This is an optimization exercise on Yosys and OpenROAD, whose aim is small area, not a production implementation. In this exercise RTL edits were held to simulation tests only and were not proved equivalent to the original. Not every run is shown, and edits may drop behaviour that the tests do not exercise. Power is estimated from default activity; no workload was simulated.

--- flow/design.v ---
module pdp11(clk, reset, initial_pc, halted, waited, trapped, soft_reset,
	     bus_addr, bus_data_out, bus_data_in,
	     bus_rd, bus_wr, bus_byte_op,
	     bus_arbitrate, bus_ack, bus_error,
	     bus_i_access, bus_d_access, bus_cpu_cm,
	     mmu_fetch_va, mmu_valid_incdec,
	     mmu_trap_odd, mmu_abort, mmu_trap, mmu_wr_inhibit, mmu_incdec,
	     bus_int, bus_int_ipl, bus_int_vector, interrupt_ack_ipl, 
	     pc, psw, psw_io_wr);
   input clk, reset;
   input [15:0] initial_pc;
   output 	halted;
   output 	waited;
   output 	trapped;
   output 	soft_reset;
   output [15:0] bus_addr;
   reg [15:0] 	 bus_addr;
   input [15:0]  bus_data_in;
   output [15:0] bus_data_out;
   reg [15:0] 	 bus_data_out;
   output 	 bus_rd, bus_wr, bus_byte_op;
   reg 		 bus_rd, bus_wr, bus_byte_op;
   output 	 bus_arbitrate;
   input 	 bus_ack, bus_error;
   input 	 bus_int;
   input [7:0] 	 bus_int_ipl, bus_int_vector;
   output [7:0]  interrupt_ack_ipl;
   reg [7:0] 	 interrupt_ack_ipl;
   output [15:0] psw;
   output [15:0] pc;
   input 	 psw_io_wr;
   output 	 bus_i_access;
   output 	 bus_d_access;
   output [1:0]  bus_cpu_cm;
   output 	 mmu_fetch_va;
   output 	 mmu_valid_incdec;
   output 	 mmu_trap_odd;
   output 	 mmu_wr_inhibit;
   output [15:0] mmu_incdec;
   input 	 mmu_abort;
   input 	 mmu_trap;
   reg 		 interrupt;
   wire [15:0] 	 bus_addr_mux;
   wire [15:0] 	 bus_data_out_mux;
   wire 	 bus_rd_r, bus_wr_r, bus_byte_op_r;
   reg 		halted;
   reg 		waited;
   wire 	trap;
   reg 		trap_bpt;
   reg 		trap_iot;
   reg 		trap_emt;
   reg 		trap_trap;
   reg 		trap_odd;
   reg 		trap_oflo;
   reg 		trap_bus;
   reg 		trap_ill;
   reg 		trap_res;
   reg 		trap_priv;
   reg 		trap_abort;
   reg 		trace_inhibit;
   reg [7:0] 	vector;
   wire 	trace;
   wire 	odd_fetch;
   wire 	odd_pc;
   wire 	waiting;
   wire 	bus_req;
   reg [15:0] 	psw;
   wire 	cc_n, cc_z, cc_v, cc_c;
   wire [2:0] 	ipl;
   reg [15:0] 	r0, r1, r2, r3, r4, r5;
   reg [15:0] 	r6[0:3];
   reg [15:0] 	pc;
   wire [15:0] 	sp;
   wire 	assert_wait;
   wire 	assert_halt;
   wire 	assert_reset;
   wire 	assert_bpt;
   wire 	assert_iot;
   wire 	assert_trap_odd;
   wire 	assert_trap_oflo;
   wire 	assert_trap_ill;
   wire 	assert_trap_res;
   wire 	assert_trap_priv;
   wire 	assert_trap_emt;
   wire 	assert_trap_trap;
   wire 	assert_trap_bus;
   wire 	assert_trap_abort;
   wire 	assert_trace_inhibit;
   wire 	deassert_wait;
   wire [3:0] 	isn_15_12;
   wire [6:0] 	isn_15_9;
   wire [9:0] 	isn_15_6;
   wire [8:0] 	isn_14_6;
   wire [5:0] 	isn_11_6;
   wire [2:0] 	isn_11_9;
   wire [5:0] 	isn_5_0;
   wire 	is_isn_rss;
   wire 	is_isn_rdd;
   wire 	is_isn_rxx;
   wire 	is_isn_r32;
   wire 	is_isn_byte;
   wire 	is_isn_mfpx;
   wire 	is_isn_mtpx;
   wire 	is_isn_mfps;
   wire 	is_illegal;
   wire 	is_reserved;
   wire 	no_operand;
   wire 	store_result;
   wire 	store_result32;
   wire 	store_ss_reg;
   wire 	need_srcspec_dd_word,
		need_srcspec_dd_byte,
		need_srcspec_dd;
   wire 	need_destspec_dd_word,
		need_destspec_dd_byte,
		need_destspec_dd,
		need_pop_reg,
		need_pop_pc_psw,
		need_push_state,
		need_dest_data,
		need_src_data;
   wire 	need_s1,
		need_s2,
		need_s4,
		need_d1,
		need_d2,
		need_d4;
   wire [15:0] 	new_pc;
   wire 	latch_pc;
   wire 	latch_sp;
   wire 	new_cc_n, new_cc_z, new_cc_v, new_cc_c;
   wire 	latch_cc;
   wire [3:0] 	new_psw_cc;
   wire [2:0] 	new_psw_prio;
   wire 	latch_psw_prio;
   wire [15:0] 	new_psw_rti_kernel;
   wire [15:0] 	new_psw_rti_user;
   reg [15:0] 	isn;
   reg [15:0] 	ea;
   wire [15:0] 	dd_ea = ea;
   wire [15:0] 	ss_ea = ea;
   wire [2:0] 	dd_mode, dd_reg;
   wire 	dd_dest_mem,
		dd_dest_reg,
		dd_ea_ind,
		dd_post_incr,
		dd_pre_dec;
   wire [2:0] 	ss_mode, ss_reg;
   wire [15:0] 	ss_reg_value;	 
   wire [15:0] 	ss_rego1_value;	 
   wire [15:0] 	dd_reg_value;	 
   reg [15:0] 	ss_data;	 
   reg [15:0] 	dd_data;	 
   wire [15:0] 	e1_data = dd_data;	 
   wire [15:0] 	e32_data = ss_data;	 
   wire [15:0] 	trap_pc = dd_data;
   wire [15:0] 	trap_psw = ss_data;
   wire 	ss_ea_ind,
		ss_post_incr,
		ss_pre_dec;
   wire [15:0] 	pc_mux;
   wire [15:0] 	sp_mux;
   wire [15:0] 	ss_data_mux;
   wire [15:0] 	dd_data_mux;
   wire [15:0] 	e1_data_mux;
   wire [15:0] 	e1_result;
   wire [15:0] 	e32_result;
   wire 	e1_advance;
   wire 	ok_to_assert_trap;
   wire 	ok_to_reset_trap;
   wire 	ok_to_reset_trace_inhibit;
   parameter 	mode_kernel = 2'b00;
   parameter 	mode_super  = 2'b01;
   parameter 	mode_undef  = 2'b10;
   parameter 	mode_user   = 2'b11;
   wire [1:0] 	current_mode;
   wire [1:0] 	previous_mode;
   parameter
       h1 = 5'b00000,
       f1 = 5'b00001,
       c1 = 5'b00010,
       s1 = 5'b00011,
       s2 = 5'b00100,
       s3 = 5'b00101,
       s4 = 5'b00110,
       d1 = 5'b00111,
       d2 = 5'b01000,
       d3 = 5'b01001,
       d4 = 5'b01010,
       e1 = 5'b01011,
       w1 = 5'b01100,
       o1 = 5'b01101,
       o2 = 5'b01110,
       o3 = 5'b01111,
       p1 = 5'b10001,
       t0 = 5'b10010,
       t1 = 5'b10011,
       t2 = 5'b10100,
       t3 = 5'b10101,
       t4 = 5'b10110,
       i1 = 5'b10111;
   wire [4:0] 	new_istate;
   reg [4:0] 	istate;
   wire        enable_execute;
   assign      enable_execute = istate == e1 &&
				~is_illegal && ~is_reserved &&
				~trap_odd && ~trap_abort 
&& ~trap_bus;
wire        enable_d1;
assign      enable_d1 = istate == d1 && ~trap_abort && ~trap_bus;
wire        enable_s1;
assign      enable_s1 = istate == s1 && ~trap_abort && ~trap_bus;
   execute exec(.clk(clk), .reset(reset),
		 .enable(enable_execute),
		 .pc(pc), .psw(psw),
		 .ss_data(ss_data), .dd_data(dd_data),
		 .cc_n(cc_n), .cc_z(cc_z), .cc_v(cc_v), .cc_c(cc_c),
		 .current_mode(current_mode),
		 .dd_ea(dd_ea),
		 .ss_reg(ss_reg),
		 .ss_reg_value(ss_reg_value),
		 .ss_rego1_value(ss_rego1_value),
		 .isn(isn),  .r5(r5),
		 .assert_halt(assert_halt),
		 .assert_wait(assert_wait),
		 .assert_trap_priv(assert_trap_priv),
		 .assert_trap_emt(assert_trap_emt), 
		 .assert_trap_trap(assert_trap_trap),
		 .assert_bpt(assert_bpt),
		 .assert_iot(assert_iot),
		 .assert_reset(assert_reset),
		 .assert_trace_inhibit(assert_trace_inhibit),
		 .e1_result(e1_result), .e32_result(e32_result),
		 .e1_advance(e1_advance),
		 .new_pc(new_pc), .latch_pc(latch_pc), .latch_sp(latch_sp),
		 .new_cc_n(new_cc_n), .new_cc_z(new_cc_z), 
		 .new_cc_v(new_cc_v), .new_cc_c(new_cc_c),
		 .latch_cc(latch_cc),
		 .latch_psw_prio(latch_psw_prio),
		 .new_psw_prio(new_psw_prio));
   wire        ea_s = (istate == s1 || istate == s2);
   wire [2:0]  ea_mode = ea_s ? ss_mode : dd_mode;
   wire [2:0]  ea_reg = ea_s ? ss_reg : dd_reg;
   wire [15:0] ea_rv = reg_b;
   wire        ea_in2 = (istate == s2 || istate == d2);
   wire [15:0] ea_addend = ea_in2 ? bus_data_in :
	       ((is_isn_byte && ea_reg < 6) ? 16'hffff : 16'hfffe);
   wire [15:0] ea_sum;
   wire        ea_co;
   radd #(16) ea_add(.a(ea_rv), .b(ea_addend), .ci(1'b0), .s(ea_sum), .co(ea_co));
   wire [15:0] ea_mux =
	       (istate == s3 || istate == d3) ? bus_data_in :
	       ea_in2 ?
	       ((ea_mode == 3 || ea_mode == 5) ? bus_data_in :
		(ea_mode == 6 || ea_mode == 7) ? ea_sum :
		ea) :
	       (ea_mode == 4 || ea_mode == 5) ? ea_sum :
	       (ea_mode == 6 || ea_mode == 7) ? pc :
	       ea_rv;
   wire [15:0] trap_vector_mux =
	       ((odd_pc |
		 trap_odd | trap_oflo | trap_bus | trap_res) ? 16'o4 :
		trap_ill ? 16'o10 :
		trap_priv ? 16'o10 :
		(trap_bpt | (trace && ~trap_iot)) ? 16'o14 :
		trap_iot ? 16'o20 :
		trap_emt ? 16'o30 :
		trap_trap ? 16'o34 :
		trap_abort ? 16'o250 :
		interrupt ? { 8'b0, vector } :
		16'd0);
   wire        id_post = ea_s ? ss_post_incr : dd_post_incr;
   wire        id_1 = need_destspec_dd_byte && ea_reg < 6 &&
	       (id_post ? ea_mode == 2 : ea_mode == 4);
   wire [15:0] new_reg_incdec;
   wire        id_co;
   radd #(16) id_add(.a(ea_rv), .b(id_post ? (id_1 ? 16'd1 : 16'd2) :
				 (id_1 ? 16'hffff : 16'hfffe)),
		     .ci(1'b0), .s(new_reg_incdec), .co(id_co));
   wire [15:0] sp_adj;
   wire        sp_co;
   radd #(16) sp_add(.a(sp), .b((istate == o1 || istate == o2 || istate == o3) ?
				16'd2 : 16'hfffe),
		     .ci(1'b0), .s(sp_adj), .co(sp_co));
   wire [15:0] pc_plus2;
   wire        pc_co;
   radd #(15) pc_add(.a(pc[15:1]), .b(15'd1), .ci(1'b0), .s(pc_plus2[15:1]), .co(pc_co));
   assign pc_plus2[0] = pc[0];
   wire [15:0] ss_ea_plus2;
   wire        ss_ea_co;
   radd #(15) ss_ea_add(.a(ss_ea[15:1]), .b(15'd1), .ci(1'b0), .s(ss_ea_plus2[15:1]), .co(ss_ea_co));
   assign ss_ea_plus2[0] = ss_ea[0];
   assign ss_data_mux =
	       (istate == c1 && rb_src_c1) ? ss_reg_value :
	       (istate == s4) ? bus_data_in :
	       16'b0;
   assign dd_data_mux =
	       (istate == c1 && is_isn_mfps) ? {8'b0, psw[7:0]} :  
	       (istate == c1 && dd_mode == 0 && ~rb_src_c1) ? dd_reg_value :
	       (istate == d4) ? bus_data_in :
	       16'b0;
   assign e1_data_mux =
	       (istate == e1) ? e1_result :
	       (istate == o3) ? bus_data_in :
 	       16'b0;
   wire trap_or_int = trap || interrupt || trace || odd_pc;
   assign pc_mux =
	  (istate == f1 && !trap_or_int                  ) ? pc_plus2 :
	  (istate == s1 && (ss_mode == 6 || ss_mode == 7)) ? pc_plus2 :
	  (istate == d1 && (dd_mode == 6 || dd_mode == 7)) ? pc_plus2 :
	  (istate == e1 && latch_pc                      ) ? new_pc :
	  (istate == o1 || istate == t1                  ) ? bus_data_in :
	  pc;
   assign sp_mux =
		  (istate == e1) ? e1_result :
		  sp_adj;
   wire sp_we = istate == o1 || istate == o2 || istate == o3 ||
		istate == p1 || istate == t3 || istate == t4 ||
		(istate == e1 && latch_sp);
   assign cc_n = psw[3];
   assign cc_z = psw[2];
   assign cc_v = psw[1];
   assign cc_c = psw[0];
   assign ipl  = psw[7:5];
   assign sp = r6[current_mode];
   assign current_mode = psw[15:14];
   assign previous_mode = psw[13:12];
   assign new_psw_cc = {new_cc_n, new_cc_z, new_cc_v, new_cc_c};
   assign new_psw_rti_kernel = { bus_data_in[15:5],
				 bus_data_in[4] | psw[4],
				 bus_data_in[3:0] };
   assign new_psw_rti_user = { 4'b1111, 7'b0,
			       bus_data_in[4] | psw[4],
			       bus_data_in[3:0] };
   wire [15:0] new_psw_wr;
   wire [15:0] new_psw_wr_kernel;
   wire [15:0] new_psw_wr_user;
   assign new_psw_wr = new_psw_wr_kernel;
   assign new_psw_wr_kernel = { bus_data_out_mux[15:5],
				bus_data_in[4] | psw[4],
				bus_data_out_mux[3:0] };
   assign new_psw_wr_user = { psw[15:12] | bus_data_out_mux[15:12],
			      7'b0,
			      bus_data_out_mux[4] | psw[4],
			      bus_data_out_mux[3:0] };
   always @(posedge clk)
     if (reset)
	  psw <= 16'o0340;
     else
       if (~waiting)
       begin
	  case (istate)
	    e1:
	      psw <= { psw[15:8], 
		       latch_psw_prio ? new_psw_prio : psw[7:5],
		       psw[4],
		       latch_cc ? new_psw_cc : psw[3:0]};
	    o2:
	      psw <= current_mode != mode_user ?
		     new_psw_rti_kernel : new_psw_rti_user;
            t2:
	      psw <= { bus_data_in[15:14], psw[15:14], bus_data_in[11:0] };
	    w1:
	      if (psw_io_wr)
		begin
		   if (~bus_byte_op_r)
		     psw <= new_psw_wr;
		   else
		     if (bus_addr_mux[0])
		       psw <= {new_psw_wr[15:8], psw[7:0]};
		     else
		       psw <= {psw[15:8], new_psw_wr[7:0]};
		end
	    default:
	      psw <= psw;
	  endcase
       end
   assign isn_15_12 = isn[15:12];
   assign isn_15_9  = isn[15:9];
   assign isn_15_6  = isn[15:6];
   assign isn_14_6  = isn[14:6];
   assign isn_11_6  = isn[11:6];
   assign isn_11_9  = isn[11:9];
   assign isn_5_0   = isn[5:0];
   assign need_destspec_dd_word =
	(isn_15_6 == 10'o0001) ||				 
	(isn_15_6 == 10'o0003) ||				 
	(isn_15_12 == 0 && (isn_11_6 >= 6'o40 && isn_11_6 <= 6'o63))|| 
	(isn_15_12 == 0 && (isn_11_6 >= 6'o65 && isn_11_6 <= 6'o67))|| 
	(isn_15_12 >= 4'o01 && isn_15_12 <= 4'o06) ||		 
	(isn_15_9 >= 7'o070 && isn_15_9 <= 7'o074) || 		 
	(isn_15_12 == 4'o10 &&
	 (isn_11_6 >= 6'o65 && isn_11_6 <= 6'o66))||		 
	(isn_15_12 == 4'o16);					 
   assign need_destspec_dd_byte =				 
	(isn_15_12 == 4'o10 && (isn_11_6 >= 6'o50 && isn_11_6 <= 6'o64))||
	(isn_15_12 == 4'o10 && (isn_11_6 == 6'o67)) ||		 
	(isn_15_12 >= 4'o11 && isn_15_12 < 4'o16);		 
   assign need_destspec_dd = need_destspec_dd_word | need_destspec_dd_byte;
   assign need_srcspec_dd_word = 
	 (isn_15_12 >= 4'o01 && isn_15_12 <= 4'o06) ||		 
	 (isn_15_12 == 4'o16);					 
   assign need_srcspec_dd_byte = 
	 (isn_15_12 >= 4'o11 && isn_15_12 <= 4'o15);		 
   assign need_srcspec_dd = need_srcspec_dd_word | need_srcspec_dd_byte;
   assign no_operand =
	(isn_15_6 == 10'o0000 && isn_5_0 < 6'o10) ||
	(isn_15_6 == 10'o0002 && (isn_5_0 >= 6'o30 )) ||
	(isn_15_12 == 0 && (isn_11_6 >= 6'o04 && isn_11_6 <= 6'o37)) ||
	(isn_15_9 == 7'o104) ||					 
	0;
   assign is_illegal =
	(isn_15_6 == 10'o0000 && isn_5_0 > 6'o07) ||
	(isn_15_6 == 10'o0000 && isn_5_0 == 6'o07) ||		 
	(isn_15_6 == 10'o0002 && (isn_5_0 >= 6'o10 && isn_5_0 <= 6'o27)) ||
	(isn_15_12 == 4'o07 && (isn_11_9 == 5 || isn_11_9 == 6)) ||
	(isn_15_12 == 4'o17);
   assign is_reserved =
	(isn_15_6 == 10'o0001 && isn[5:3] == 3'b000) ||		 
   	(isn_15_9 == 7'o004 && isn[5:3] == 3'b000);		 
   assign need_pop_reg =					 
			(isn_15_6 == 10'o0002 && (isn_5_0 < 6'o10)) ||
			(isn_15_6 == 10'o0064) ||		 
			(isn_15_6 == 10'o0070) ||		 
			(isn_14_6 == 9'o066);			 
   assign need_pop_pc_psw =					 
	(isn_15_6 == 0 && (isn_5_0 == 6'o02 || isn_5_0 == 6'o06));
   assign need_push_state =
			   (isn_15_9 == 7'o004) ||		 
			   (isn_14_6 == 9'o065);		 
   assign assert_trap_ill = is_illegal;
   assign assert_trap_res = is_reserved;
   assign odd_pc = pc[0];
   assign odd_fetch = (bus_rd_r || bus_wr_r) && bus_addr_mux[0] && ~bus_byte_op_r;
   assign assert_trap_odd = odd_fetch;			 
   reg [1:0] trap_count;
   assign assert_trap_oflo = 				 
	     (((istate == s1 && ss_pre_dec && ss_reg == 6) ||
	       (istate == d1 && dd_pre_dec && dd_reg == 6)) &&
	      new_reg_incdec[15:8] == 8'd0) ||
	     (trap && sp_adj[15:8] == 8'd0) ||
	     ((istate == t3 || istate == t4) && trap_count < 2 && sp_adj[15:8] == 8'd0) ||
	     (interrupt && sp_adj[15:8] == 8'd0);
   always @(posedge clk)
     if (reset)
       trap_count <= 0;
     else
       if (istate == f1 && ~trap)
	 trap_count <= 0;
       else
	 if (istate == t0 && trap)
	   trap_count <= trap_count + 1;
   assign assert_trap_bus = bus_error;
   assign assert_trap_abort = mmu_abort || mmu_trap;
   assign trace = psw[4] && !trace_inhibit;			 
   assign store_result32 =
			  (isn_15_9 == 7'o070) ||		 
			  (isn_15_9 == 7'o071) ||		 
			  (isn_15_9 == 7'o073);			 
   assign store_result =
		!no_operand &&
		!store_result32 &&
		!(isn_15_9 == 7'o004) &&			 
		!(isn_15_9 == 7'o072) &&			 
		!(isn_15_9 == 7'o077) &&			 
		!(isn_15_6 == 10'o0001) &&			 
		!(isn_15_6 == 10'o0057) &&
		!(isn_15_6 == 10'o1057) &&			 
		!(isn_14_6 == 9'o064) &&			 
		!(isn_14_6 == 9'o065) &&			 
		!(isn_15_12 == 4'o02) &&
		!(isn_15_12 == 4'o12) &&			 
		!(isn_15_12 == 4'o03) &&
		!(isn_15_12 == 4'o13) &&			 
		!((isn_15_6 >= 10'o1000) && (isn_15_6 <= 10'o1037)) && 
		!((isn_15_6 >= 10'o0004) && (isn_15_6 <= 10'o0034));   
   assign need_dest_data = 
		   !(isn_15_12 == 4'o01) &&			 
		   !(isn_15_12 == 4'o11) &&			 
		   !(isn_15_9 == 7'o04) &&			 
		   !((isn_15_6 == 10'o0050) ||
		     (isn_15_6 == 10'o1050)) && 		 
		   !(isn_15_6 == 10'o0001);			 
   assign is_isn_byte = isn[15] &&
			!(isn_15_12 == 4'o16) && 		 
			!is_isn_mtpx && 			 
			!is_isn_mfpx;		 		 
   assign is_isn_rdd = 
		       (isn_15_9 == 7'o004) ||			 
		       (isn_15_9 == 7'o074) ||			 
		       (isn_15_9 == 7'o077);			 
   assign is_isn_rss = 
		       (isn_15_9 == 7'o070) ||			 
		       (isn_15_9 == 7'o071) ||			 
		       (isn_15_9 == 7'o072) ||			 
		       (isn_15_9 == 7'o073);			 
   assign is_isn_rxx = is_isn_rdd || is_isn_rss;
   assign is_isn_r32 = (isn_15_9 == 7'o071);			 
   assign is_isn_mfpx = (isn_14_6 == 9'o065);			 
   assign is_isn_mtpx = (isn_14_6 == 9'o066);			 
   assign is_isn_mfps = (isn_15_6 == 10'o1067);			 
   assign need_src_data =
			 !((isn_15_6 == 10'o0050) ||
			   (isn_15_6 == 10'o1050));		 
   assign ss_mode = isn[11:9];
   assign ss_reg = (isn_15_6 == 10'o0064) ? 3'd5 : isn[8:6];
   assign ss_ea_ind = ss_mode == 7;
   assign store_ss_reg = (isn_15_9 == 004 && ss_reg != 7) ||	 
			 (isn_15_9 == 7'o072) ||		 
			 (isn_15_9 == 7'o077) ||		 
			 (isn_15_6 == 10'o0064);		 
   assign ss_post_incr = need_srcspec_dd &&
			 (ss_mode == 2 || ss_mode == 3);
   assign ss_pre_dec = need_srcspec_dd &&
		       (ss_mode == 4 || ss_mode == 5);
   assign dd_mode = isn[5:3];
   assign dd_reg = isn[2:0];
   assign dd_dest_mem = dd_mode != 0;
   assign dd_dest_reg = dd_mode == 0;
   assign dd_ea_ind = dd_mode == 7;
   assign dd_post_incr = need_destspec_dd &&
			 (dd_mode == 2 || dd_mode == 3);
   assign dd_pre_dec = need_destspec_dd &&
		       (dd_mode == 4 || dd_mode == 5);
   wire        is_isn_ashc = isn_15_9 == 7'o073;
   wire        rb_src_c1 = is_isn_rxx && ~is_isn_ashc;
   wire        rb_dd = (istate == c1 && ~rb_src_c1) ||
	       (istate == d1 && ~(is_isn_ashc && dd_mode == 0)) ||
	       istate == d2;
   wire [2:0]  rb_reg = rb_dd ? dd_reg : ss_reg;
   wire [1:0]  rb_bank = (rb_dd && is_isn_mfpx) ? previous_mode : current_mode;
   wire [15:0] reg_b = rb_reg == 0 ? r0 :
	       rb_reg == 1 ? r1 :
	       rb_reg == 2 ? r2 :
	       rb_reg == 3 ? r3 :
	       rb_reg == 4 ? r4 :
	       rb_reg == 5 ? r5 :
	       rb_reg == 6 ? r6[rb_bank] :
	       pc;
   assign ss_reg_value = reg_b;
   assign ss_rego1_value = (ss_reg == 3'd0 || ss_reg == 3'd1) ? r1 :
			   (ss_reg == 3'd2 || ss_reg == 3'd3) ? r3 :
			   (ss_reg == 3'd4 || ss_reg == 3'd5) ? r5 :
			   pc;
   assign dd_reg_value = reg_b;
   assign need_s1 = need_srcspec_dd;
   assign need_d1 = need_destspec_dd;
   assign need_s2 = need_srcspec_dd && (ss_mode == 3 || ss_mode >= 5);
   assign need_d2 = need_destspec_dd && (dd_mode == 3 || dd_mode >= 5);
   assign need_s4 = need_srcspec_dd && ss_mode != 0 && need_src_data;
   assign need_d4 = need_destspec_dd && dd_mode != 0 && need_dest_data;
   assign bus_rd_r =
		  istate == f1 ||
		  (istate == s2 || istate == s3 || istate == s4) ||
		  (istate == d2 || istate == d3 || istate == d4) ||
		  (istate == o1 || istate == o2 || istate == o3) ||
		  (istate == t1 || istate == t2);
   assign bus_wr_r =
		  (istate == w1 && store_result && dd_dest_mem) ||
		  istate == p1 ||
		  (istate == t3 || istate == t4);
   assign bus_data_out_mux =
		  istate == w1 ? e1_data :
		  istate == p1 ? (is_isn_mfpx ?			 
				  dd_data : ss_reg_value) :
		  istate == t3 ? trap_psw :
   		  istate == t4 ? trap_pc :
		  16'b0;
   assign bus_addr_mux =
		    istate == f1 ? pc :
		    istate == s2 ? ss_ea :
		    istate == s3 ? ss_ea :
		    istate == s4 ? ss_ea :
		    istate == d2 ? dd_ea :
    		    istate == d3 ? dd_ea :
    		    istate == d4 ? dd_ea :
		    istate == w1 ? dd_ea :
		    istate == o1 ? sp :
		    istate == o2 ? sp :
		    istate == o3 ? sp :
		    istate == p1 ? sp_adj :
		    istate == t1 ? ss_ea :
		    istate == t2 ? ss_ea :
		    istate == t3 ? sp_adj :
		    istate == t4 ? sp_adj :
		    16'b0;
   always @(posedge clk)
     if (reset)
       begin
	  bus_rd <= 0;
	  bus_wr <= 0;
	  bus_byte_op <= 0;
       end
     else
       begin
	  if ((bus_rd || bus_wr) && bus_ack)
	    begin
	       bus_rd <= 0;
	       bus_wr <= 0;
	       bus_byte_op <= 0;
	    end
	  else
	    if (bus_rd_r)
	      begin
		 bus_byte_op <= bus_byte_op_r;
		 bus_rd <= bus_rd_r;
	      end
	    else
	      if (bus_wr_r)
		begin
		   bus_byte_op <= bus_byte_op_r;
		   bus_wr <= bus_wr_r;
		end
       end
   wire   bus_addr_valid;
   assign bus_addr_valid = bus_rd_r || bus_wr_r;
   always @(posedge clk)
     if (reset)
       begin
	  bus_addr <= initial_pc;
	  bus_data_out <= 0;
       end
     else
       if (bus_addr_valid)
	 begin
	    bus_addr <= bus_addr_mux;
	    bus_data_out <= bus_data_out_mux;
	 end
   assign bus_byte_op_r = (istate == w1 || istate == s4 || istate == d4) ?
			  is_isn_byte: 1'b0;
   assign bus_i_access = istate == f1 ||
			 (istate == s1 && (ss_mode == 6 || ss_mode == 7)) ||
			 (istate == d1 && (dd_mode == 6 || dd_mode == 7));
   assign bus_d_access = (istate == d1 && (dd_mode != 6 && dd_mode != 7)) ||
			  (istate == w1);
   wire force_previous_mode;
   wire force_kernel_mode;
   assign force_kernel_mode = (istate == t1 || istate == t2);
   assign force_previous_mode =
	(is_isn_mfpx && (istate == d2 || istate == d3 || istate == d4)) ||
	(is_isn_mtpx && (istate == d4 || istate == w1));
   assign bus_cpu_cm = force_kernel_mode ? 2'b0 :
		       force_previous_mode ? previous_mode :
		       current_mode;
   assign mmu_fetch_va = istate == f1 && ~trap && ~waiting;
   assign mmu_trap_odd = assert_trap_odd;
   assign mmu_wr_inhibit = (trap_abort || mmu_abort) && istate == w1;
   reg 	      rf_we;
   reg [2:0]  rf_wi;
   reg [15:0] rf_wd;
   reg 	      rf_w32;
   reg [1:0]  rf_bank;
   always @(*)
     begin
	rf_we = 1'b0;
	rf_wi = ss_reg;
	rf_wd = e1_data;
	rf_w32 = 1'b0;
	rf_bank = current_mode;
	case (istate)
	  s1:
	    begin
	       rf_we = ss_post_incr || ss_pre_dec;
	       rf_wd = new_reg_incdec;
	    end
	  d1:
	    begin
	       rf_we = (dd_post_incr || dd_pre_dec) && enable_d1;
	       rf_wi = dd_reg;
	       rf_wd = new_reg_incdec;
	    end
	  w1:
	    if (store_result && dd_dest_mem)
	      ;
	    else if (store_result && dd_dest_reg)
	      begin
		 rf_we = 1'b1;
		 rf_wi = dd_reg;
		 if (is_isn_mtpx)
		   rf_bank = previous_mode;
	      end
	    else if (store_ss_reg)
	      rf_we = 1'b1;
	    else if (store_result32)
	      begin
		 rf_we = 1'b1;
		 rf_wi = ss_reg | 3'd1;
		 rf_w32 = ~ss_reg[0];
	      end
	  default:
	    ;
	endcase
     end
   always @(posedge clk)
     if (reset)
       begin
	  r0 <= 0;
	  r1 <= 0;
	  r2 <= 0;
	  r3 <= 0;
	  r4 <= 0;
	  r5 <= 0;
	  r6[0] <= 0;
	  r6[1] <= 0;
	  r6[2] <= 0;
	  r6[3] <= 0;
	  pc <= initial_pc;
       end
     else
       if (~waiting)
	 begin
	    if (istate != w1)
	      pc <= pc_mux;
	    if (sp_we)
	      r6[current_mode] <= sp_mux;
	    if (rf_we)
	      case (rf_wi)
		0: r0 <= rf_wd;
		1: r1 <= rf_wd;
		2: r2 <= rf_wd;
		3: r3 <= rf_wd;
		4: r4 <= rf_wd;
		5: r5 <= rf_wd;
		6: r6[rf_bank] <= rf_wd;
		7: pc <= rf_wd;
	      endcase
	    if (rf_w32)
	      case (ss_reg[2:1])
		0: r0 <= e32_data;
		1: r2 <= e32_data;
		2: r4 <= e32_data;
		3: r6[current_mode] <= e32_data;
	      endcase
	 end
   always @(posedge clk)
     if (~waiting)
       begin
	  if (istate == f1)
	    isn <= bus_data_in;
       end
   assign ok_to_assert_trap =
			     istate == f1 || istate == c1 || istate == e1 ||
			     istate == s4 || istate == d4 || istate == w1 ||
			     istate == t3 || istate == t4 ||
			     istate == s1 || istate == d1;
   assign ok_to_reset_trap = istate == t1;
   assign ok_to_reset_trace_inhibit = istate == f1;
   assign trapped = trap;
   assign trap =
            trap_bpt || trap_iot || trap_emt || trap_trap ||
	    trap_res || trap_ill || trap_odd || trap_oflo ||
	    trap_priv || trap_bus || trap_abort;
   assign soft_reset = (istate == e1 || istate == w1) && assert_reset;
   always @(posedge clk)
     if (reset)
       begin
	  trap_bpt <= 0;
	  trap_iot <= 0;
	  trap_emt <= 0;
	  trap_trap <= 0;
	  trap_res <= 0;
	  trap_ill <= 0;
	  trap_odd <= 0;
	  trap_oflo <= 0;
	  trap_priv <= 0;
	  trap_bus <= 0;
	  trap_abort <= 0;
	  trace_inhibit <= 0;
       end
   else
     begin
	if (ok_to_reset_trap)
	  begin
	     trap_odd <= 0;
	     if (~trap_odd && ~trap_ill && ~trap_res &&
		 ~trap_priv && ~trap_bpt && ~trap_iot &&
		 ~trap_emt && ~trap_trap && ~trap_bus &&
		 ~trap_abort)
	       trap_oflo <= 0;
	     trap_ill <= 0;
	     trap_res <= 0;
	     trap_priv <= 0;
	     trap_bpt <= 0;
	     trap_iot <= 0;
	     trap_emt <= 0;
	     trap_trap <= 0;
	     trap_bus <= 0;
	     trap_abort <= 0;
	  end
	else
	  if (ok_to_assert_trap)
	    begin
	       if (assert_trap_odd)
		    trap_odd <= 1;
	       if (assert_trap_oflo)
		    trap_oflo <= 1;
	       if (assert_trap_bus)
		    trap_bus <= 1;
	       if (assert_trap_abort)
		    trap_abort <= 1;
	       if (istate == c1)
		 begin
		    if (assert_trap_ill)
		      trap_ill <= 1;
		    if (assert_trap_res)
		      trap_res <= 1;
		 end
               if (istate == e1)
		 begin
		    if (assert_trap_priv)
                      trap_priv <= 1;
		    if (assert_bpt)
                      trap_bpt <= 1;
		    if (assert_iot)
                      trap_iot <= 1;
		    if (assert_trap_emt)
                      trap_emt <= 1;
		    if (assert_trap_trap)
                      trap_trap <= 1;
		    if (assert_trace_inhibit)
		      trace_inhibit <= 1;
		 end
	    end  
	if (ok_to_reset_trace_inhibit)
	  trace_inhibit <= 0;
     end
   assign deassert_wait =   istate == i1;
   always @(posedge clk)
     if (reset)
       begin
	  halted <= 0;
	  waited <= 0;
       end
     else
       begin
	  if (istate == e1)
	    begin
	       if (assert_halt)
		 begin
		    halted <= 1;
		 end
	       if (assert_wait)
		 begin
		    waited <= 1;
		 end
	    end  
	  else
	    if (deassert_wait)
	      begin
		 waited <= 0;
	      end
       end
   wire ok_to_assert_int;
   assign ok_to_assert_int = istate == f1 || istate == i1 ||
			     istate == s4 || istate == d4 || istate == w1;
   wire ipl_below;
   wire [7:0] ipl_winner;
   ipl_below ibf(clk, reset, ipl, bus_int_ipl, ipl_below, ipl_winner);
   always @(posedge clk)
     if (reset)
       begin
	  interrupt <= 0;
	  interrupt_ack_ipl <= 0;
       end
     else
       if (ok_to_assert_int)
	 begin
	    if (bus_int & ipl_below && ~interrupt)
	    begin
               interrupt <= 1;
	       interrupt_ack_ipl <= ipl_winner ;
               vector <= bus_int_vector;
            end
	  else
	    begin
	       interrupt_ack_ipl <= 0;
	    end
       end
     else
       if (istate == t4)
	 begin
	    interrupt <= 0;
	    interrupt_ack_ipl <= 0;
	    vector <= 0;
	 end
   wire do_push_state;
   assign do_push_state = need_push_state && !(assert_trap_bus || trap_bus);
   assign new_istate =
		      istate == f1 ? ((trap||interrupt||trace||odd_pc) ? t0 :
        			      c1) :
		       istate == c1 ? ((is_illegal || is_reserved) ? f1 :
        			       no_operand ? e1 :
        			       need_s1 ? s1 :
        			       need_d1 ? d1 :
				       e1):
		       istate == s1 ? (need_s2 ? s2 :
				       need_s4 ? s4 :
				       d1) :
		       istate == s2 ? (ss_ea_ind ? s3 :
        			       need_s4 ? s4 :
				       d1) :
		       istate == s3 ? s4 :
		       istate == s4 ? d1 :
		       istate == d1 ? (need_d2 ? d2 : 
        			       need_d4 ? d4 :
        			       do_push_state ? p1 :
        			       e1) :
		       istate == d2 ? (dd_ea_ind ? d3 :
        			       need_d4 ? d4 :
        			       do_push_state ? p1 :
        			       e1) :
		       istate == d3 ? (need_d4 ? d4 :
        			       do_push_state ? p1 :
        			       e1) :
		       istate == d4 ? (do_push_state ? p1 :
        			       e1) :
		       istate == e1 ? (~e1_advance ? e1 :
				       need_pop_reg ? o3 :
				       need_pop_pc_psw ? o1 :
        			       w1) :
		       istate == w1 ? (halted ? h1 :
				       waited ? i1 :
				       f1) :
		       istate == o1 ? o2 :
		       istate == o2 ? f1 :
		       istate == o3 ? w1 :
		       istate == p1 ? e1 :
		       istate == t0 ? t1 :		       
		       istate == t1 ? t2 :
		       istate == t2 ? t3 :
		       istate == t3 ? t4 :
		       istate == t4 ? f1 :
		       istate == i1 ? (interrupt ? f1 : i1) :
		       istate == h1 ? h1 :
		       istate;
   assign bus_req = bus_rd_r || bus_wr_r;
   assign waiting = bus_req && !bus_ack;
   assign bus_arbitrate = istate == f1;
   always @(posedge clk)
     if (reset)
       istate <= f1;
     else
       istate <= waiting ? istate : new_istate;
   always @(posedge clk)
     if (~waiting)
       begin
	  if (istate == s1 || istate == s2 || istate == s3 ||
	      istate == c1 || istate == d1 || istate == d2 || istate == d3)
	    ea <= ea_mux;
	  else if (istate == t0)
	    ea <= trap_vector_mux;
	  else if (istate == t1)
	    ea <= ss_ea_plus2;
	  if (istate == c1 || istate == s4)
	    ss_data <= ss_data_mux;
	  else if (istate == s1 && ss_mode == 0)
	    ss_data <= reg_b;
	  else if (istate == e1 && e1_advance)
	    ss_data <= e32_result;
	  else if (istate == t0)
	    ss_data <= psw;
	  if (istate == c1 || istate == d4)
	    dd_data <= dd_data_mux;
	  else if (istate == d1 && rb_src_c1 && dd_mode == 0)
	    dd_data <= reg_b;
	  else if ((istate == e1 && e1_advance) || istate == o3)
	    dd_data <= e1_data_mux;
	  else if (istate == t0)
	    dd_data <= pc;
       end
   reg [15:0] reg_incdec;
   reg 	      reg_valid_incdec;
   wire [4:0] ss_reg_delta, dd_reg_delta;
   wire ss_reg_delta_1, dd_reg_delta_1;
   assign dd_reg_delta_1 = (need_destspec_dd_byte && dd_reg < 6 && dd_mode == 2);
   assign ss_reg_delta_1 = (is_isn_byte  && ss_reg < 6 && ss_mode == 2);
   assign dd_reg_delta = dd_post_incr ?
			 (dd_reg_delta_1 ? 5'b00001 : 5'b00010) :
			 (dd_reg_delta_1 ? 5'b11111 : 5'b11110);   
   assign ss_reg_delta = ss_post_incr ?
			 (ss_reg_delta_1 ? 5'b00001 : 5'b00010) :
			 (ss_reg_delta_1 ? 5'b11111 : 5'b11110);   
   assign mmu_incdec = reg_incdec;
   assign mmu_valid_incdec = reg_valid_incdec;
   always @(posedge clk)
     if (reset)
       reg_valid_incdec <= 0;
     else
       reg_valid_incdec <= (istate == s1) || (istate == d1);
   always @(posedge clk)
     if (reset)
       reg_incdec <= 0;
     else
       begin
	  if ((ss_post_incr || ss_pre_dec) && istate == s1)
	    reg_incdec <= { reg_incdec[15:8], ss_reg_delta, ss_reg };
	  if ((dd_post_incr || dd_pre_dec) && istate == d1)
	    reg_incdec <= { dd_reg_delta, dd_reg, reg_incdec[7:0] };
       end
endmodule
module execute(clk, reset, enable,
	       pc, psw,
	       ss_data, dd_data,
	       cc_n, cc_z, cc_v, cc_c,
	       current_mode,
	       dd_ea, ss_reg, ss_reg_value, ss_rego1_value,
	       isn, r5,
	       assert_halt, assert_wait, assert_trap_priv, assert_trap_emt, 
	       assert_trap_trap, assert_bpt, assert_iot, assert_reset,
	       assert_trace_inhibit,
	       e1_result, e32_result, e1_advance,
	       new_pc, latch_pc, latch_sp,
	       new_cc_n, new_cc_z, new_cc_v, new_cc_c,
	       latch_cc, latch_psw_prio, new_psw_prio);
   input clk;
   input reset;
   input enable;
   input [15:0] pc, psw;
   input [15:0] ss_data, dd_data;
   input 	cc_n, cc_z, cc_v, cc_c;
   input [1:0] 	current_mode;
   input [15:0] dd_ea;
   input [15:0] isn;
   input [15:0] r5;
   input [2:0] 	ss_reg;
   input [15:0]	ss_reg_value, ss_rego1_value;
   output 	assert_halt, assert_wait, assert_trap_priv, assert_trap_emt, 
		assert_trap_trap, assert_bpt, assert_iot, assert_reset;
   output 	assert_trace_inhibit;
   output [15:0] e1_result ;
   output [15:0] new_pc;
   output [15:0] e32_result ;
   output 	 e1_advance;
   output 	 latch_pc;
   output 	 latch_sp;
   output 	 new_cc_n, new_cc_z, new_cc_v, new_cc_c;
   output 	 latch_cc, latch_psw_prio;
   output [2:0]  new_psw_prio;
   wire [15:0] 	 div_result;
   wire [15:0] 	 div_remainder;
   wire [31:0] 	 mul_result;
   wire [31:0] 	 shift_result;
   reg 		assert_halt, assert_wait, assert_trap_priv, assert_trap_emt, 
		assert_trap_trap, assert_bpt, assert_iot, assert_reset;
   reg 		assert_trace_inhibit;
   reg [15:0] e1_result, new_pc;
   reg [15:0] e32_result;
   reg 	      latch_pc;
   reg 	      latch_sp;
   reg 	      new_cc_n, new_cc_z, new_cc_v, new_cc_c;
   reg 	      latch_cc, latch_psw_prio;
   reg [2:0]  new_psw_prio;
   reg [5:0]  shift;
   wire       e32_result_sign, e32_result_zero;
   wire       e1_result_sign, e1_result_byte_sign;
   wire       e1_result_zero, e1_result_byte_zero;
   wire       dd_data_sign, dd_data_zero, ss_data_sign;
   assign e32_result_sign = e32_result[15];
   assign e32_result_zero = e1_result == 16'b0 && e32_result == 16'b0;
   assign e1_result_sign = e1_result[15];
   assign e1_result_byte_sign = e1_result[7];
   assign e1_result_zero = e1_result == 16'b0;
   assign e1_result_byte_zero = e1_result[7:0] == 8'b0;
   assign dd_data_sign = dd_data[15];
   assign dd_data_zero = dd_data == 16'b0;
   assign ss_data_sign = ss_data[15];
   wire [7:0] pc_offset;
   wire [15:0] new_pc_w, new_pc_b, new_pc_sob;
   wire        is_sob = isn[15:9] == 7'o077;
   wire [15:0] br_offset = is_sob ? ~{9'b0, isn[5:0], 1'b0} :
	       {{7{isn[7]}}, isn[7:0], 1'b0};
   wire [15:0] br_target;
   wire        br_co;
   radd #(16) br_add(.a(pc), .b(br_offset), .ci(is_sob), .s(br_target), .co(br_co));
   assign pc_offset = {isn[6:0], 1'b0};
   assign new_pc_w = br_target;
   assign new_pc_b = br_target;
   assign new_pc_sob = br_target;
   wire        op_cmp  = isn[15:12] == 4'o02 || isn[15:12] == 4'o12;
   wire        op_add  = isn[15:12] == 4'o06;
   wire        op_sub  = isn[15:12] == 4'o16;
   wire [2:0]  op_unit = isn[8:6];		 
   wire        a_ss = op_cmp | op_add | is_sob;
   wire        a_zero = ~a_ss & ~op_sub & (op_unit == 3'd4);
   wire [15:0] alu_a = a_zero ? 16'd0 : a_ss ? ss_data : dd_data;
   reg [15:0]  alu_b;
   reg 	       alu_cin;
   always @(*)
     begin
	alu_b = 16'd0;
	alu_cin = 1'b0;
	if (op_cmp)
	  begin alu_b = ~dd_data; alu_cin = 1'b1; end
	else if (op_add)
	  alu_b = dd_data;
	else if (op_sub)
	  begin alu_b = ~ss_data; alu_cin = 1'b1; end
	else if (is_sob)
	  alu_b = 16'hffff;
	else
	  case (op_unit)
	    3'd2: alu_cin = 1'b1;
	    3'd3: alu_b = 16'hffff;
	    3'd4: begin alu_b = ~dd_data; alu_cin = 1'b1; end
	    3'd5: alu_cin = cc_c;
	    3'd6: alu_b = {16{cc_c}};
	    default: ;
	  endcase
     end
   wire [15:0] alu_sum;
   wire        alu_c8, alu_c16;
   radd #(8) alu_add_lo(.a(alu_a[7:0]), .b(alu_b[7:0]), .ci(alu_cin),
			.s(alu_sum[7:0]), .co(alu_c8));
   radd #(8) alu_add_hi(.a(alu_a[15:8]), .b(alu_b[15:8]), .ci(alu_c8),
			.s(alu_sum[15:8]), .co(alu_c16));
   parameter 	mode_kernel = 2'b00;
   parameter 	mode_super  = 2'b01;
   parameter 	mode_undef  = 2'b10;
   parameter 	mode_user   = 2'b11;
   wire   mul_done;
   wire   div_done;
   wire   shift_done;
   reg 	  mul_ready;
   reg 	  div_ready;
   reg 	  shift_ready;
   reg   div_abort;
   wire   shift_out;
   wire   sign_change16;
   wire   sign_change32;
   wire   div_overflow;
   wire   mul_flag_n, mul_flag_z, mul_flag_c;
   wire   e1_advance;
   wire   is_isn_muldiv;
   wire [31:0] shift_in;
   wire shift_sign_change16, shift_sign_change32;
   wire eis_done;
   eis_unit eis_box(.clk(clk), .reset(reset),
		    .op_div(isn[9]), .op_shift(isn[10]),
		    .ready(mul_ready | div_ready | shift_ready),
		    .done(eis_done),
		    .multiplier(ss_data),
		    .operand(dd_data),
		    .dividend({ss_reg_value, ss_rego1_value}),
		    .shift_in(shift_in),
		    .shift(shift),
		    .product(mul_result),
		    .mul_n(mul_flag_n), .mul_z(mul_flag_z), .mul_c(mul_flag_c),
		    .quotient(div_result),
		    .remainder(div_remainder),
		    .div_overflow(div_overflow),
		    .shift_result(shift_result),
		    .last_bit(shift_out),
		    .sign_change16(shift_sign_change16),
		    .sign_change32(shift_sign_change32));
   assign mul_done = eis_done;
   assign div_done = eis_done;
   assign shift_done = eis_done;
   wire   is_ash, is_ashc, is_ashx;
   assign is_ash = (isn[15:9] == 7'o072) ? 1'b1 : 1'b0;		 
   assign is_ashc = (isn[15:9] == 7'o073) ? 1'b1 : 1'b0;	 
   assign is_ashx = is_ash | is_ashc;
   assign shift_in = is_ash ?
		     {ss_data[15] ? 16'hffff : 16'b0,ss_data} :	 
		     {ss_reg_value, ss_rego1_value};		 
   assign is_isn_muldiv =
			 (isn[15:9] == 7'o070) ||		 
			 (isn[15:9] == 7'o071);			 
   assign e1_advance = is_isn_muldiv ? (mul_done || div_done || div_abort) :
		       is_ashx ? (shift_done) : 1'b1;
   always @( enable or isn or pc or psw or ss_data or dd_data or
	    ss_reg or ss_reg_value or ss_rego1_value or
	    dd_ea or
	    cc_n or cc_z or cc_v or cc_c or isn or
	    e32_result or e32_result_sign or e32_result_zero or
	    e1_result or e1_result_sign or e1_result_zero or
	    e1_result_byte_sign or e1_result_byte_zero or
	    mul_result or div_result or div_remainder or
	    div_overflow or mul_flag_n or mul_flag_z or mul_flag_c or
	    dd_data_sign or dd_data_zero or ss_data_sign or
	    pc_offset or new_pc_w or new_pc_b or new_pc_sob or alu_sum or alu_c8 or alu_c16 or
	    current_mode or r5 or
	    shift_result or shift_out or
	    shift_sign_change16 or shift_sign_change32
           )
     if (~enable) begin
	assert_halt = 0;
	assert_wait = 0;
	assert_trap_priv = 0;
	assert_trap_emt = 0;
	assert_trap_trap = 0;
	assert_bpt = 0;
	assert_iot = 0;
	assert_reset = 0;
	assert_trace_inhibit = 0;
	e1_result = 0;
	e32_result = 0;
	new_pc = 0;
	latch_pc = 0;
	latch_sp = 0;
	new_cc_n = 0;
	new_cc_z = 0;
	new_cc_v = 0;
	new_cc_c = 0;
	latch_cc = 0;
	latch_psw_prio = 0;
	new_psw_prio = 0;
	mul_ready = 0;
	div_ready = 0;
	div_abort = 0;
	shift_ready = 0;
	shift = 0;
     end
     else
       begin
	assert_halt = 0;
	assert_wait = 0;
	assert_trap_priv = 0;
	assert_trap_emt = 0;
	assert_trap_trap = 0;
	assert_bpt = 0;
	assert_iot = 0;
	assert_reset = 0;
	assert_trace_inhibit = 0;
	e1_result = 0;
	e32_result = 0;
	new_pc = 0;
	latch_pc = 0;
	latch_sp = 0;
	new_cc_n = cc_n;
	new_cc_z = cc_z;
	new_cc_v = cc_v;
	new_cc_c = cc_c;
	latch_cc = 0;
	latch_psw_prio = 0;
	new_psw_prio = 0;
	mul_ready = 0;
	div_ready = 0;
	div_abort = 0;
	shift_ready = 0;
	shift = 0;
	if (isn[15:12] == 0)
	  begin
	     if (isn[11:6] == 6'o00 && isn[5:0] < 6'o10)
	       begin
		  case (isn[2:0])
		    0:					     
		      begin
			   assert_halt = 1;
		      end
		    1:					     
		      begin
		      end
		    3:					     
		      begin
			 assert_bpt = 1;
		      end
		    4:					     
		      begin
			 assert_iot = 1;
			 assert_trace_inhibit = 1;
		      end
		    5:					     
		      begin
			 if (current_mode == mode_kernel)
			   assert_reset = 1;
		      end
		    2:					     
		      begin
			 if (0) $display("e: RTI");
		      end
		    6:					     
		      begin
			 assert_trace_inhibit = 1;
		      end
		    7:					     
		      e1_result = 16'h1234;
		  endcase  
	       end  
	     else
	       begin
		  if (0) $display("e: pc & cc %o", isn[11:6]);
		  case (isn[11:6])
		    6'o01:					     
		      begin
			 if (0) $display("e: JMP; dest_ea %o", dd_ea);
			 new_pc = dd_ea;
			 latch_pc = isn[5:3] != 3'b000;
		      end
		    6'o02:					     
		      case (isn[5:0])
			6'o00, 6'o01, 6'o02, 6'o03,
			  6'o04, 6'o05, 6'o06, 6'o07:
			    begin
			       if (0) $display("e: RTS");
			       new_pc = dd_data;
			       latch_pc = 1;
			    end
			6'o30:				    	     
			  begin
			     new_psw_prio = isn[2:0];
			     latch_psw_prio = 1;
			  end
			6'o40, 6'o41, 6'o42, 6'o43,
			  6'o44, 6'o45, 6'o46, 6'o47,
			  6'o50, 6'o51, 6'o52, 6'o53,
			  6'o54, 6'o55, 6'o56, 6'o57:
			    begin
			       if (isn[3]) new_cc_n = 0;
			       if (isn[2]) new_cc_z = 0;
			       if (isn[1]) new_cc_v = 0;
			       if (isn[0]) new_cc_c = 0;
			       latch_cc = 1;
			    end
			6'o60, 6'o61, 6'o62, 6'o63,
			  6'o64, 6'o65, 6'o66, 6'o67,
			  6'o70, 6'o71, 6'o72, 6'o73,
			  6'o74, 6'o75, 6'o76, 6'o77:
			    begin
			       if (isn[3]) new_cc_n = 1;
			       if (isn[2]) new_cc_z = 1;
			       if (isn[1]) new_cc_v = 1;
			       if (isn[0]) new_cc_c = 1;
			       latch_cc = 1;
			    end
			default:
			  begin
			  end
		      endcase  
		    6'o03:					     
		      begin
			 if (0) $display("e: SWAB");
			 e1_result = {dd_data[7:0],dd_data[15:8]};
			 new_cc_n = e1_result_byte_sign;
			 new_cc_z = e1_result_byte_zero;
			 new_cc_v = 0;
			 new_cc_c = 0;
			 latch_cc = 1;
		      end
		    6'o04, 6'o05:				     
		      begin
			 new_pc = new_pc_w;
			 latch_pc = 1;
			 if (0) $display("e: br; isn %o, pc %o, new_pc %o",
					 isn, pc, new_pc);
		      end
		    6'o06, 6'o07:				     
		      begin
			 new_pc = new_pc_b;
			 latch_pc = 1;
		      end
		    6'o10, 6'o11:				     
		      begin
			 new_pc = new_pc_w;
			 latch_pc = ~cc_z;
		      end
		    6'o12, 6'o13:				     
		      begin
			 new_pc = new_pc_b;
			 latch_pc = ~cc_z;
		      end
		    6'o14, 6'o15:				     
		      begin
			 new_pc = new_pc_w;
			 latch_pc = cc_z;
		      end
		    6'o16, 6'o17:				     
		      begin
			 new_pc = new_pc_b;
			 latch_pc = cc_z;
		      end
		    6'o20, 6'o21:				     
		      begin
			 new_pc = new_pc_w;
			 latch_pc = (cc_n ^ cc_v) ? 1'b0 : 1'b1;
		      end
		    6'o22, 6'o23:				     
		      begin
			 new_pc = new_pc_b;
			 latch_pc = (cc_n ^ cc_v) ? 1'b0 : 1'b1;
		      end
		    6'o24, 6'o25:				     
		      begin
			 new_pc = new_pc_w;
			 latch_pc = (cc_n ^ cc_v);
		      end
		    6'o26, 6'o27:				     
		      begin
			 new_pc = new_pc_b;
			 latch_pc = (cc_n ^ cc_v);
		      end
		    6'o30, 6'o31:				     
		      begin
			 new_pc = new_pc_w;
			 latch_pc = (cc_z || cc_n ^ cc_v) ? 1'b0 : 1'b1;
		      end
		    6'o32, 6'o33:				     
		      begin
			 new_pc = new_pc_b;
			 latch_pc = (cc_z || cc_n ^ cc_v) ? 1'b0 : 1'b1;
		      end
		    6'o34, 6'o35:				     
		      begin
			 new_pc = new_pc_w;
			 latch_pc = (cc_z || cc_n ^ cc_v);
		      end
		    6'o36, 6'o37:				     
		      begin
			 new_pc = new_pc_b;
			 latch_pc = (cc_z || cc_n ^ cc_v);
		      end
		    6'o40, 6'o41, 6'o42, 6'o43,	     
		      6'o44, 6'o45, 6'o46, 6'o47:
			begin
			   if (0) $display("e: JSR r%d; dd_data %o, dd_ea %o",
					   ss_reg, dd_data, dd_ea);
			   e1_result = pc;
			   new_pc = dd_ea;
			   latch_pc = isn[5:3] != 3'b000;
			end
		    6'o50:					     
		      begin
			 new_cc_n = 0;
			 new_cc_v = 0;
			 new_cc_c = 0;
			 new_cc_z = 1;
			 latch_cc = 1;
			 e1_result = 0;
		      end
		    6'o51:					     
		      begin
			 e1_result = ~dd_data;
			 new_cc_n = e1_result_sign;
			 new_cc_z = e1_result_zero;
			 new_cc_v = 0;
			 new_cc_c = 1;
			 latch_cc = 1;
		      end
		    6'o52:					     
		      begin
			 e1_result = alu_sum;
			 new_cc_n = e1_result_sign;
			 new_cc_z = e1_result_zero;
			 new_cc_v = (e1_result == 16'o100000);
			 latch_cc = 1;
		      end
		    6'o53:					     
		      begin
			 e1_result = alu_sum;
			 new_cc_n = e1_result_sign;
			 new_cc_z = e1_result_zero;
			 new_cc_v = (e1_result == 16'o77777);
			 latch_cc = 1;
		      end
		    6'o54:					     
		      begin
			 e1_result = alu_sum;
			 new_cc_n = e1_result_sign;
			 new_cc_z = e1_result_zero;
			 new_cc_v = (e1_result == 16'o100000);
			 new_cc_c = new_cc_z ^ 1'b1;
			 latch_cc = 1;
		      end
		    6'o55:					     
		      begin
			 e1_result = alu_sum;
			 new_cc_n = e1_result_sign;
			 new_cc_z = e1_result_zero;
			 new_cc_v = (cc_c && (e1_result == 16'o100000));
			 new_cc_c = cc_c & new_cc_z;
			 latch_cc = 1;
		      end
		    6'o56:					     
		      begin
			 e1_result = alu_sum;
			 new_cc_n = e1_result_sign;
			 new_cc_z = e1_result_zero;
			 new_cc_v = (cc_c && (e1_result == 16'o77777));
			 new_cc_c = (cc_c && (e1_result == 16'o177777));
			 latch_cc = 1;
		      end
		    6'o57:					     
		      begin
			 e1_result = dd_data;
			 new_cc_n = e1_result_sign;
			 new_cc_z = e1_result_zero;
			 new_cc_v = 0;
			 new_cc_c = 0;
			 latch_cc = 1;
		      end
		    6'o60:					     
		      begin
			 e1_result = {cc_c, dd_data[15:1]};
			 new_cc_n = e1_result_sign;
			 new_cc_z = e1_result_zero;
			 new_cc_c = dd_data[0];
			 new_cc_v = new_cc_n ^ new_cc_c;
			 latch_cc = 1;
		      end
		    6'o61:					     
		      begin
			 e1_result = {dd_data[14:0], cc_c};
			 new_cc_n = e1_result_sign;
			 new_cc_z = e1_result_zero;
			 new_cc_c = dd_data_sign;
			 new_cc_v = new_cc_n ^ new_cc_c;
			 latch_cc = 1;
		      end
		    6'o62:					     
		      begin
			 e1_result = {dd_data[15], dd_data[15:1]};
			 new_cc_n = e1_result_sign;
			 new_cc_z = e1_result_zero;
			 new_cc_c = dd_data[0];
			 new_cc_v = new_cc_n ^ new_cc_c;
			 latch_cc = 1;
		      end
		    6'o63:					     
		      begin
			 e1_result = {dd_data[14:0], 1'b0};
			 new_cc_n = e1_result_sign;
			 new_cc_z = e1_result_zero;
			 new_cc_c = dd_data[15];
			 new_cc_v = new_cc_n ^ new_cc_c;
			 latch_cc = 1;
		      end
		    6'o64:					     
		      begin
			 e1_result = new_pc_w;
			 latch_sp = 1;
			 new_pc = r5;
			 latch_pc = 1;
		      end
		    6'o65:					     
		      begin
			 new_cc_n = dd_data_sign;
			 new_cc_z = dd_data_zero;
			 new_cc_v = 0;
			 latch_cc = 1;
		      end
		    6'o66:					     
		      begin
			 new_cc_n = dd_data_sign;
			 new_cc_z = dd_data_zero;
			 new_cc_v = 0;
			 latch_cc = 1;
		      end
		    6'o67:					     
		      begin
			 e1_result = cc_n ? 16'hffff : 16'b0;
			 new_cc_z = cc_n ^ 1'b1;
			 new_cc_v = 0;
			 latch_cc = 1;
		      end
		    6'o70,					     
		      6'o72,					     
		      6'o73:					     
			begin
			end
		    default:
		      begin
		      end
		  endcase  
	       end  
	  end  
	else
	  begin
	     if (0) $display("e: isn[15:12] != 0 (%o)", isn[15:12]);
	     case (isn[15:12])
	       4'o00:
		 begin
		 end
	       4'o01:					     
		 begin
		    e1_result = ss_data;
		    new_cc_n = e1_result_sign;
		    new_cc_z = e1_result_zero;
		    new_cc_v = 0;
		    latch_cc = 1;
		    if (0) $display("e: mov ss_data %o, e1_result %o",
				    ss_data, e1_result);
		 end
	       4'o02:					     
		 begin
		    e1_result = alu_sum;
		    new_cc_n = e1_result_sign;
		    new_cc_z = e1_result_zero;
		    new_cc_v = (ss_data[15] ^ dd_data[15]) &
			       (~dd_data[15] ^ e1_result[15]);
		    new_cc_c = ~alu_c16;
		    latch_cc = 1;
		 end
	       4'o03:					     
		 begin
		    e1_result = ss_data & dd_data;
		    new_cc_n = e1_result_sign;
		    new_cc_z = e1_result_zero;
		    new_cc_v = 0;
		    latch_cc = 1;
		 end
	       4'o04:					     
		 begin
		    e1_result = ~ss_data & dd_data;
		    new_cc_n = e1_result_sign;
		    new_cc_z = e1_result_zero;
		    new_cc_v = 0;
		    latch_cc = 1;
		 end
	       4'o05:					     
		 begin
		    e1_result = ss_data | dd_data;
		    new_cc_n = e1_result_sign;
		    new_cc_z = e1_result_zero;
		    new_cc_v = 0;
		    latch_cc = 1;
		 end
	       4'o06:					     
		 begin
		    e1_result = alu_sum;
		    new_cc_n = e1_result_sign;
		    new_cc_z = e1_result_zero;
		    new_cc_v = (~ss_data[15] ^ dd_data[15]) &
			       (ss_data[15] ^ e1_result[15]);
		    new_cc_c = alu_c16;
		    latch_cc = 1;
		    if (0) $display("e: add, new_cc_z %o", new_cc_z);
		 end
	       04'o7:
		 case (isn[11:9]) 
		   0:					     
		     begin
			if (0) $display("e: MUL %o %o %o",
					ss_data, dd_data, mul_result);
			mul_ready = 1;
			e32_result = mul_result[31:16];
			e1_result = mul_result[15:0];
			new_cc_n = mul_flag_n;
			new_cc_z = mul_flag_z;
			new_cc_v = 0;
			new_cc_c = mul_flag_c;
			latch_cc = 1;
		     end
		   1:					     
		     begin
			if (dd_data == 0)
			  begin
			     e32_result = ss_reg_value;
			     e1_result = ss_rego1_value;
			     new_cc_n = 0;
			     new_cc_z = 1;
			     new_cc_v = 1;
			     new_cc_c = 1;
			     latch_cc = 1;
			     div_abort = 1;
			  end
			else if ((ss_reg_value == 16'h8000 &&
				  ss_rego1_value == 0) &&
				 (dd_data == 16'o177777))
			  begin
			     e32_result = ss_reg_value;
			     e1_result = ss_rego1_value;
			     new_cc_v = 1;
			     new_cc_z = 1;
			     new_cc_n = 1;
			     new_cc_c = 1;
			     latch_cc = 1;
			     div_abort = 1;
			  end
			else begin
			   div_ready = 1;
			   e32_result = div_result;
			   e1_result = div_remainder;
			   if (div_overflow)
			     begin
				e32_result = ss_reg_value;
				e1_result = ss_rego1_value;
				new_cc_n = e32_result_sign;
				new_cc_z = 0;
				new_cc_v = 1;
				new_cc_c = 0;
			     end else begin
				new_cc_n = e32_result_sign;
				new_cc_z = e32_result == 16'b0;
				new_cc_v = 0;
				new_cc_c = 0;
			     end
			   latch_cc = 1;
			end
		     end  
		   2:					     
		     begin
			shift = dd_data[5:0];
			shift_ready = 1;
			e1_result = shift_result[15:0];
			new_cc_n = e1_result_sign;
			new_cc_z = e1_result_zero;
			new_cc_v = shift == 0 ? 1'b0 : shift_sign_change16;
			new_cc_c = shift[5] ? shift_out : shift_result[16];
			latch_cc = 1;
		     end  
		   3:					     
		     begin
			shift = dd_data[5:0];
			shift_ready = 1;
			e32_result = shift_result[31:16];
			e1_result = shift_result[15:0];
			new_cc_n = e32_result_sign;
			new_cc_z = e32_result_zero;
			new_cc_v = shift == 0 ? 1'b0 : shift_sign_change32;
			new_cc_c = shift_out;
			latch_cc = 1;
		     end
		   4:					     
		     begin
			e1_result = ss_data ^ dd_data;
			new_cc_n = e1_result_sign;
			new_cc_z = e1_result_zero;
			new_cc_v = 0;
			latch_cc = 1;
		     end
		   5:					     
		     begin
		     end
		   6:					     
		     begin
		     end
		   7:					     
		     begin
			e1_result = alu_sum;
			new_pc = new_pc_sob;
			latch_pc = ~e1_result_zero;
		     end
		 endcase  
	       4'o10:
		 begin
		    if (0) $display("e: 010 isn[11:6] %o", isn[11:6]);
		 case (isn[11:6])
		   6'o00, 6'o01:				 
		     begin
			new_pc = new_pc_w;
			latch_pc = ~cc_n;
		     end
		   6'o02, 6'o03:				 
		     begin
			new_pc = new_pc_b;
			latch_pc = ~cc_n;
		     end
		   6'o04, 6'o05:				 
		     begin
			new_pc = new_pc_w;
			latch_pc = cc_n;
		     end
		   6'o06, 6'o07:				 
		     begin
			new_pc = new_pc_b;
			latch_pc = cc_n;
		     end
		   6'o10, 6'o11:				 
		     begin
			new_pc = new_pc_w;
			latch_pc = ~(cc_c | cc_z);
		     end
		   6'o12, 6'o13:				 
		     begin
			new_pc = new_pc_b;
			latch_pc = ~(cc_c | cc_z);
		     end
		   6'o14, 6'o15:				 
		     begin
			new_pc = new_pc_w;
			latch_pc = (cc_c | cc_z);
		     end
		   6'o16, 6'o17:				 
		     begin
			new_pc = new_pc_b;
			latch_pc = (cc_c | cc_z);
		     end
		   6'o20, 6'o21:				 
		     begin
			new_pc = new_pc_w;
			latch_pc = ~cc_v;
		     end
		   6'o22, 6'o23:				 
		     begin
			new_pc = new_pc_b;
			latch_pc = ~cc_v;
		     end
		   6'o24, 6'o25:				 
		     begin
			new_pc = new_pc_w;
			latch_pc = cc_v;
		     end
		   6'o26, 6'o27:				 
		     begin
			new_pc = new_pc_b;
			latch_pc = cc_v;
		     end
		   6'o30, 6'o31:				 
		     begin
			new_pc = new_pc_w;
			latch_pc = ~cc_c;
		     end
		   6'o32, 6'o33:				 
		     begin
			new_pc = new_pc_b;
			latch_pc = ~cc_c;
		     end
		   6'o34, 6'o35:				 
		     begin
			new_pc = new_pc_w;
			latch_pc = cc_c;
		     end
		   6'o36, 6'o37:				 
		     begin
			new_pc = new_pc_b;
			latch_pc = cc_c;
		     end
		   6'o40, 6'o41, 6'o42, 6'o43:	 
		     begin
			assert_trap_emt = 1;
		     end
		   6'o44, 6'o45, 6'o46, 6'o47:	 
		     begin
			assert_trap_trap = 1;
		     end
		   6'o50:				 
		     begin
			e1_result = {dd_data[15:8], 8'b0};
			new_cc_n = 0;
			new_cc_v = 0;
			new_cc_c = 0;
			new_cc_z = 1;
			latch_cc = 1;
		     end
		   6'o51:				 
		     begin
			e1_result = {8'b0, ~dd_data[7:0]};
			new_cc_n = e1_result_byte_sign;
			new_cc_z = e1_result_byte_zero;
			new_cc_v = 0;
			new_cc_c = 1;
			latch_cc = 1;
		     end
		   6'o52:				 
		     begin
			e1_result = {dd_data[15:8], alu_sum[7:0]};
			new_cc_n = e1_result_byte_sign;
			new_cc_z = e1_result_byte_zero;
			new_cc_v = 0;
			latch_cc = 1;
		     end
		   6'o53:				 
		     begin
			e1_result = {dd_data[15:8], alu_sum[7:0]};
			new_cc_n = e1_result_byte_sign;
			new_cc_z = e1_result_byte_zero;
			new_cc_v = e1_result[7:0] == 8'o177;
			latch_cc = 1;
		     end
		   6'o54:				 
		     begin
			e1_result = {dd_data[15:8], alu_sum[7:0]};
			new_cc_n = e1_result_byte_sign;
			new_cc_z = e1_result_byte_zero;
			new_cc_v = e1_result[7:0] == 8'o200;
			new_cc_c = new_cc_z ^ 1'b1;
			latch_cc = 1;
		     end
		   6'o55:				 
		     begin
			e1_result = {dd_data[15:8], alu_sum[7:0]};
			new_cc_n = e1_result_byte_sign;
			new_cc_z = e1_result_byte_zero;
			new_cc_v = cc_c && (e1_result[7:0] == 8'o200);
			new_cc_c = cc_c & new_cc_z;
			latch_cc = 1;
		     end
		   6'o56:				 
		     begin
			e1_result = {dd_data[15:8], alu_sum[7:0]};
			new_cc_n = e1_result_byte_sign;
			new_cc_z = e1_result_byte_zero;
			new_cc_v = cc_c && (e1_result[7:0] == 8'o177);
			new_cc_c = cc_c && (e1_result[7:0] == 8'o377);
			latch_cc = 1;
		     end
		   6'o57:				 
		     begin
			e1_result = {8'b0, dd_data[7:0]};
			new_cc_n = e1_result_byte_sign;
			new_cc_z = e1_result_byte_zero;
			new_cc_v = 0;
			new_cc_c = 0;
			latch_cc = 1;
		     end
		   6'o60:				 
		     begin
			e1_result = {dd_data[15:8], cc_c, dd_data[7:1]};
			new_cc_n = e1_result_byte_sign;
			new_cc_z = e1_result_byte_zero;
			new_cc_c = dd_data[0];
			new_cc_v = new_cc_n ^ new_cc_c;
			latch_cc = 1;
		     end
		   6'o61:				 
		     begin
			e1_result = {dd_data[15:8], dd_data[6:0], cc_c};
			new_cc_n = e1_result_byte_sign;
			new_cc_z = e1_result_byte_zero;
			new_cc_c = dd_data[7];
			new_cc_v = new_cc_n ^ new_cc_c;
			latch_cc = 1;
		     end
		   6'o62:				 
		     begin
			e1_result = {dd_data[15:8], dd_data[7], dd_data[7:1]};
			new_cc_n = e1_result_byte_sign;
			new_cc_z = e1_result_byte_zero;
			new_cc_c = dd_data[0];
			new_cc_v = new_cc_n ^ new_cc_c;
			latch_cc = 1;
		     end
		   6'o63:				 
		     begin
			e1_result = {dd_data[15:8], dd_data[6:0], 1'b0};
			new_cc_n = e1_result_byte_sign;
			new_cc_z = e1_result_byte_zero;
			new_cc_c = dd_data[7];
			new_cc_v = new_cc_n ^ new_cc_c;
			latch_cc = 1;
		     end
		   6'o64:				 
		     begin
			new_psw_prio = dd_data[7:5];
			latch_psw_prio = 1;
			new_cc_n = dd_data[3];
			new_cc_z = dd_data[2];
			new_cc_v = dd_data[1];
			new_cc_c = dd_data[0];
			latch_cc = 1;
		     end
		   6'o65:				 
		     begin
			new_cc_n = dd_data_sign;
			new_cc_z = dd_data_zero;
			new_cc_v = 0;
			latch_cc = 1;
		     end
		   6'o66:				 
		     begin
			new_cc_n = dd_data_sign;
			new_cc_z = dd_data_zero;
			new_cc_v = 0;
			latch_cc = 1;
		     end
		   6'o67:				 
		     begin
			new_cc_n = e1_result_sign;
			new_cc_z = e1_result_zero;
			new_cc_v = 0;
			latch_cc = 1;
			e1_result = psw[7] ? (16'o177400 | psw) : psw;
		     end
		   default:
		     begin
		     end
		 endcase  
		 end
	       4'o11:					     
		 begin
		    e1_result = {ss_data[7] ? 8'hff : 8'b0, ss_data[7:0]};
		    new_cc_n = e1_result_byte_sign;
		    new_cc_z = e1_result_byte_zero;
		    new_cc_v = 0;
		    latch_cc = 1;
		 end
	       4'o12:					     
		 begin
		    e1_result = {8'b0, alu_sum[7:0]};
		    new_cc_n = e1_result_byte_sign;
		    new_cc_z = e1_result_byte_zero;
		    new_cc_v = (ss_data[7] ^ dd_data[7]) &
			       (~dd_data[7] ^ e1_result[7]);
		    new_cc_c = ~alu_c8;
		    latch_cc = 1;
		 end
	       4'o13:					     
		 begin
		    e1_result = {dd_data[15:8], ss_data[7:0] & dd_data[7:0]};
		    new_cc_n = e1_result_byte_sign;
		    new_cc_z = e1_result_zero;
		    new_cc_v = 0;
		    latch_cc = 1;
		 end
	       4'o14:					     
		 begin
		    e1_result = {dd_data[15:8], ~ss_data[7:0] & dd_data[7:0]};
		    new_cc_n = e1_result_byte_sign;
		    new_cc_z = e1_result_zero;
		    new_cc_v = 0;
		    latch_cc = 1;
		 end
	       4'o15:					     
		 begin
		    e1_result = {dd_data[15:8], ss_data[7:0] | dd_data[7:0]};
		    new_cc_n = e1_result_byte_sign;
		    new_cc_z = e1_result_zero;
		    new_cc_v = 0;
		    latch_cc = 1;
		 end
	       4'o16:					     
		 begin
		    if (0) $display("e: SUB %o %o", ss_data, dd_data);
		    e1_result = alu_sum;
		    new_cc_n = e1_result_sign;
		    new_cc_z = e1_result_zero;
		    new_cc_v = ((ss_data[15] ^ dd_data[15]) &
				(~ss_data[15] ^ e1_result[15]));
		    new_cc_c = ~alu_c16;
		    latch_cc = 1;
		 end  
	       4'o17:
		 begin
		 end
	     endcase  
	  end  
     end  
endmodule  
module eis_unit(clk, reset, op_div, op_shift, ready, done,
		multiplier, operand, dividend, shift_in, shift,
		product, mul_n, mul_z, mul_c,
		quotient, remainder, div_overflow,
		shift_result, last_bit, sign_change16, sign_change32);
   input         clk;
   input 	 reset;
   input 	 op_div;		 
   input 	 op_shift;
   input 	 ready;
   output 	 done;
   input [15:0]  multiplier;		 
   input [15:0]  operand;		 
   input [31:0]  dividend;
   input [31:0]  shift_in;
   input [5:0] 	 shift;
   output [31:0] product;
   output 	 mul_n, mul_z, mul_c;
   output [15:0] quotient, remainder;
   output 	 div_overflow;
   output [31:0] shift_result;
   output 	 last_bit, sign_change16, sign_change32;
   reg [31:0] 	 acc;
   reg [5:0] 	 cnt;
   reg 		 last_bit, sign_change16, sign_change32;
   reg [1:0] 	 state;
   wire [1:0] 	 next_state;
   parameter 	 idle = 2'd0;
   parameter 	 running = 2'd1;
   parameter 	 last = 2'd2;
   assign 	 done = state == last;
   wire 	 up = ~shift[5];
   wire 	 div_op = op_div & ~op_shift;
   wire 	 final_bit = (op_shift & ~up) ? (cnt == 6'd63) : (cnt == 6'd1);
   always @(posedge clk)
     if (reset)
       state <= idle;
     else
       state <= next_state;
   assign next_state = (state == idle && ready) ?
		       ((op_shift && shift == 6'd0) ? last : running) :
		       (state == running) ? (final_bit ? last : running) :
		       (state == last) ? (ready ? last : idle) : idle;
   wire [15:0] mc;
   wire        mc_co;
   radd #(16) mc_abs(.a(operand ^ {16{operand[15]}}), .b(16'd0),
		     .ci(operand[15]), .s(mc), .co(mc_co));
   wire        mul_bit = acc[0] ^ (multiplier[15] & last_bit);
   wire [16:0] mul_sum;
   radd #(16) mul_add(.a(acc[31:16]),
		      .b((~op_shift & mul_bit) ? mc : 16'd0), .ci(1'b0),
		      .s(mul_sum[15:0]), .co(mul_sum[16]));
   wire [4:0]  idx = cnt[4:0] - 5'd1;
   reg 	       lower_nz;
   integer     k;
   always @(*)
     begin
	lower_nz = 1'b0;
	for (k = 0; k < 31; k = k + 1)
	  if (k < idx)
	    lower_nz = lower_nz | dividend[k];
     end
   wire        dividend_bit = dividend[idx] ^ (dividend[31] & lower_nz);
   wire [15:0] trial = {acc[30:16], dividend_bit};
   wire [15:0] diff;
   wire        diff_co;
   radd #(16) div_sub(.a(trial), .b(~mc), .ci(1'b1), .s(diff), .co(diff_co));
   wire        fits = diff_co;
   always @(posedge clk)
     if (state == idle)
       begin
	  sign_change16 <= 1'b0;
	  sign_change32 <= 1'b0;
	  last_bit <= 1'b0;
	  if (op_shift)
	    begin
	       cnt <= shift;
	       acc <= shift_in;
	    end
	  else if (op_div)
	    begin
	       cnt <= 6'd32;
	       acc <= 32'd0;
	    end
	  else
	    begin
	       cnt <= 6'd16;
	       acc <= {16'd0, multiplier};
	    end
       end
     else
       if (state == running)
	 begin
	    if ((op_shift & ~up) | (~op_shift & ~div_op & ~cnt[4]))
	      acc <= {op_shift ? acc[31] : mul_sum[16], mul_sum[15:0], acc[15:1]};
	    if ((op_shift & up) | div_op)
	      acc <= {div_op ? (acc[31] | acc[15]) : acc[30],
		      div_op ? (fits ? diff[14:0] : trial[14:0]) : acc[29:15],
		      acc[14:0], div_op & fits};
	    cnt <= cnt + ((op_shift & ~up) ? 6'd1 : 6'h3f);
	    if (op_shift)
	      begin
		 last_bit <= up ? acc[31] : acc[0];
		 if (up & (acc[15] ^ acc[14]))
		   sign_change16 <= 1'b1;
		 if (up & (acc[31] ^ acc[30]))
		   sign_change32 <= 1'b1;
	      end
	    else if (~div_op & ~cnt[4])
	      last_bit <= last_bit | acc[0];
	 end
   assign shift_result = acc;
   reg 	       any, ge, other;
   integer     b;
   always @(*)
     begin
	any = 1'b0;
	ge = 1'b0;
	other = 1'b0;
	for (b = 1; b < 32; b = b + 1)
	  if (b > cnt[4:0])
	    begin
	       any = any | acc[b];
	       if (b >= cnt[4:0] + 16)
		 ge = ge | acc[b];
	       if (b != cnt[4:0] + 16)
		 other = other | acc[b];
	    end
     end
   wire        mul_neg = multiplier[15] ^ operand[15];
   wire        at15 = acc[{1'b1, cnt[3:0]}];
   wire        gt = ge & (~at15 | other);
   assign mul_z = ~any;
   assign mul_n = mul_neg & any;
   assign mul_c = mul_neg ? gt : ge;
   wire        div_neg = operand[15] ^ dividend[31];
   wire [15:0] lo_in = op_div ? {1'b0, acc[30:16]} : acc[16:1];
   wire        lo_neg = op_div ? dividend[31] : mul_neg;
   wire [16:0] lo_out;
   radd #(16) lo_add(.a(lo_in ^ {16{lo_neg}}), .b(16'd0), .ci(lo_neg),
		     .s(lo_out[15:0]), .co(lo_out[16]));
   wire [15:0] hi_in = op_div ? acc[15:0] : {1'b0, acc[31:17]};
   wire        hi_neg = op_div ? div_neg : mul_neg;
   wire [15:0] hi_out;
   wire        hi_co;
   radd #(16) hi_add(.a(hi_in ^ {16{hi_neg}}), .b(16'd0),
		     .ci(op_div ? div_neg : lo_out[16]), .s(hi_out), .co(hi_co));
   assign product = {hi_out, lo_out[15:0]};
   assign quotient = hi_out;
   assign remainder = lo_out[15:0];
   assign div_overflow = acc[31] || (acc[15] && acc[14:0] != 15'd0);
endmodule
module add8(result, arg1, arg2);
   input [7:0] arg1, arg2;
   output [7:0] result;
   wire 	co;
   radd #(8) a(.a(arg1), .b(arg2), .ci(1'b0), .s(result), .co(co));
endmodule
module radd(a, b, ci, s, co);
   parameter W = 16;
   input [W-1:0]  a, b;
   input 	  ci;
   output [W-1:0] s;
   output 	  co;
   wire [W:0] 	  c;
   assign c[0] = ci;
   genvar 	  i;
   generate
      for (i = 0; i < W; i = i + 1)
	begin : bit_
	   assign s[i] = a[i] ^ b[i] ^ c[i];
	   assign c[i+1] = (a[i] & b[i]) | (c[i] & (a[i] ^ b[i]));
	end
   endgenerate
   assign co = c[W];
endmodule
module ipl_below(clk, reset, ipl, asserting, result, winner);
   input clk;
   input reset;
   input [2:0] ipl;
   input [7:0] asserting;
   output      result;
   reg 	       result;
   output [7:0] winner;
   always @(ipl or asserting)
     begin
	case (ipl)
	  0: result = |asserting[7:1];
	  1: result = |asserting[7:2];
	  2: result = |asserting[7:3];
	  3: result = |asserting[7:4];
	  4: result = |asserting[7:5];
	  5: result = |asserting[7:6];
	  6: result = |asserting[7];
	  7: result = 0;
	endcase  
     end
   wire [7:0] mask, hot;
   assign mask =
		ipl == 0 ? 8'hfe :
		ipl == 1 ? 8'hfc :
		ipl == 2 ? 8'hf8 :
		ipl == 3 ? 8'hf0 :
		ipl == 4 ? 8'he0 :
		ipl == 5 ? 8'hc0 :
		ipl == 6 ? 8'h80 :
		0;
   assign hot = asserting & mask;
   assign winner =
   		  hot[7] ? 8'h80 :
		  hot[6] ? 8'h40 :
		  hot[5] ? 8'h20 :
		  hot[4] ? 8'h10 :
		  hot[3] ? 8'h08 :
		  hot[2] ? 8'h04 :
		  hot[1] ? 8'h02 :
		  hot[0] ? 8'h01 :
		  0;
endmodule
--- flow/run.sh ---
#!/bin/bash
# synth_recipe.tcl (not shown) runs the flow's synth.tcl, then flattens the netlist and writes it again
# the make line also repeats each setting of config.mk as NAME=value (left out here)
make -C /OpenROAD-flow-scripts/flow DESIGN_CONFIG=/design/flow/config.mk WORK_HOME=/design/flow/orfs CLKGATE_MAP_FILE= SYNTH_SCRIPT=/design/flow/synth_recipe.tcl finish
--- flow/config.mk ---
export PLATFORM = sky130hd
export DESIGN_NAME = pdp11
export DESIGN_NICKNAME = pdp11
export VERILOG_FILES = /design/flow/design.v
export SDC_FILE = /design/flow/constraint.sdc
export NUM_CORES = 4
export LEC_CHECK = 0
export CAP_MARGIN = 35
export CORE_MARGIN = 2
export CORE_UTILIZATION = 30
export SLEW_MARGIN = 35
--- flow/constraint.sdc ---
create_clock -name core_clock -period 14.0 [get_ports {clk}]
set_input_delay 2.8000 -clock core_clock [delete_from_list [all_inputs] [get_ports {clk}]]
set_output_delay 2.8000 -clock core_clock [all_outputs]
set_load 0.01 [all_outputs]
run_1/congestion.png
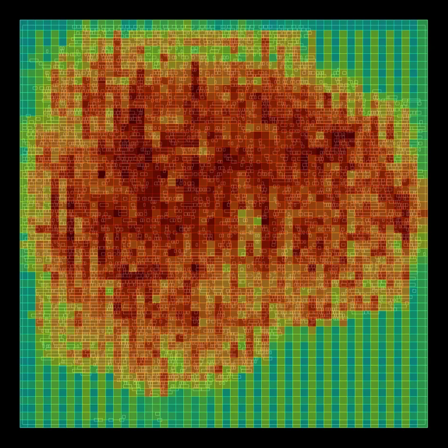
GRT met1 Usage: 48.0%
met2 Track Usage GR: 50.9%

run_1/placement_by_type.png
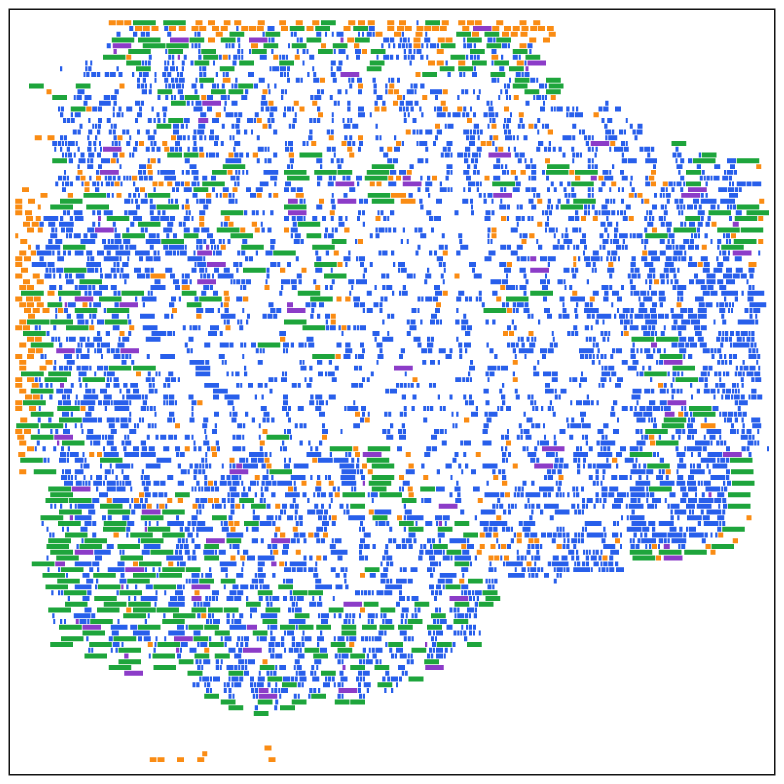
legend:
  other buffers and delay cells:
    colour: orange
    cells: 481
    share_of_their_area: 9.5%
  combinational and other logic:
    colour: blue
    cells: 4,134
    share_of_their_area: 64%
  flops:
    colour: green
    cells: 384
    share_of_their_area: 23%
  clock drivers and dummy loads:
    colour: purple
    cells: 92
    share_of_their_area: 4.0%
core region area: 126,000 um^2
Core Util, Final: 35.3%

run_1/wires.png
Only two layers are drawn.
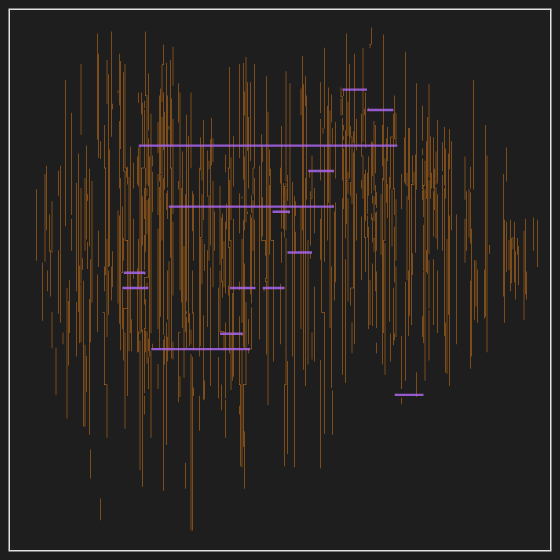
legend:
  metal 4:
    colour: orange
    wire_length: 22.5 mm
  metal 5:
    colour: purple
    wire_length: 503 um

run_1/clk_routes.png
Bar = 100 um.
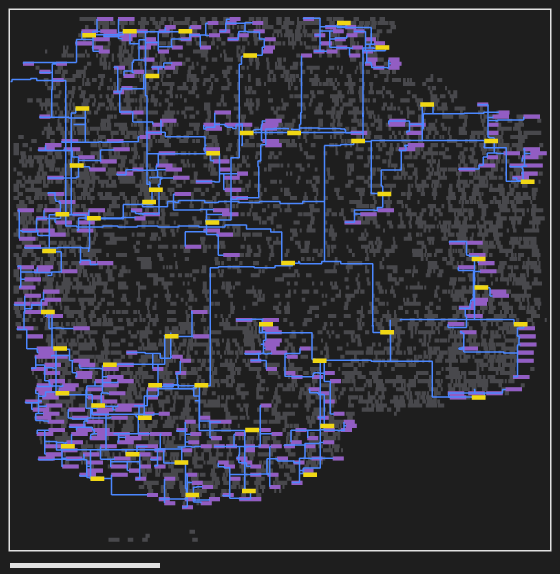
legend:
  flip-flops:
    colour: purple
    count: 384
  clock wires:
    colour: blue
    length: 7,360 um
  clock drivers:
    colour: yellow
    count: 49
routed clock nets: 50
flops lie: all over the die

==> run_results.csv, run 1 <==
group,metric,value,unit
outcome,run_status,"no timing/DRC/antenna violations",
timing,maximum_clock_frequency,75.3,MHz
synth,synth_top_area_share,16.2,%
synth,synth-main-ff-cell,"edfxtp_1",
setup_path,path_common_cell,"fa_1",
final_layout,number_of_nets_at_the_end_of_the_flow,5312,
global_routing,use_met3,15.0,%
drt,avgViaCountPerCell,6.80,
setup_path,timing.critical_path.arrival,13.69,ns
placement,port_buffers,156,
setup_path,r2r_end,"pc[3]$_DFFE_PP_",
synth,synthesis.area_per_instance,7.68,um^2
timing,rsz0062_at_grt,"no",
setup_path,timing_worst_setup_path_type,"flip-flop to flip-flop",
clock_tree,clk_pin_slew,0.08,ns
synth,synthCells,4976,
global_routing,grt_antenna_before_repair,27,
timing,worst_slew_pin_slew,1.07,ns
setup_path,critical_path.reg2reg.startpoint,"isn[15]$_DFFE_PP_",
setup_path,crit_path_top_delay_cell,"nor4b_2",
drt,detail_route.first_pass.iterations,12,
final_layout,layout.cells.most_common_list,"587 x nand2_1, 586 x nor2_1, 453 x a21oi_1, 436 x o21ai_0, 316 x buf_4",
synth,flip_flop_and_latch_count_after_synthesis,384,
timing,slew_headroom,28.3,%
global_routing,first_global_vias,41742,
drt,detail_route.iter0.violations,8236,
setup_path,critical_path_peak_fanout,36,
timing,finalCritPeriodShare,94.8,%
setup_path,ff2ff_setup_slack,0.73,ns
clock_tree,tritoncts_clock_tree,"yes",
setup_path,sort_of_element_at_the_end_of_the_critical_path,"flip-flop",
final_layout,fraction_of_final_layout_cells_sized_beyond_drive_strength_1,12.1,%
setup_path,worst_path_largest_cell_delay,0.68,ns
clock_tree,max-clock-path-buffers,3,
synth,netlist_top_cells_area,"edfxtp_1 16%, dfxtp_1 9.3%, a21oi_1 6.0%, nor2_1 5.9%, nand2_1 5.8%",
floorplan,floorplan.die.height,361,um
setup_path,worstSetupEndpoint,"pc[3]$_DFFE_PP_",
global_routing,grt_pass1_wl,347000,um
floorplan,chipWidth,361,um
floorplan,starting_density,30.3,%
setup_path,reg2regPathDepth,42,
floorplan,design.die.area,130000,um^2
synth,syn-cell-area,38200,um^2
timing,fin_tns_setup,0,ns
job,maxCapViolations,0,
clock_tree,post_cts_resize_count,0,
global_routing,global_route.overflow_total,0,
timing,fin_worst_hold_slack,0.467,ns
synth,synthDominantAreaCellType,"edfxtp_1",
floorplan,placement_rows,130,
setup_path,cp-start-kind,"flip-flop",
pwr,irDropWorstVdd,0.222,mV
global_routing,grt_max_degree,81,
drt,residual_antenna_violating_net_count_after_detailed_routing,0,
synth,synth_edf_count,206,
clock_tree,cts_hold_buf,0,
pwr,p_per_area,295,nW/um^2
timing,skew_final,0.0688,ns
run 1: critical path: cells and delay by family (launching register included):
family / cells / cell delay, ns
fa+ha+maj: 16 / 6.30
buf+inv: 11 / 2.19
simple gates: 10 / 1.98
compound gates: 5 / 1.76
flops: 1 / 0.66
run 1: worst min-delay path by stage:
| stage | depth (start not counted) | end |
|---|---|---|
| 2_1_floorplan | 2 | exec.eis_box.sign_change16$_SDFFE_PP0P_ |
| 3_3_place_gp | 2 | interrupt_ack_ipl[6]$_SDFFE_PP0P_ |
| 3_5_place_dp | 2 | interrupt_ack_ipl[6]$_SDFFE_PP0P_ |
| 4_1_cts | 2 | bus_byte_op$_SDFFE_PP0N_ |
| 5_1_grt | 2 | bus_byte_op$_SDFFE_PP0N_ |
| 6_report | 2 | interrupt_ack_ipl[6]$_SDFFE_PP0P_ |
run 1: power breakdown:
group	switching, mW	total [mW]	internal [mW]	leakage (nW)
Sequential	0.382	1.91	1.52	3.55
Combinational	6.93	9.87	2.94	12.2
Clock	0.630	1.37	0.741	0.833
run 1: logic make-up (layout without fill, tap and decap cells):
group | after synthesis | count (layout) | share of synthesized area [%]
and+or+nand+nor | 1705 | 1705 | 19.9
muxes | 279 | 279 | 8.82
other | 1 | 20 | 0.00981
DFF | 384 | 384 | 25.5
adders and majority gates | 207 | 207 | 8.73
buffers and inverters | 608 | 722 | 6.40
xor gates and xnor gates | 90 | 90 | 2.06
AOI/OAI and AO/OA | 1702 | 1702 | 28.5
run 1: routing by layer:
metal,wire length (um),up-vias,share of wire [%]
met3,37400,1033,15
li1,-,18562,-
met5,503,-,0.20
met1,96900,22407,38
met4,22500,29,8.8
met2,98200,3930,38
run 1: per-stage QoR:
step,area (um^2),instances
floorplan,38200,4977
global placement,42600,6643
detailed placement,42700,6644
CTS,44400,6736
global route,44500,6741
finish,44500,6759
run 1: cell usage after synthesis (18+ instances only):
cell type	n
or4_1	18
a22oi_1	92
or2_2	25
nor3_1	107
o221ai_1	32
ha_1	106
nor2_1	602
mux4_2	43
nand4_1	40
xnor2_1	27
nand2_1	592
nor4_1	44
buf_1	45
buf_2	25
edfxtp_1	206
dfxtp_1	178
o2111ai_1	27
nor2b_1	36
o22ai_1	101
a222oi_1	33
a221oi_1	59
a211oi_1	72
a21o_1	18
o21ai_0	440
and2_1	24
a21oi_1	461
inv_1	142
o211ai_1	43
a31oi_1	58
mux2_2	22
nand3_1	72
clkbuf_1	363
and3_1	48
a32oi_1	21
fa_1	100
o21a_1	30
xor2_1	63
nand2b_1	32
mux2i_1	213
run 1: cell type report:
type / instances / area [um^2]
antenna: 18 / 45.0
clock buffer: 68 / 1450
clock inverter: 24 / 223
tap: 1650 / 2060
timing repair buffer: 481 / 4040
sequential: 384 / 9750
inverter: 149 / 559
multi-input combinational: 3985 / 26400
fill: 13311 / 81500
run_1/logic_types.png
Bar = 100 um.
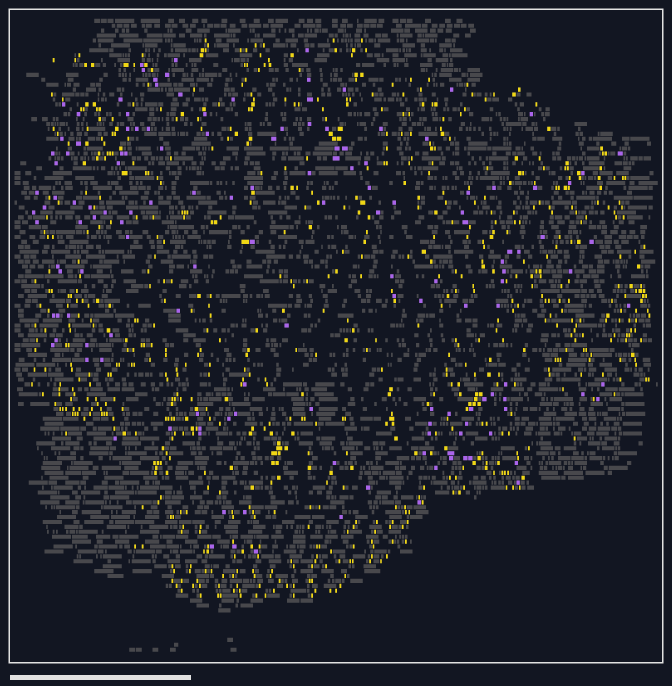

==> run 2, diff against run 1 <==
--- a/flow/design.v
+++ b/flow/design.v
@@ -238,4 +238,5 @@
 		 .latch_cc(latch_cc),
 		 .latch_psw_prio(latch_psw_prio),
+		 .div_keep(div_keep),
 		 .new_psw_prio(new_psw_prio));
    wire        ea_s = (istate == s1 || istate == s2);
@@ -249,12 +250,13 @@
    wire        ea_co;
    radd #(16) ea_add(.a(ea_rv), .b(ea_addend), .ci(1'b0), .s(ea_sum), .co(ea_co));
-   wire [15:0] ea_mux =
-	       (istate == s3 || istate == d3) ? bus_data_in :
-	       ea_in2 ?
-	       ((ea_mode == 3 || ea_mode == 5) ? bus_data_in :
-		(ea_mode == 6 || ea_mode == 7) ? ea_sum :
-		ea) :
-	       (ea_mode == 4 || ea_mode == 5) ? ea_sum :
-	       (ea_mode == 6 || ea_mode == 7) ? pc :
+   wire        ea_s3 = (istate == s3 || istate == d3);
+   wire        ea_bus = ea_s3 || (ea_in2 && (ea_mode == 3 || ea_mode == 5));
+   wire        ea_sel_add = ea_in2 ? ea_mode[2:1] == 2'b11 : ea_mode[2:1] == 2'b10;
+   wire        ea_pc = ~ea_in2 && ea_mode[2:1] == 2'b11;
+   wire        ea_load = istate == c1 || istate == s1 || istate == d1 || ea_s3 ||
+	       (ea_in2 && (ea_mode == 3 || ea_mode[2]));
+   wire [15:0] ea_mux = ea_bus ? bus_data_in :
+	       ea_sel_add ? ea_sum :
+	       ea_pc ? pc :
 	       ea_rv;
    wire [15:0] trap_vector_mux =
@@ -291,8 +293,5 @@
    radd #(15) ss_ea_add(.a(ss_ea[15:1]), .b(15'd1), .ci(1'b0), .s(ss_ea_plus2[15:1]), .co(ss_ea_co));
    assign ss_ea_plus2[0] = ss_ea[0];
-   assign ss_data_mux =
-	       (istate == c1 && rb_src_c1) ? ss_reg_value :
-	       (istate == s4) ? bus_data_in :
-	       16'b0;
+   assign ss_data_mux = (istate == s4) ? bus_data_in : ss_reg_value;
    assign dd_data_mux =
 	       (istate == c1 && is_isn_mfps) ? {8'b0, psw[7:0]} :  
@@ -528,5 +527,5 @@
 	       (istate == d1 && ~(is_isn_ashc && dd_mode == 0)) ||
 	       istate == d2;
-   wire [2:0]  rb_reg = rb_dd ? dd_reg : ss_reg;
+   wire [2:0]  rb_reg = (istate == t0) ? 3'd7 : rb_dd ? dd_reg : ss_reg;
    wire [1:0]  rb_bank = (rb_dd && is_isn_mfpx) ? previous_mode : current_mode;
    wire [15:0] reg_b = rb_reg == 0 ? r0 :
@@ -682,5 +681,5 @@
 	    else if (store_ss_reg)
 	      rf_we = 1'b1;
-	    else if (store_result32)
+	    else if (store_result32 && ~div_keep_r)
 	      begin
 		 rf_we = 1'b1;
@@ -733,4 +732,9 @@
 	      endcase
 	 end
+   wire       div_keep;
+   reg 	      div_keep_r;
+   always @(posedge clk)
+     if (istate == e1)
+       div_keep_r <= div_keep;
    always @(posedge clk)
      if (~waiting)
@@ -882,5 +886,4 @@
 	    interrupt <= 0;
 	    interrupt_ack_ipl <= 0;
-	    vector <= 0;
 	 end
    wire do_push_state;
@@ -945,6 +948,5 @@
      if (~waiting)
        begin
-	  if (istate == s1 || istate == s2 || istate == s3 ||
-	      istate == c1 || istate == d1 || istate == d2 || istate == d3)
+	  if (ea_load)
 	    ea <= ea_mux;
 	  else if (istate == t0)
@@ -967,5 +969,5 @@
 	    dd_data <= e1_data_mux;
 	  else if (istate == t0)
-	    dd_data <= pc;
+	    dd_data <= reg_b;	 
        end
    reg [15:0] reg_incdec;
@@ -1012,7 +1014,9 @@
 	       new_pc, latch_pc, latch_sp,
 	       new_cc_n, new_cc_z, new_cc_v, new_cc_c,
-	       latch_cc, latch_psw_prio, new_psw_prio);
+	       latch_cc, latch_psw_prio, new_psw_prio, div_keep);
    input clk;
    input reset;
+   output div_keep;		 
+   reg 	  div_keep;
    input enable;
    input [15:0] pc, psw;
@@ -1142,5 +1146,4 @@
 		    .operand(dd_data),
 		    .dividend({ss_reg_value, ss_rego1_value}),
-		    .shift_in(shift_in),
 		    .shift(shift),
 		    .product(mul_result),
@@ -1208,4 +1211,5 @@
 	div_ready = 0;
 	div_abort = 0;
+	div_keep = 0;
 	shift_ready = 0;
 	shift = 0;
@@ -1237,4 +1241,5 @@
 	div_ready = 0;
 	div_abort = 0;
+	div_keep = 0;
 	shift_ready = 0;
 	shift = 0;
@@ -1642,8 +1647,8 @@
 		   1:					     
 		     begin
+			e32_result = div_result;
+			e1_result = div_remainder;
 			if (dd_data == 0)
 			  begin
-			     e32_result = ss_reg_value;
-			     e1_result = ss_rego1_value;
 			     new_cc_n = 0;
 			     new_cc_z = 1;
@@ -1652,4 +1657,5 @@
 			     latch_cc = 1;
 			     div_abort = 1;
+			     div_keep = 1;
 			  end
 			else if ((ss_reg_value == 16'h8000 &&
@@ -1657,6 +1663,4 @@
 				 (dd_data == 16'o177777))
 			  begin
-			     e32_result = ss_reg_value;
-			     e1_result = ss_rego1_value;
 			     new_cc_v = 1;
 			     new_cc_z = 1;
@@ -1665,17 +1669,15 @@
 			     latch_cc = 1;
 			     div_abort = 1;
+			     div_keep = 1;
 			  end
 			else begin
 			   div_ready = 1;
-			   e32_result = div_result;
-			   e1_result = div_remainder;
 			   if (div_overflow)
 			     begin
-				e32_result = ss_reg_value;
-				e1_result = ss_rego1_value;
-				new_cc_n = e32_result_sign;
+				new_cc_n = ss_reg_value[15];
 				new_cc_z = 0;
 				new_cc_v = 1;
 				new_cc_c = 0;
+				div_keep = 1;
 			     end else begin
 				new_cc_n = e32_result_sign;
@@ -2027,5 +2029,5 @@
 endmodule  
 module eis_unit(clk, reset, op_div, op_shift, ready, done,
-		multiplier, operand, dividend, shift_in, shift,
+		multiplier, operand, dividend, shift,
 		product, mul_n, mul_z, mul_c,
 		quotient, remainder, div_overflow,
@@ -2040,5 +2042,4 @@
    input [15:0]  operand;		 
    input [31:0]  dividend;
-   input [31:0]  shift_in;
    input [5:0] 	 shift;
    output [31:0] product;
@@ -2099,20 +2100,10 @@
 	  sign_change16 <= 1'b0;
 	  sign_change32 <= 1'b0;
-	  last_bit <= 1'b0;
-	  if (op_shift)
-	    begin
-	       cnt <= shift;
-	       acc <= shift_in;
-	    end
-	  else if (op_div)
-	    begin
-	       cnt <= 6'd32;
-	       acc <= 32'd0;
-	    end
-	  else
-	    begin
-	       cnt <= 6'd16;
-	       acc <= {16'd0, multiplier};
-	    end
+	  last_bit <= div_op & dividend[31];
+	  acc <= {(op_shift & op_div) ? dividend[31:16] :
+		  (op_shift & multiplier[15]) ? 16'hffff : 16'd0,
+		  (op_shift & op_div) ? dividend[15:0] :
+		  div_op ? 16'd0 : multiplier};
+	  cnt <= op_shift ? shift : div_op ? 6'd32 : 6'd16;
        end
      else
@@ -2138,30 +2129,28 @@
 	 end
    assign shift_result = acc;
-   reg 	       any, ge, other;
+   reg 	       below, gt16;
    integer     b;
    always @(*)
      begin
-	any = 1'b0;
-	ge = 1'b0;
-	other = 1'b0;
+	below = 1'b0;
+	gt16 = 1'b0;
 	for (b = 1; b < 32; b = b + 1)
-	  if (b > cnt[4:0])
-	    begin
-	       any = any | acc[b];
-	       if (b >= cnt[4:0] + 16)
-		 ge = ge | acc[b];
-	       if (b != cnt[4:0] + 16)
-		 other = other | acc[b];
-	    end
+	  begin
+	     if (b > cnt[4:0] && b < cnt[4:0] + 16)
+	       below = below | acc[b];
+	     if (b > cnt[4:0] + 16)
+	       gt16 = gt16 | acc[b];
+	  end
      end
    wire        mul_neg = multiplier[15] ^ operand[15];
-   wire        at15 = acc[{1'b1, cnt[3:0]}];
-   wire        gt = ge & (~at15 | other);
-   assign mul_z = ~any;
-   assign mul_n = mul_neg & any;
+   wire        at15 = ~cnt[4] & acc[{1'b1, cnt[3:0]}];
+   wire        ge = at15 | gt16;
+   wire        gt = gt16 | (at15 & below);
+   assign mul_z = ~(ge | below);
+   assign mul_n = mul_neg & (ge | below);
    assign mul_c = mul_neg ? gt : ge;
-   wire        div_neg = operand[15] ^ dividend[31];
+   wire        div_neg = operand[15] ^ last_bit;
    wire [15:0] lo_in = op_div ? {1'b0, acc[30:16]} : acc[16:1];
-   wire        lo_neg = op_div ? dividend[31] : mul_neg;
+   wire        lo_neg = op_div ? last_bit : mul_neg;
    wire [16:0] lo_out;
    radd #(16) lo_add(.a(lo_in ^ {16{lo_neg}}), .b(16'd0), .ci(lo_neg),
@@ -2172,5 +2161,6 @@
    wire        hi_co;
    radd #(16) hi_add(.a(hi_in ^ {16{hi_neg}}), .b(16'd0),
-		     .ci(op_div ? div_neg : lo_out[16]), .s(hi_out), .co(hi_co));
+		     .ci(op_div ? div_neg : (mul_neg & lo_in == 16'd0)),
+		     .s(hi_out), .co(hi_co));
    assign product = {hi_out, lo_out[15:0]};
    assign quotient = hi_out;
--- a/flow/config.mk
+++ b/flow/config.mk
@@ -6,6 +6,9 @@
 export NUM_CORES = 4
 export LEC_CHECK = 0
+export ABC_AREA = 1
 export CAP_MARGIN = 35
 export CORE_MARGIN = 2
-export CORE_UTILIZATION = 30
+export CORE_UTILIZATION = 40
+export CTS_CLUSTER_DIAMETER = 120
+export CTS_CLUSTER_SIZE = 20
 export SLEW_MARGIN = 35
run_2/logic_types.png
Bar = 100 um.
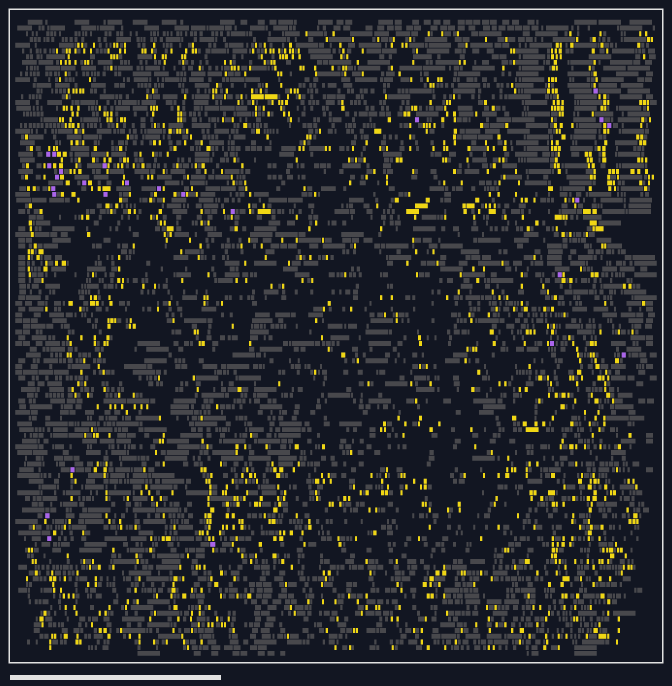
legend:
  NAND gates:
    colour: yellow
    cells: 1,363
    most_used: nand2_1
    where: all over the die
  AND and OR gates:
    colour: purple
    cells: 26
    most_used: or2_2
most common cell after layout, fill and taps aside: nand2_1
fraction of standard cell area in multi-input logic: 56.9%
number of cells in the finished layout apart from fillers: 6,846

==> run_results.csv, run 2 <==
group,metric,value,unit
clock_tree,clk_pin_slew,0.09,ns
synth,synth_edf_count,208,
placement,numPlacedInstances,6786,
clock_tree,tritoncts_clock_tree,"yes",
setup_path,worst_path_largest_cell_delay,0.92,ns
final_layout,num-fill-cells,9804,
timing,fin_worst_hold_slack,0.477,ns
synth,flip_flop_and_latch_count_after_synthesis,385,
synth,synthesis.area_per_instance,6.76,um^2
placement,port_buffers,156,
synth,yosys.cell_count.top_type,"nand2_1",
job,maxCapViolations,0,
synth,synth-main-ff-cell,"edfxtp_1",
outcome,run_status,"no timing/DRC/antenna violations",
synth,synth_top_family_by_area,"compound AO/OA/AOI/OAI gates",
global_routing,grt_antenna_before_repair,15,
floorplan,chipWidth,309,um
setup_path,path_common_cell,"fa_1",
final_layout,layout.cell_area.non_filler,41700,um^2
drt,avgViaCountPerCell,6.80,
setup_path,path_delay_family,"adder cells",
setup_path,cp-start-kind,"flip-flop",
setup_path,critical_path_peak_fanout,32,
final_layout,fraction_of_final_layout_cells_sized_beyond_drive_strength_1,7.94,%
timing,worst_slew_pin_slew,1.08,ns
timing,finalCritPeriodShare,93.8,%
synth,synth_compound_gate_area_share,28.6,%
synth,synthSimpleGateAreaFrac,23.8,%
drt,residual_antenna_violating_net_count_after_detailed_routing,0,
setup_path,crit_path_top_delay_cell,"edfxtp_1",
synth,synthCells,5510,
timing,slew_headroom,27.4,%
drt,detail_route.iter0.violations,8508,
run_2/placement_by_type.png
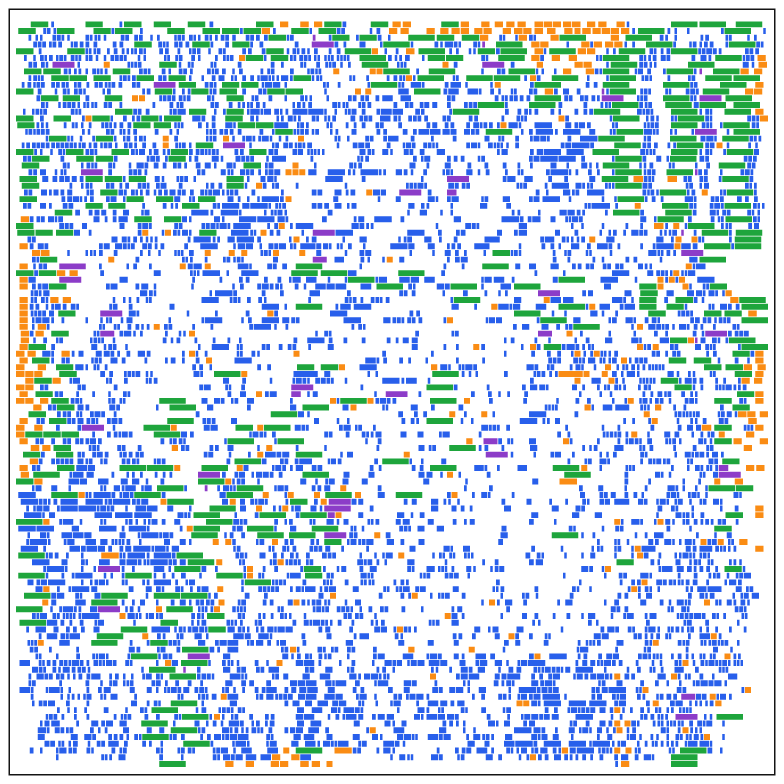
legend:
  flops:
    colour: green
    cells: 385
    share_of_their_area: 24%
  clock drivers and dummy loads:
    colour: purple
    cells: 49
    share_of_their_area: 2.3%
  combinational and other logic:
    colour: blue
    cells: 4,796
    share_of_their_area: 65%
  other buffers and delay cells:
    colour: orange
    cells: 364
    share_of_their_area: 7.9%
standard-cell row count: 111
sequential share of cell area: 23.4%

run 2: changes by cell type after synthesis, sizes merged, moves of 50 or more:
cell,change
nand2,+468
clkbuf,-118
o21ai,+181
o211ai,+101
a21oi,+50
mux2i,-208
inv,+490
nand3,+177
nor2,-52
run 2: layout make-up:
class / count / area (um^2) / share of cell area [%]
inverters: 662 / 2490 / 5.97
multi-input cells: 4134 / 23800 / 56.9
clock buffers: 38 / 759 / 1.82
diodes: 9 / 22.5 / 0.0539
repair buffers: 364 / 3190 / 7.65
flip-flops and latches: 385 / 9790 / 23.4
well taps: 1243 / 1560 / 3.73
clock inverters: 11 / 184 / 0.441
run 2: logic make-up (layout without fill, tap and decap cells):
logic type,Yosys count,after routing
compound gates,1786,1786
xor+xnor,71,71
simple gates,2064,2064
mux,6,6
buf+inv,992,1075
flops,385,385
fa+ha+maj,205,205
other cells,1,11
run 2: worst reg2reg max path, delay by kind of cell (launching register included):
kind	cells	cell delay (ns)
AO/OA/AOI/OAI	10	1.39
adder cells (fa/ha/maj)	16	6.16
AND/OR/NAND/NOR	16	2.45
buffers and inverters	12	1.96
flip-flops	1	0.92
run 2: final timing paths:
| path | endpoint | slack (ns) | cells past startpoint | start |
|---|---|---|---|---|
| hold / removal | reg_incdec[10]$_SDFFE_PP0P_ | 0.48 | 2 | reg_incdec[10]$_SDFFE_PP0P_ |
| hold reg to reg | reg_incdec[10]$_SDFFE_PP0P_ | 0.48 | 2 | reg_incdec[10]$_SDFFE_PP0P_ |
| setup / recovery | pc[0]$_DFFE_PP_ | 0.87 | 54 | isn[7]$_DFFE_PP_ |
| setup reg to reg | pc[0]$_DFFE_PP_ | 0.87 | 54 | isn[7]$_DFFE_PP_ |
run 2: where the power goes:
group	internal (mW)	switching (mW)
sequential	1.56	0.393
combinational	2.61	7.18
clock	0.420	0.529
run 2: routing by layer:
metal  vias up  wire [um]  global-route usage, %
met1     22237      94500                   66.9
met3       926      41200                   20.5
li1      19293          -                      -
met5         -        146                      0
met4        14      20500                   32.8
met2      4106      96600                   69.3
run_2/wires.png
Only two layers are drawn.
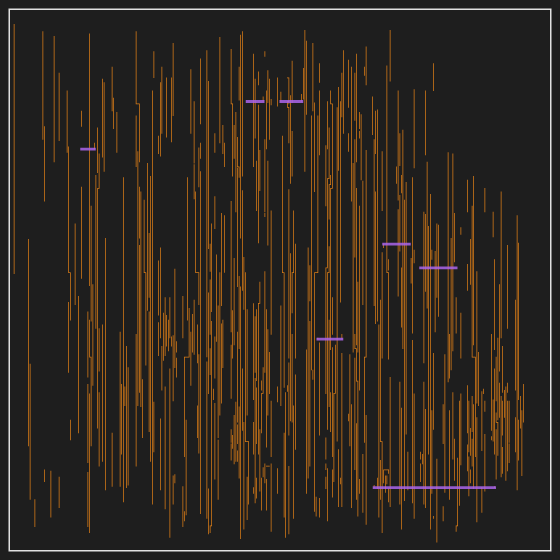

==> run 3, diff against run 2 <==
--- a/flow/design.v
+++ b/flow/design.v
@@ -2070,13 +2070,8 @@
 		       (state == running) ? (final_bit ? last : running) :
 		       (state == last) ? (ready ? last : idle) : idle;
-   wire [15:0] mc;
-   wire        mc_co;
-   radd #(16) mc_abs(.a(operand ^ {16{operand[15]}}), .b(16'd0),
-		     .ci(operand[15]), .s(mc), .co(mc_co));
    wire        mul_bit = acc[0] ^ (multiplier[15] & last_bit);
    wire [16:0] mul_sum;
-   radd #(16) mul_add(.a(acc[31:16]),
-		      .b((~op_shift & mul_bit) ? mc : 16'd0), .ci(1'b0),
-		      .s(mul_sum[15:0]), .co(mul_sum[16]));
+   wire [15:0] diff;
+   wire        diff_co;
    wire [4:0]  idx = cnt[4:0] - 5'd1;
    reg 	       lower_nz;
@@ -2091,7 +2086,15 @@
    wire        dividend_bit = dividend[idx] ^ (dividend[31] & lower_nz);
    wire [15:0] trial = {acc[30:16], dividend_bit};
-   wire [15:0] diff;
-   wire        diff_co;
-   radd #(16) div_sub(.a(trial), .b(~mc), .ci(1'b1), .s(diff), .co(diff_co));
+   wire        add_op = div_op | (~op_shift & mul_bit);
+   wire [15:0] op_x = operand ^ {16{div_op ^ operand[15]}};
+   wire [15:0] add_s;
+   wire        add_co;
+   radd #(16) eis_add(.a(div_op ? trial : acc[31:16]),
+		      .b(add_op ? op_x : 16'd0),
+		      .ci(add_op & (div_op ^ operand[15])),
+		      .s(add_s), .co(add_co));
+   assign mul_sum = {add_co, add_s};
+   assign diff = add_s;
+   assign diff_co = add_co;
    wire        fits = diff_co;
    always @(posedge clk)
run_3/wires.png
Only two layers are drawn.
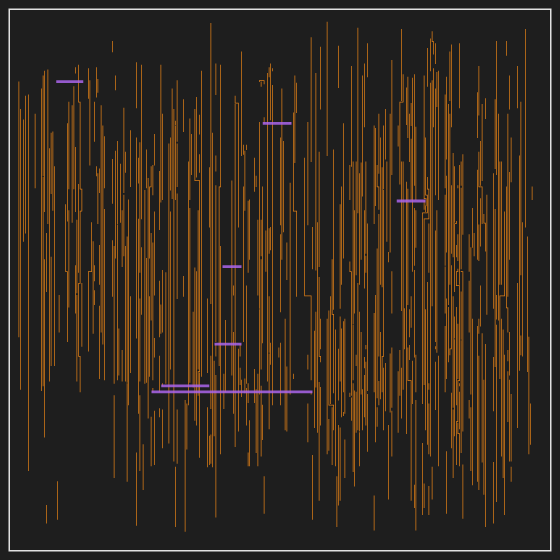
legend:
  metal 5:
    colour: purple
    wire_length: 182 um
  metal 4:
    colour: orange
    wire_length: 24.6 mm

run_3/logic_types.png
Bar = 100 um.
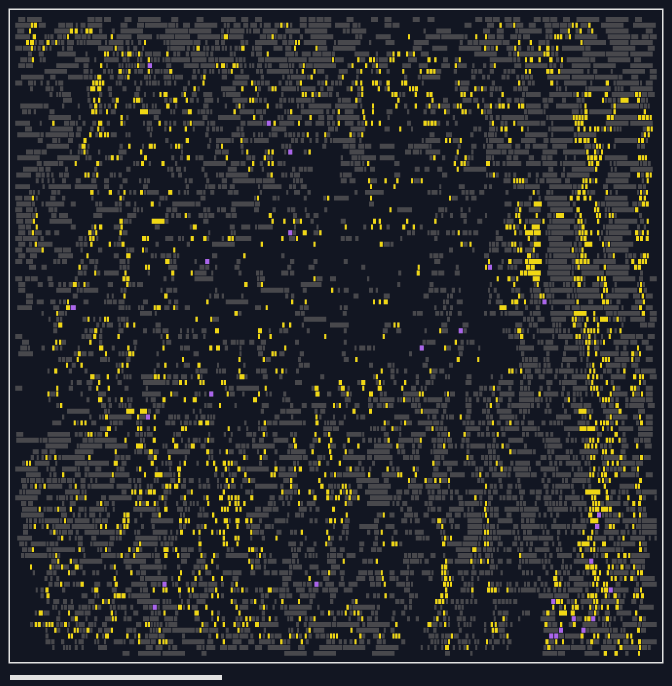
legend:
  NAND gates:
    colour: yellow
    cells: 1,450
    most_used: nand2_1
    where: all over the die
  AND and OR gates:
    colour: purple
    cells: 26
    most_used: or2_2
    where: all over the die

==> run_results.csv, run 3 <==
group,metric,value,unit
outcome,run_status,"no timing/DRC/antenna violations",
final_layout,fraction_of_final_layout_cells_sized_beyond_drive_strength_1,8.91,%
global_routing,global_route.usage.met1,65.5,%
placement,dpl_cell_area,40500,um^2
placement,port_buffers,156,
synth,netlist_top_cells_area,"edfxtp_1 17%, nand2_1 11%, dfxtp_1 9.6%, o21ai_0 8.1%, a21oi_1 5.9%",
setup_path,ff2ff_setup_slack,0.95,ns
drt,detail_route.first_pass.iterations,10,
synth,synth_top_area_share,16.9,%
drt,avgViaCountPerCell,6.84,
synth,synth_edf_count,208,
floorplan,starting_density,40.3,%
floorplan,placement_rows,111,
final_layout,layout.cell_area.non_filler,41400,um^2
timing,skew_final,0.0280,ns
setup_path,cp.buffers_inverters,6,
pwr,power.share.sequential,14.2,%
clock_tree,tritoncts_clock_tree,"yes",
synth,synth-main-ff-cell,"edfxtp_1",
pwr,p_switching,8.86,mW
setup_path,cp-start-kind,"flip-flop",
setup_path,timing.critical_path.arrival,13.58,ns
clock_tree,max-clock-path-buffers,3,
global_routing,first_global_vias,41920,
synth,flip_flop_and_latch_count_after_synthesis,385,
hold_path,min_delay_path_depth,2,
setup_path,critical_path_peak_fanout,19,
synth,post_synth_most_frequent_cells,"1,084 x nand2_1, 596 x o21ai_0, 534 x nor2_1",
synth,synthDominantAreaCellType,"edfxtp_1",
global_routing,grt_max_degree,118,
clock_tree,post_cts_resize_count,0,
synth,syn-cell-area,36900,um^2
job,maxCapViolations,0,
-- run 3: changes by cell type in the layout (fill, tap and decap cells not counted), sizes merged, moves of 17 or more --
cell / before / now
a21oi: 512 / 441
buf: 209 / 250
ha: 105 / 85
inv: 638 / 572
nand2: 1062 / 1130
nor2: 551 / 568
o2111ai: 49 / 27
o211ai: 147 / 192
-- run 3: logic make-up after synthesis --
logic type	count (synthesis)	share of synthesized area, %
AO/OA/AOI/OAI	1734	28.3
XOR/XNOR	71	1.68
adder cells (fa/ha/maj)	172	7.60
buffers and inverters	940	10.4
flip-flops	385	26.5
multiplexers	10	0.271
other	1	0.0102
AND/OR/NAND/NOR	2156	25.2
-- run 3: per-layer routing --
layer	vias to the layer above	share of wire, %
li1	19229	-
met1	21779	36
met2	4351	39
met3	1060	15
met4	14	9.6
met5	-	0.071
-- run 3: worst max path at each step --
| stage | startpoint | endpoint | slack, ns | depth (start not counted) |
|---|---|---|---|---|
| 2_1_floorplan | isn[11]$_DFFE_PP_ | pc[6]$_DFFE_PP_ | 3.61 | 44 |
| 3_3_place_gp | isn[9]$_DFFE_PP_ | pc[2]$_DFFE_PP_ | 1.58 | 43 |
| 3_5_place_dp | isn[13]$_DFFE_PP_ | pc[2]$_DFFE_PP_ | 1.51 | 42 |
| 4_1_cts | isn[13]$_DFFE_PP_ | pc[2]$_DFFE_PP_ | 1.49 | 42 |
| 5_1_grt | isn[13]$_DFFE_PP_ | pc[2]$_DFFE_PP_ | 0.78 | 44 |
| 6_report | isn[7]$_DFFE_PP_ | pc[2]$_DFFE_PP_ | 0.95 | 39 |
-- run 3: worst min-delay path, stage by stage, from the launching register on --
cell and delay, ns:
dfxtp_1 0.31, inv_1 0.06, a21oi_1 0.06
-- run 3: power groups by stage --
stage / combinational, mW / sequential, mW / clock, mW
finish: 10.8 / 1.95 / 0.929
detailed placement: 9.99 / 1.94 / 0
floorplan: 5.31 / 1.77 / 0
global route: 11.0 / 1.94 / 0.951
global placement: 9.97 / 1.93 / 0
CTS: 10.0 / 1.91 / 0.915
-- run 3: cell type report --
cell class,count,area (um^2)
Multi-Input combinational cell,4145,23500
Antenna cell,19,47.5
Sequential cell,385,9790
Timing Repair Buffer,405,3460
Clock buffer,37,756
Fill cell,9644,50100
Clock inverter,11,154
Inverter,597,2250
Tap cell,1186,1480
run_3/congestion.png
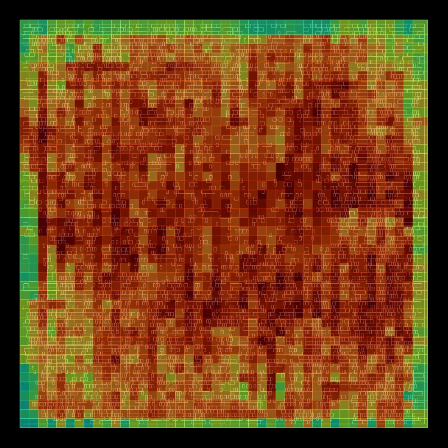

==> run 4, diff against run 3 <==
--- a/flow/design.v
+++ b/flow/design.v
@@ -211,4 +211,9 @@
 wire        enable_s1;
 assign      enable_s1 = istate == s1 && ~trap_abort && ~trap_bus;
+   wire        eis_acc_we;
+   wire [31:0] eis_acc_d;
+   wire        eis_load = ~waiting && istate != e1 && new_istate == e1 &&
+	       isn_15_12 == 4'o07 && ~isn[11];
+   wire        div_keep;
    execute exec(.clk(clk), .reset(reset),
 		 .enable(enable_execute),
@@ -239,4 +244,6 @@
 		 .latch_psw_prio(latch_psw_prio),
 		 .div_keep(div_keep),
+		 .eis_load(eis_load), .eis_acc({ss_data, ea}),
+		 .eis_acc_we(eis_acc_we), .eis_acc_d(eis_acc_d),
 		 .new_psw_prio(new_psw_prio));
    wire        ea_s = (istate == s1 || istate == s2);
@@ -732,5 +739,4 @@
 	      endcase
 	 end
-   wire       div_keep;
    reg 	      div_keep_r;
    always @(posedge clk)
@@ -948,5 +954,7 @@
      if (~waiting)
        begin
-	  if (ea_load)
+	  if (eis_acc_we)
+	    ea <= eis_acc_d[15:0];
+	  else if (ea_load)
 	    ea <= ea_mux;
 	  else if (istate == t0)
@@ -954,5 +962,7 @@
 	  else if (istate == t1)
 	    ea <= ss_ea_plus2;
-	  if (istate == c1 || istate == s4)
+	  if (eis_acc_we)
+	    ss_data <= eis_acc_d[31:16];
+	  else if (istate == c1 || istate == s4)
 	    ss_data <= ss_data_mux;
 	  else if (istate == s1 && ss_mode == 0)
@@ -1014,8 +1024,13 @@
 	       new_pc, latch_pc, latch_sp,
 	       new_cc_n, new_cc_z, new_cc_v, new_cc_c,
-	       latch_cc, latch_psw_prio, new_psw_prio, div_keep);
+	       latch_cc, latch_psw_prio, new_psw_prio, div_keep,
+	       eis_load, eis_acc, eis_acc_we, eis_acc_d);
    input clk;
    input reset;
    output div_keep;		 
+   input  eis_load;
+   input [31:0] eis_acc;
+   output 	eis_acc_we;
+   output [31:0] eis_acc_d;
    reg 	  div_keep;
    input enable;
@@ -1143,4 +1158,6 @@
 		    .ready(mul_ready | div_ready | shift_ready),
 		    .done(eis_done),
+		    .load(eis_load),
+		    .acc(eis_acc), .acc_we(eis_acc_we), .acc_d(eis_acc_d),
 		    .multiplier(ss_data),
 		    .operand(dd_data),
@@ -1730,5 +1747,5 @@
 			e1_result = alu_sum;
 			new_pc = new_pc_sob;
-			latch_pc = ~e1_result_zero;
+			latch_pc = ss_data != 16'd1;	 
 		     end
 		 endcase  
@@ -2028,5 +2045,6 @@
      end  
 endmodule  
-module eis_unit(clk, reset, op_div, op_shift, ready, done,
+module eis_unit(clk, reset, op_div, op_shift, ready, done, load,
+		acc, acc_we, acc_d,
 		multiplier, operand, dividend, shift,
 		product, mul_n, mul_z, mul_c,
@@ -2039,4 +2057,8 @@
    input 	 ready;
    output 	 done;
+   input 	 load;			 
+   input [31:0]  acc;
+   output 	 acc_we;
+   output [31:0] acc_d;
    input [15:0]  multiplier;		 
    input [15:0]  operand;		 
@@ -2049,7 +2071,7 @@
    output [31:0] shift_result;
    output 	 last_bit, sign_change16, sign_change32;
-   reg [31:0] 	 acc;
    reg [5:0] 	 cnt;
    reg 		 last_bit, sign_change16, sign_change32;
+   reg 		 msign;			 
    reg [1:0] 	 state;
    wire [1:0] 	 next_state;
@@ -2070,5 +2092,5 @@
 		       (state == running) ? (final_bit ? last : running) :
 		       (state == last) ? (ready ? last : idle) : idle;
-   wire        mul_bit = acc[0] ^ (multiplier[15] & last_bit);
+   wire        mul_bit = acc[0] ^ (msign & last_bit);
    wire [16:0] mul_sum;
    wire [15:0] diff;
@@ -2104,8 +2126,4 @@
 	  sign_change32 <= 1'b0;
 	  last_bit <= div_op & dividend[31];
-	  acc <= {(op_shift & op_div) ? dividend[31:16] :
-		  (op_shift & multiplier[15]) ? 16'hffff : 16'd0,
-		  (op_shift & op_div) ? dividend[15:0] :
-		  div_op ? 16'd0 : multiplier};
 	  cnt <= op_shift ? shift : div_op ? 6'd32 : 6'd16;
        end
@@ -2113,10 +2131,4 @@
        if (state == running)
 	 begin
-	    if ((op_shift & ~up) | (~op_shift & ~div_op & ~cnt[4]))
-	      acc <= {op_shift ? acc[31] : mul_sum[16], mul_sum[15:0], acc[15:1]};
-	    if ((op_shift & up) | div_op)
-	      acc <= {div_op ? (acc[31] | acc[15]) : acc[30],
-		      div_op ? (fits ? diff[14:0] : trial[14:0]) : acc[29:15],
-		      acc[14:0], div_op & fits};
 	    cnt <= cnt + ((op_shift & ~up) ? 6'd1 : 6'h3f);
 	    if (op_shift)
@@ -2131,4 +2143,21 @@
 	      last_bit <= last_bit | acc[0];
 	 end
+   always @(posedge clk)
+     if (load)
+       msign <= multiplier[15];
+   wire        run = state == running;
+   wire        acc_right = run & ((op_shift & ~up) | (~op_shift & ~div_op & ~cnt[4]));
+   wire        acc_left = run & ((op_shift & up) | div_op);
+   assign acc_we = load | acc_right | acc_left;
+   assign acc_d = load ?
+		  {(op_shift & op_div) ? dividend[31:16] :
+		   (op_shift & multiplier[15]) ? 16'hffff : 16'd0,
+		   (op_shift & op_div) ? dividend[15:0] :
+		   div_op ? 16'd0 : multiplier} :
+		  acc_right ?
+		  {op_shift ? acc[31] : mul_sum[16], mul_sum[15:0], acc[15:1]} :
+		  {div_op ? (acc[31] | acc[15]) : acc[30],
+		   div_op ? (fits ? diff[14:0] : trial[14:0]) : acc[29:15],
+		   acc[14:0], div_op & fits};
    assign shift_result = acc;
    reg 	       below, gt16;
@@ -2146,5 +2175,5 @@
 	  end
      end
-   wire        mul_neg = multiplier[15] ^ operand[15];
+   wire        mul_neg = msign ^ operand[15];
    wire        at15 = ~cnt[4] & acc[{1'b1, cnt[3:0]}];
    wire        ge = at15 | gt16;
run_4/congestion.png
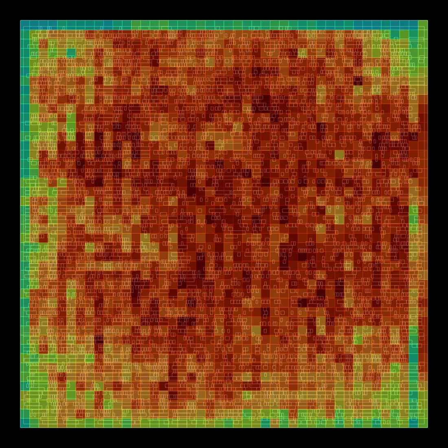
Core Util, Final: 45.6%
Global Route Usage Sum: 53.0%

==> run_results.csv, run 4 <==
group,metric,value,unit
timing,maximum_clock_frequency,76.2,MHz
drt,residual_antenna_violating_net_count_after_detailed_routing,0,
floorplan,chipWidth,304,um
drt,detail_route.first_pass.iterations,12,
synth,synthesis.area_per_instance,6.49,um^2
pwr,combPwrFrac,80.4,%
setup_path,timing_worst_setup_path_type,"flip-flop to flip-flop",
global_routing,global_route.overflow_total,0,
floorplan,design.die.area,92300,um^2
drt,avgViaCountPerCell,6.98,
drt,detail_route.iter0.violations,8810,
synth,synth_top_area_share,14.8,%
global_routing,grt_pass1_wl,343000,um
setup_path,worst_path_largest_cell_delay,0.53,ns
synth,netlist_top_cells_area,"edfxtp_1 15%, nand2_1 11%, dfxtp_1 9.9%, o21ai_0 9.8%, a21oi_1 6.5%",
setup_path,critical_path_peak_fanout,28,
final_layout,num-fill-cells,9644,
global_routing,grt_antenna_before_repair,41,
synth,post_synth_most_frequent_cells,"1,060 x nand2_1, 706 x o21ai_0, 607 x inv_1",
timing,fin_tns_setup,0,ns
synth,multiplexer_area_fraction_after_synthesis,0.0592,%
setup_path,cp-start-kind,"flip-flop",
setup_path,setup_crit_start,"isn[6]$_DFFE_PP_",
outcome,run_status,"no timing/DRC/antenna violations",
timing,skew_final,0.0573,ns
pwr,p_per_area,325,nW/um^2
setup_path,crit_path_top_delay_cell,"nor2_1",
hold_path,min_from,"r3[4]$_SDFFE_PP0P_",
floorplan,floorplan.core_area,88600,um^2
placement,port_buffers,156,
pwr,cell_internal_pwr,4.56,mW
synth,synthDominantAreaCellType,"edfxtp_1",
run_4/logic_types.png
Bar = 100 um.
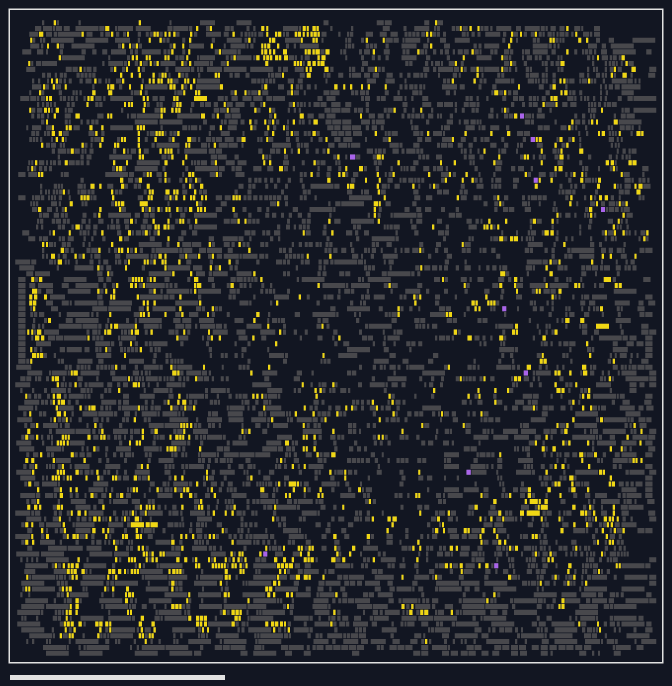
legend:
  AND and OR gates:
    colour: purple
    cells: 10
    most_used: or2_2
  NAND gates:
    colour: yellow
    cells: 1,400
    most_used: nand2_1
    where: all over the die

-- run 4: cell count changes after synthesis, moves of 14 or more --
cell / change
a21oi_1: +32
xor2_1: -19
edfxtp_1: -31
o221ai_1: +27
inv_1: +75
nand2_1: -24
o21ai_1: -15
o31ai_1: -15
o21ai_0: +110
clkbuf_1: +17
o22ai_1: +14
or2_2: -14
-- run 4: routing by layer --
metal / GRT usage (%) / part of all wire (%) / vias to the layer above
met5: 2.07 / 0.051 / -
met4: 40.3 / 9.8 / 20
met3: 25.5 / 17 / 1247
met2: 70.2 / 37 / 4612
met1: 65.4 / 35 / 22460
li1: - / - / 19459
-- run 4: final cells by class --
| type | instances | area (um^2) | share of cell area, % |
|---|---|---|---|
| repair buffers | 398 | 3430 | 8.49 |
| well taps | 1165 | 1460 | 3.61 |
| diodes | 36 | 90.1 | 0.223 |
| multi-input cells | 4177 | 23200 | 57.4 |
| clock buffers | 35 | 684 | 1.69 |
| flip-flops and latches | 354 | 8860 | 21.9 |
| clock inverters | 11 | 156 | 0.387 |
| inverters | 672 | 2530 | 6.26 |
-- run 4: kinds of logic (layout without fill, tap and decap cells) --
| group | after synthesis | count (layout) |
|---|---|---|
| buffers and inverters | 1009 | 1116 |
| multiplexers | 2 | 2 |
| AO/OA/AOI/OAI | 1856 | 1856 |
| XOR/XNOR | 65 | 65 |
| adder cells (fa/ha/maj) | 173 | 173 |
| flip-flops | 354 | 354 |
| AND/OR/NAND/NOR | 2079 | 2079 |
| other | 1 | 38 |
-- run 4: path summary, 6_finish.rpt --
kind | end | slack, ns | cells after the start
setup / recovery | ss_data[10]$_DFFE_PP_ | 0.88 | 58
hold / removal | r3[4]$_SDFFE_PP0P_ | 0.47 | 2
setup reg to reg | ss_data[10]$_DFFE_PP_ | 0.88 | 58
hold reg to reg | r3[4]$_SDFFE_PP0P_ | 0.47 | 2
-- run 4: power by group through the flow --
stage,Clock (mW),Combinational (mW),Sequential (mW)
CTS,0.858,9.71,1.67
detailed placement,0,9.65,1.69
global placement,0,9.64,1.69
global route,0.885,10.7,1.70
finish,0.867,10.6,1.70
floorplan,0,5.15,1.59
-- run 4: per-stage QoR --
| step | hold slack, ns | std cells | cell area [um^2] | setup WS (ns) | power [mW] |
|---|---|---|---|---|---|
| floorplan | 0.430 | 5540 | 35900 | 3.55 | 6.73 |
| global placement | 0.448 | 6762 | 39400 | 1.45 | 11.3 |
| detailed placement | 0.449 | 6763 | 39500 | 1.24 | 11.3 |
| CTS | 0.466 | 6809 | 40300 | 1.26 | 12.2 |
| global route | 0.481 | 6820 | 40400 | 0.513 | 13.3 |
| finish | 0.470 | 6848 | 40400 | 0.884 | 13.1 |

-- static timing again, ports no longer ideal --
The flow's constraints put no driver on any port. The routed layouts listed below were extracted and timed again, unchanged, in two steps.
Step 1 (the two cells are an assumption about what drives the block):
set clk [get_ports {clk}]
set_driving_cell -lib_cell sky130_fd_sc_hd__clkbuf_16 $clk
set_driving_cell -lib_cell sky130_fd_sc_hd__buf_2 [delete_from_list [all_inputs] $clk]
Step 2 also shifts input and output timing later by t, the mid clock arrival at the registers, as if the neighbouring blocks saw the same clock.
Three values: ideal, step 1, step 2; two values: the first two.
run | shift t [ns] | setup WS [ns] | pins driven straight from the clock port
run 1 | 0.776 | 0.726 / 0.726 / 0.726 | 1
run 2 | 0.760 | 0.867 / 0.867 / 0.867 | 1
run 3 | 0.741 | 0.953 / 0.953 / 0.953 | 1
run 4 | 0.719 | 0.884 / 0.884 / 0.884 | 1
After both steps every run listed still meets setup and hold.
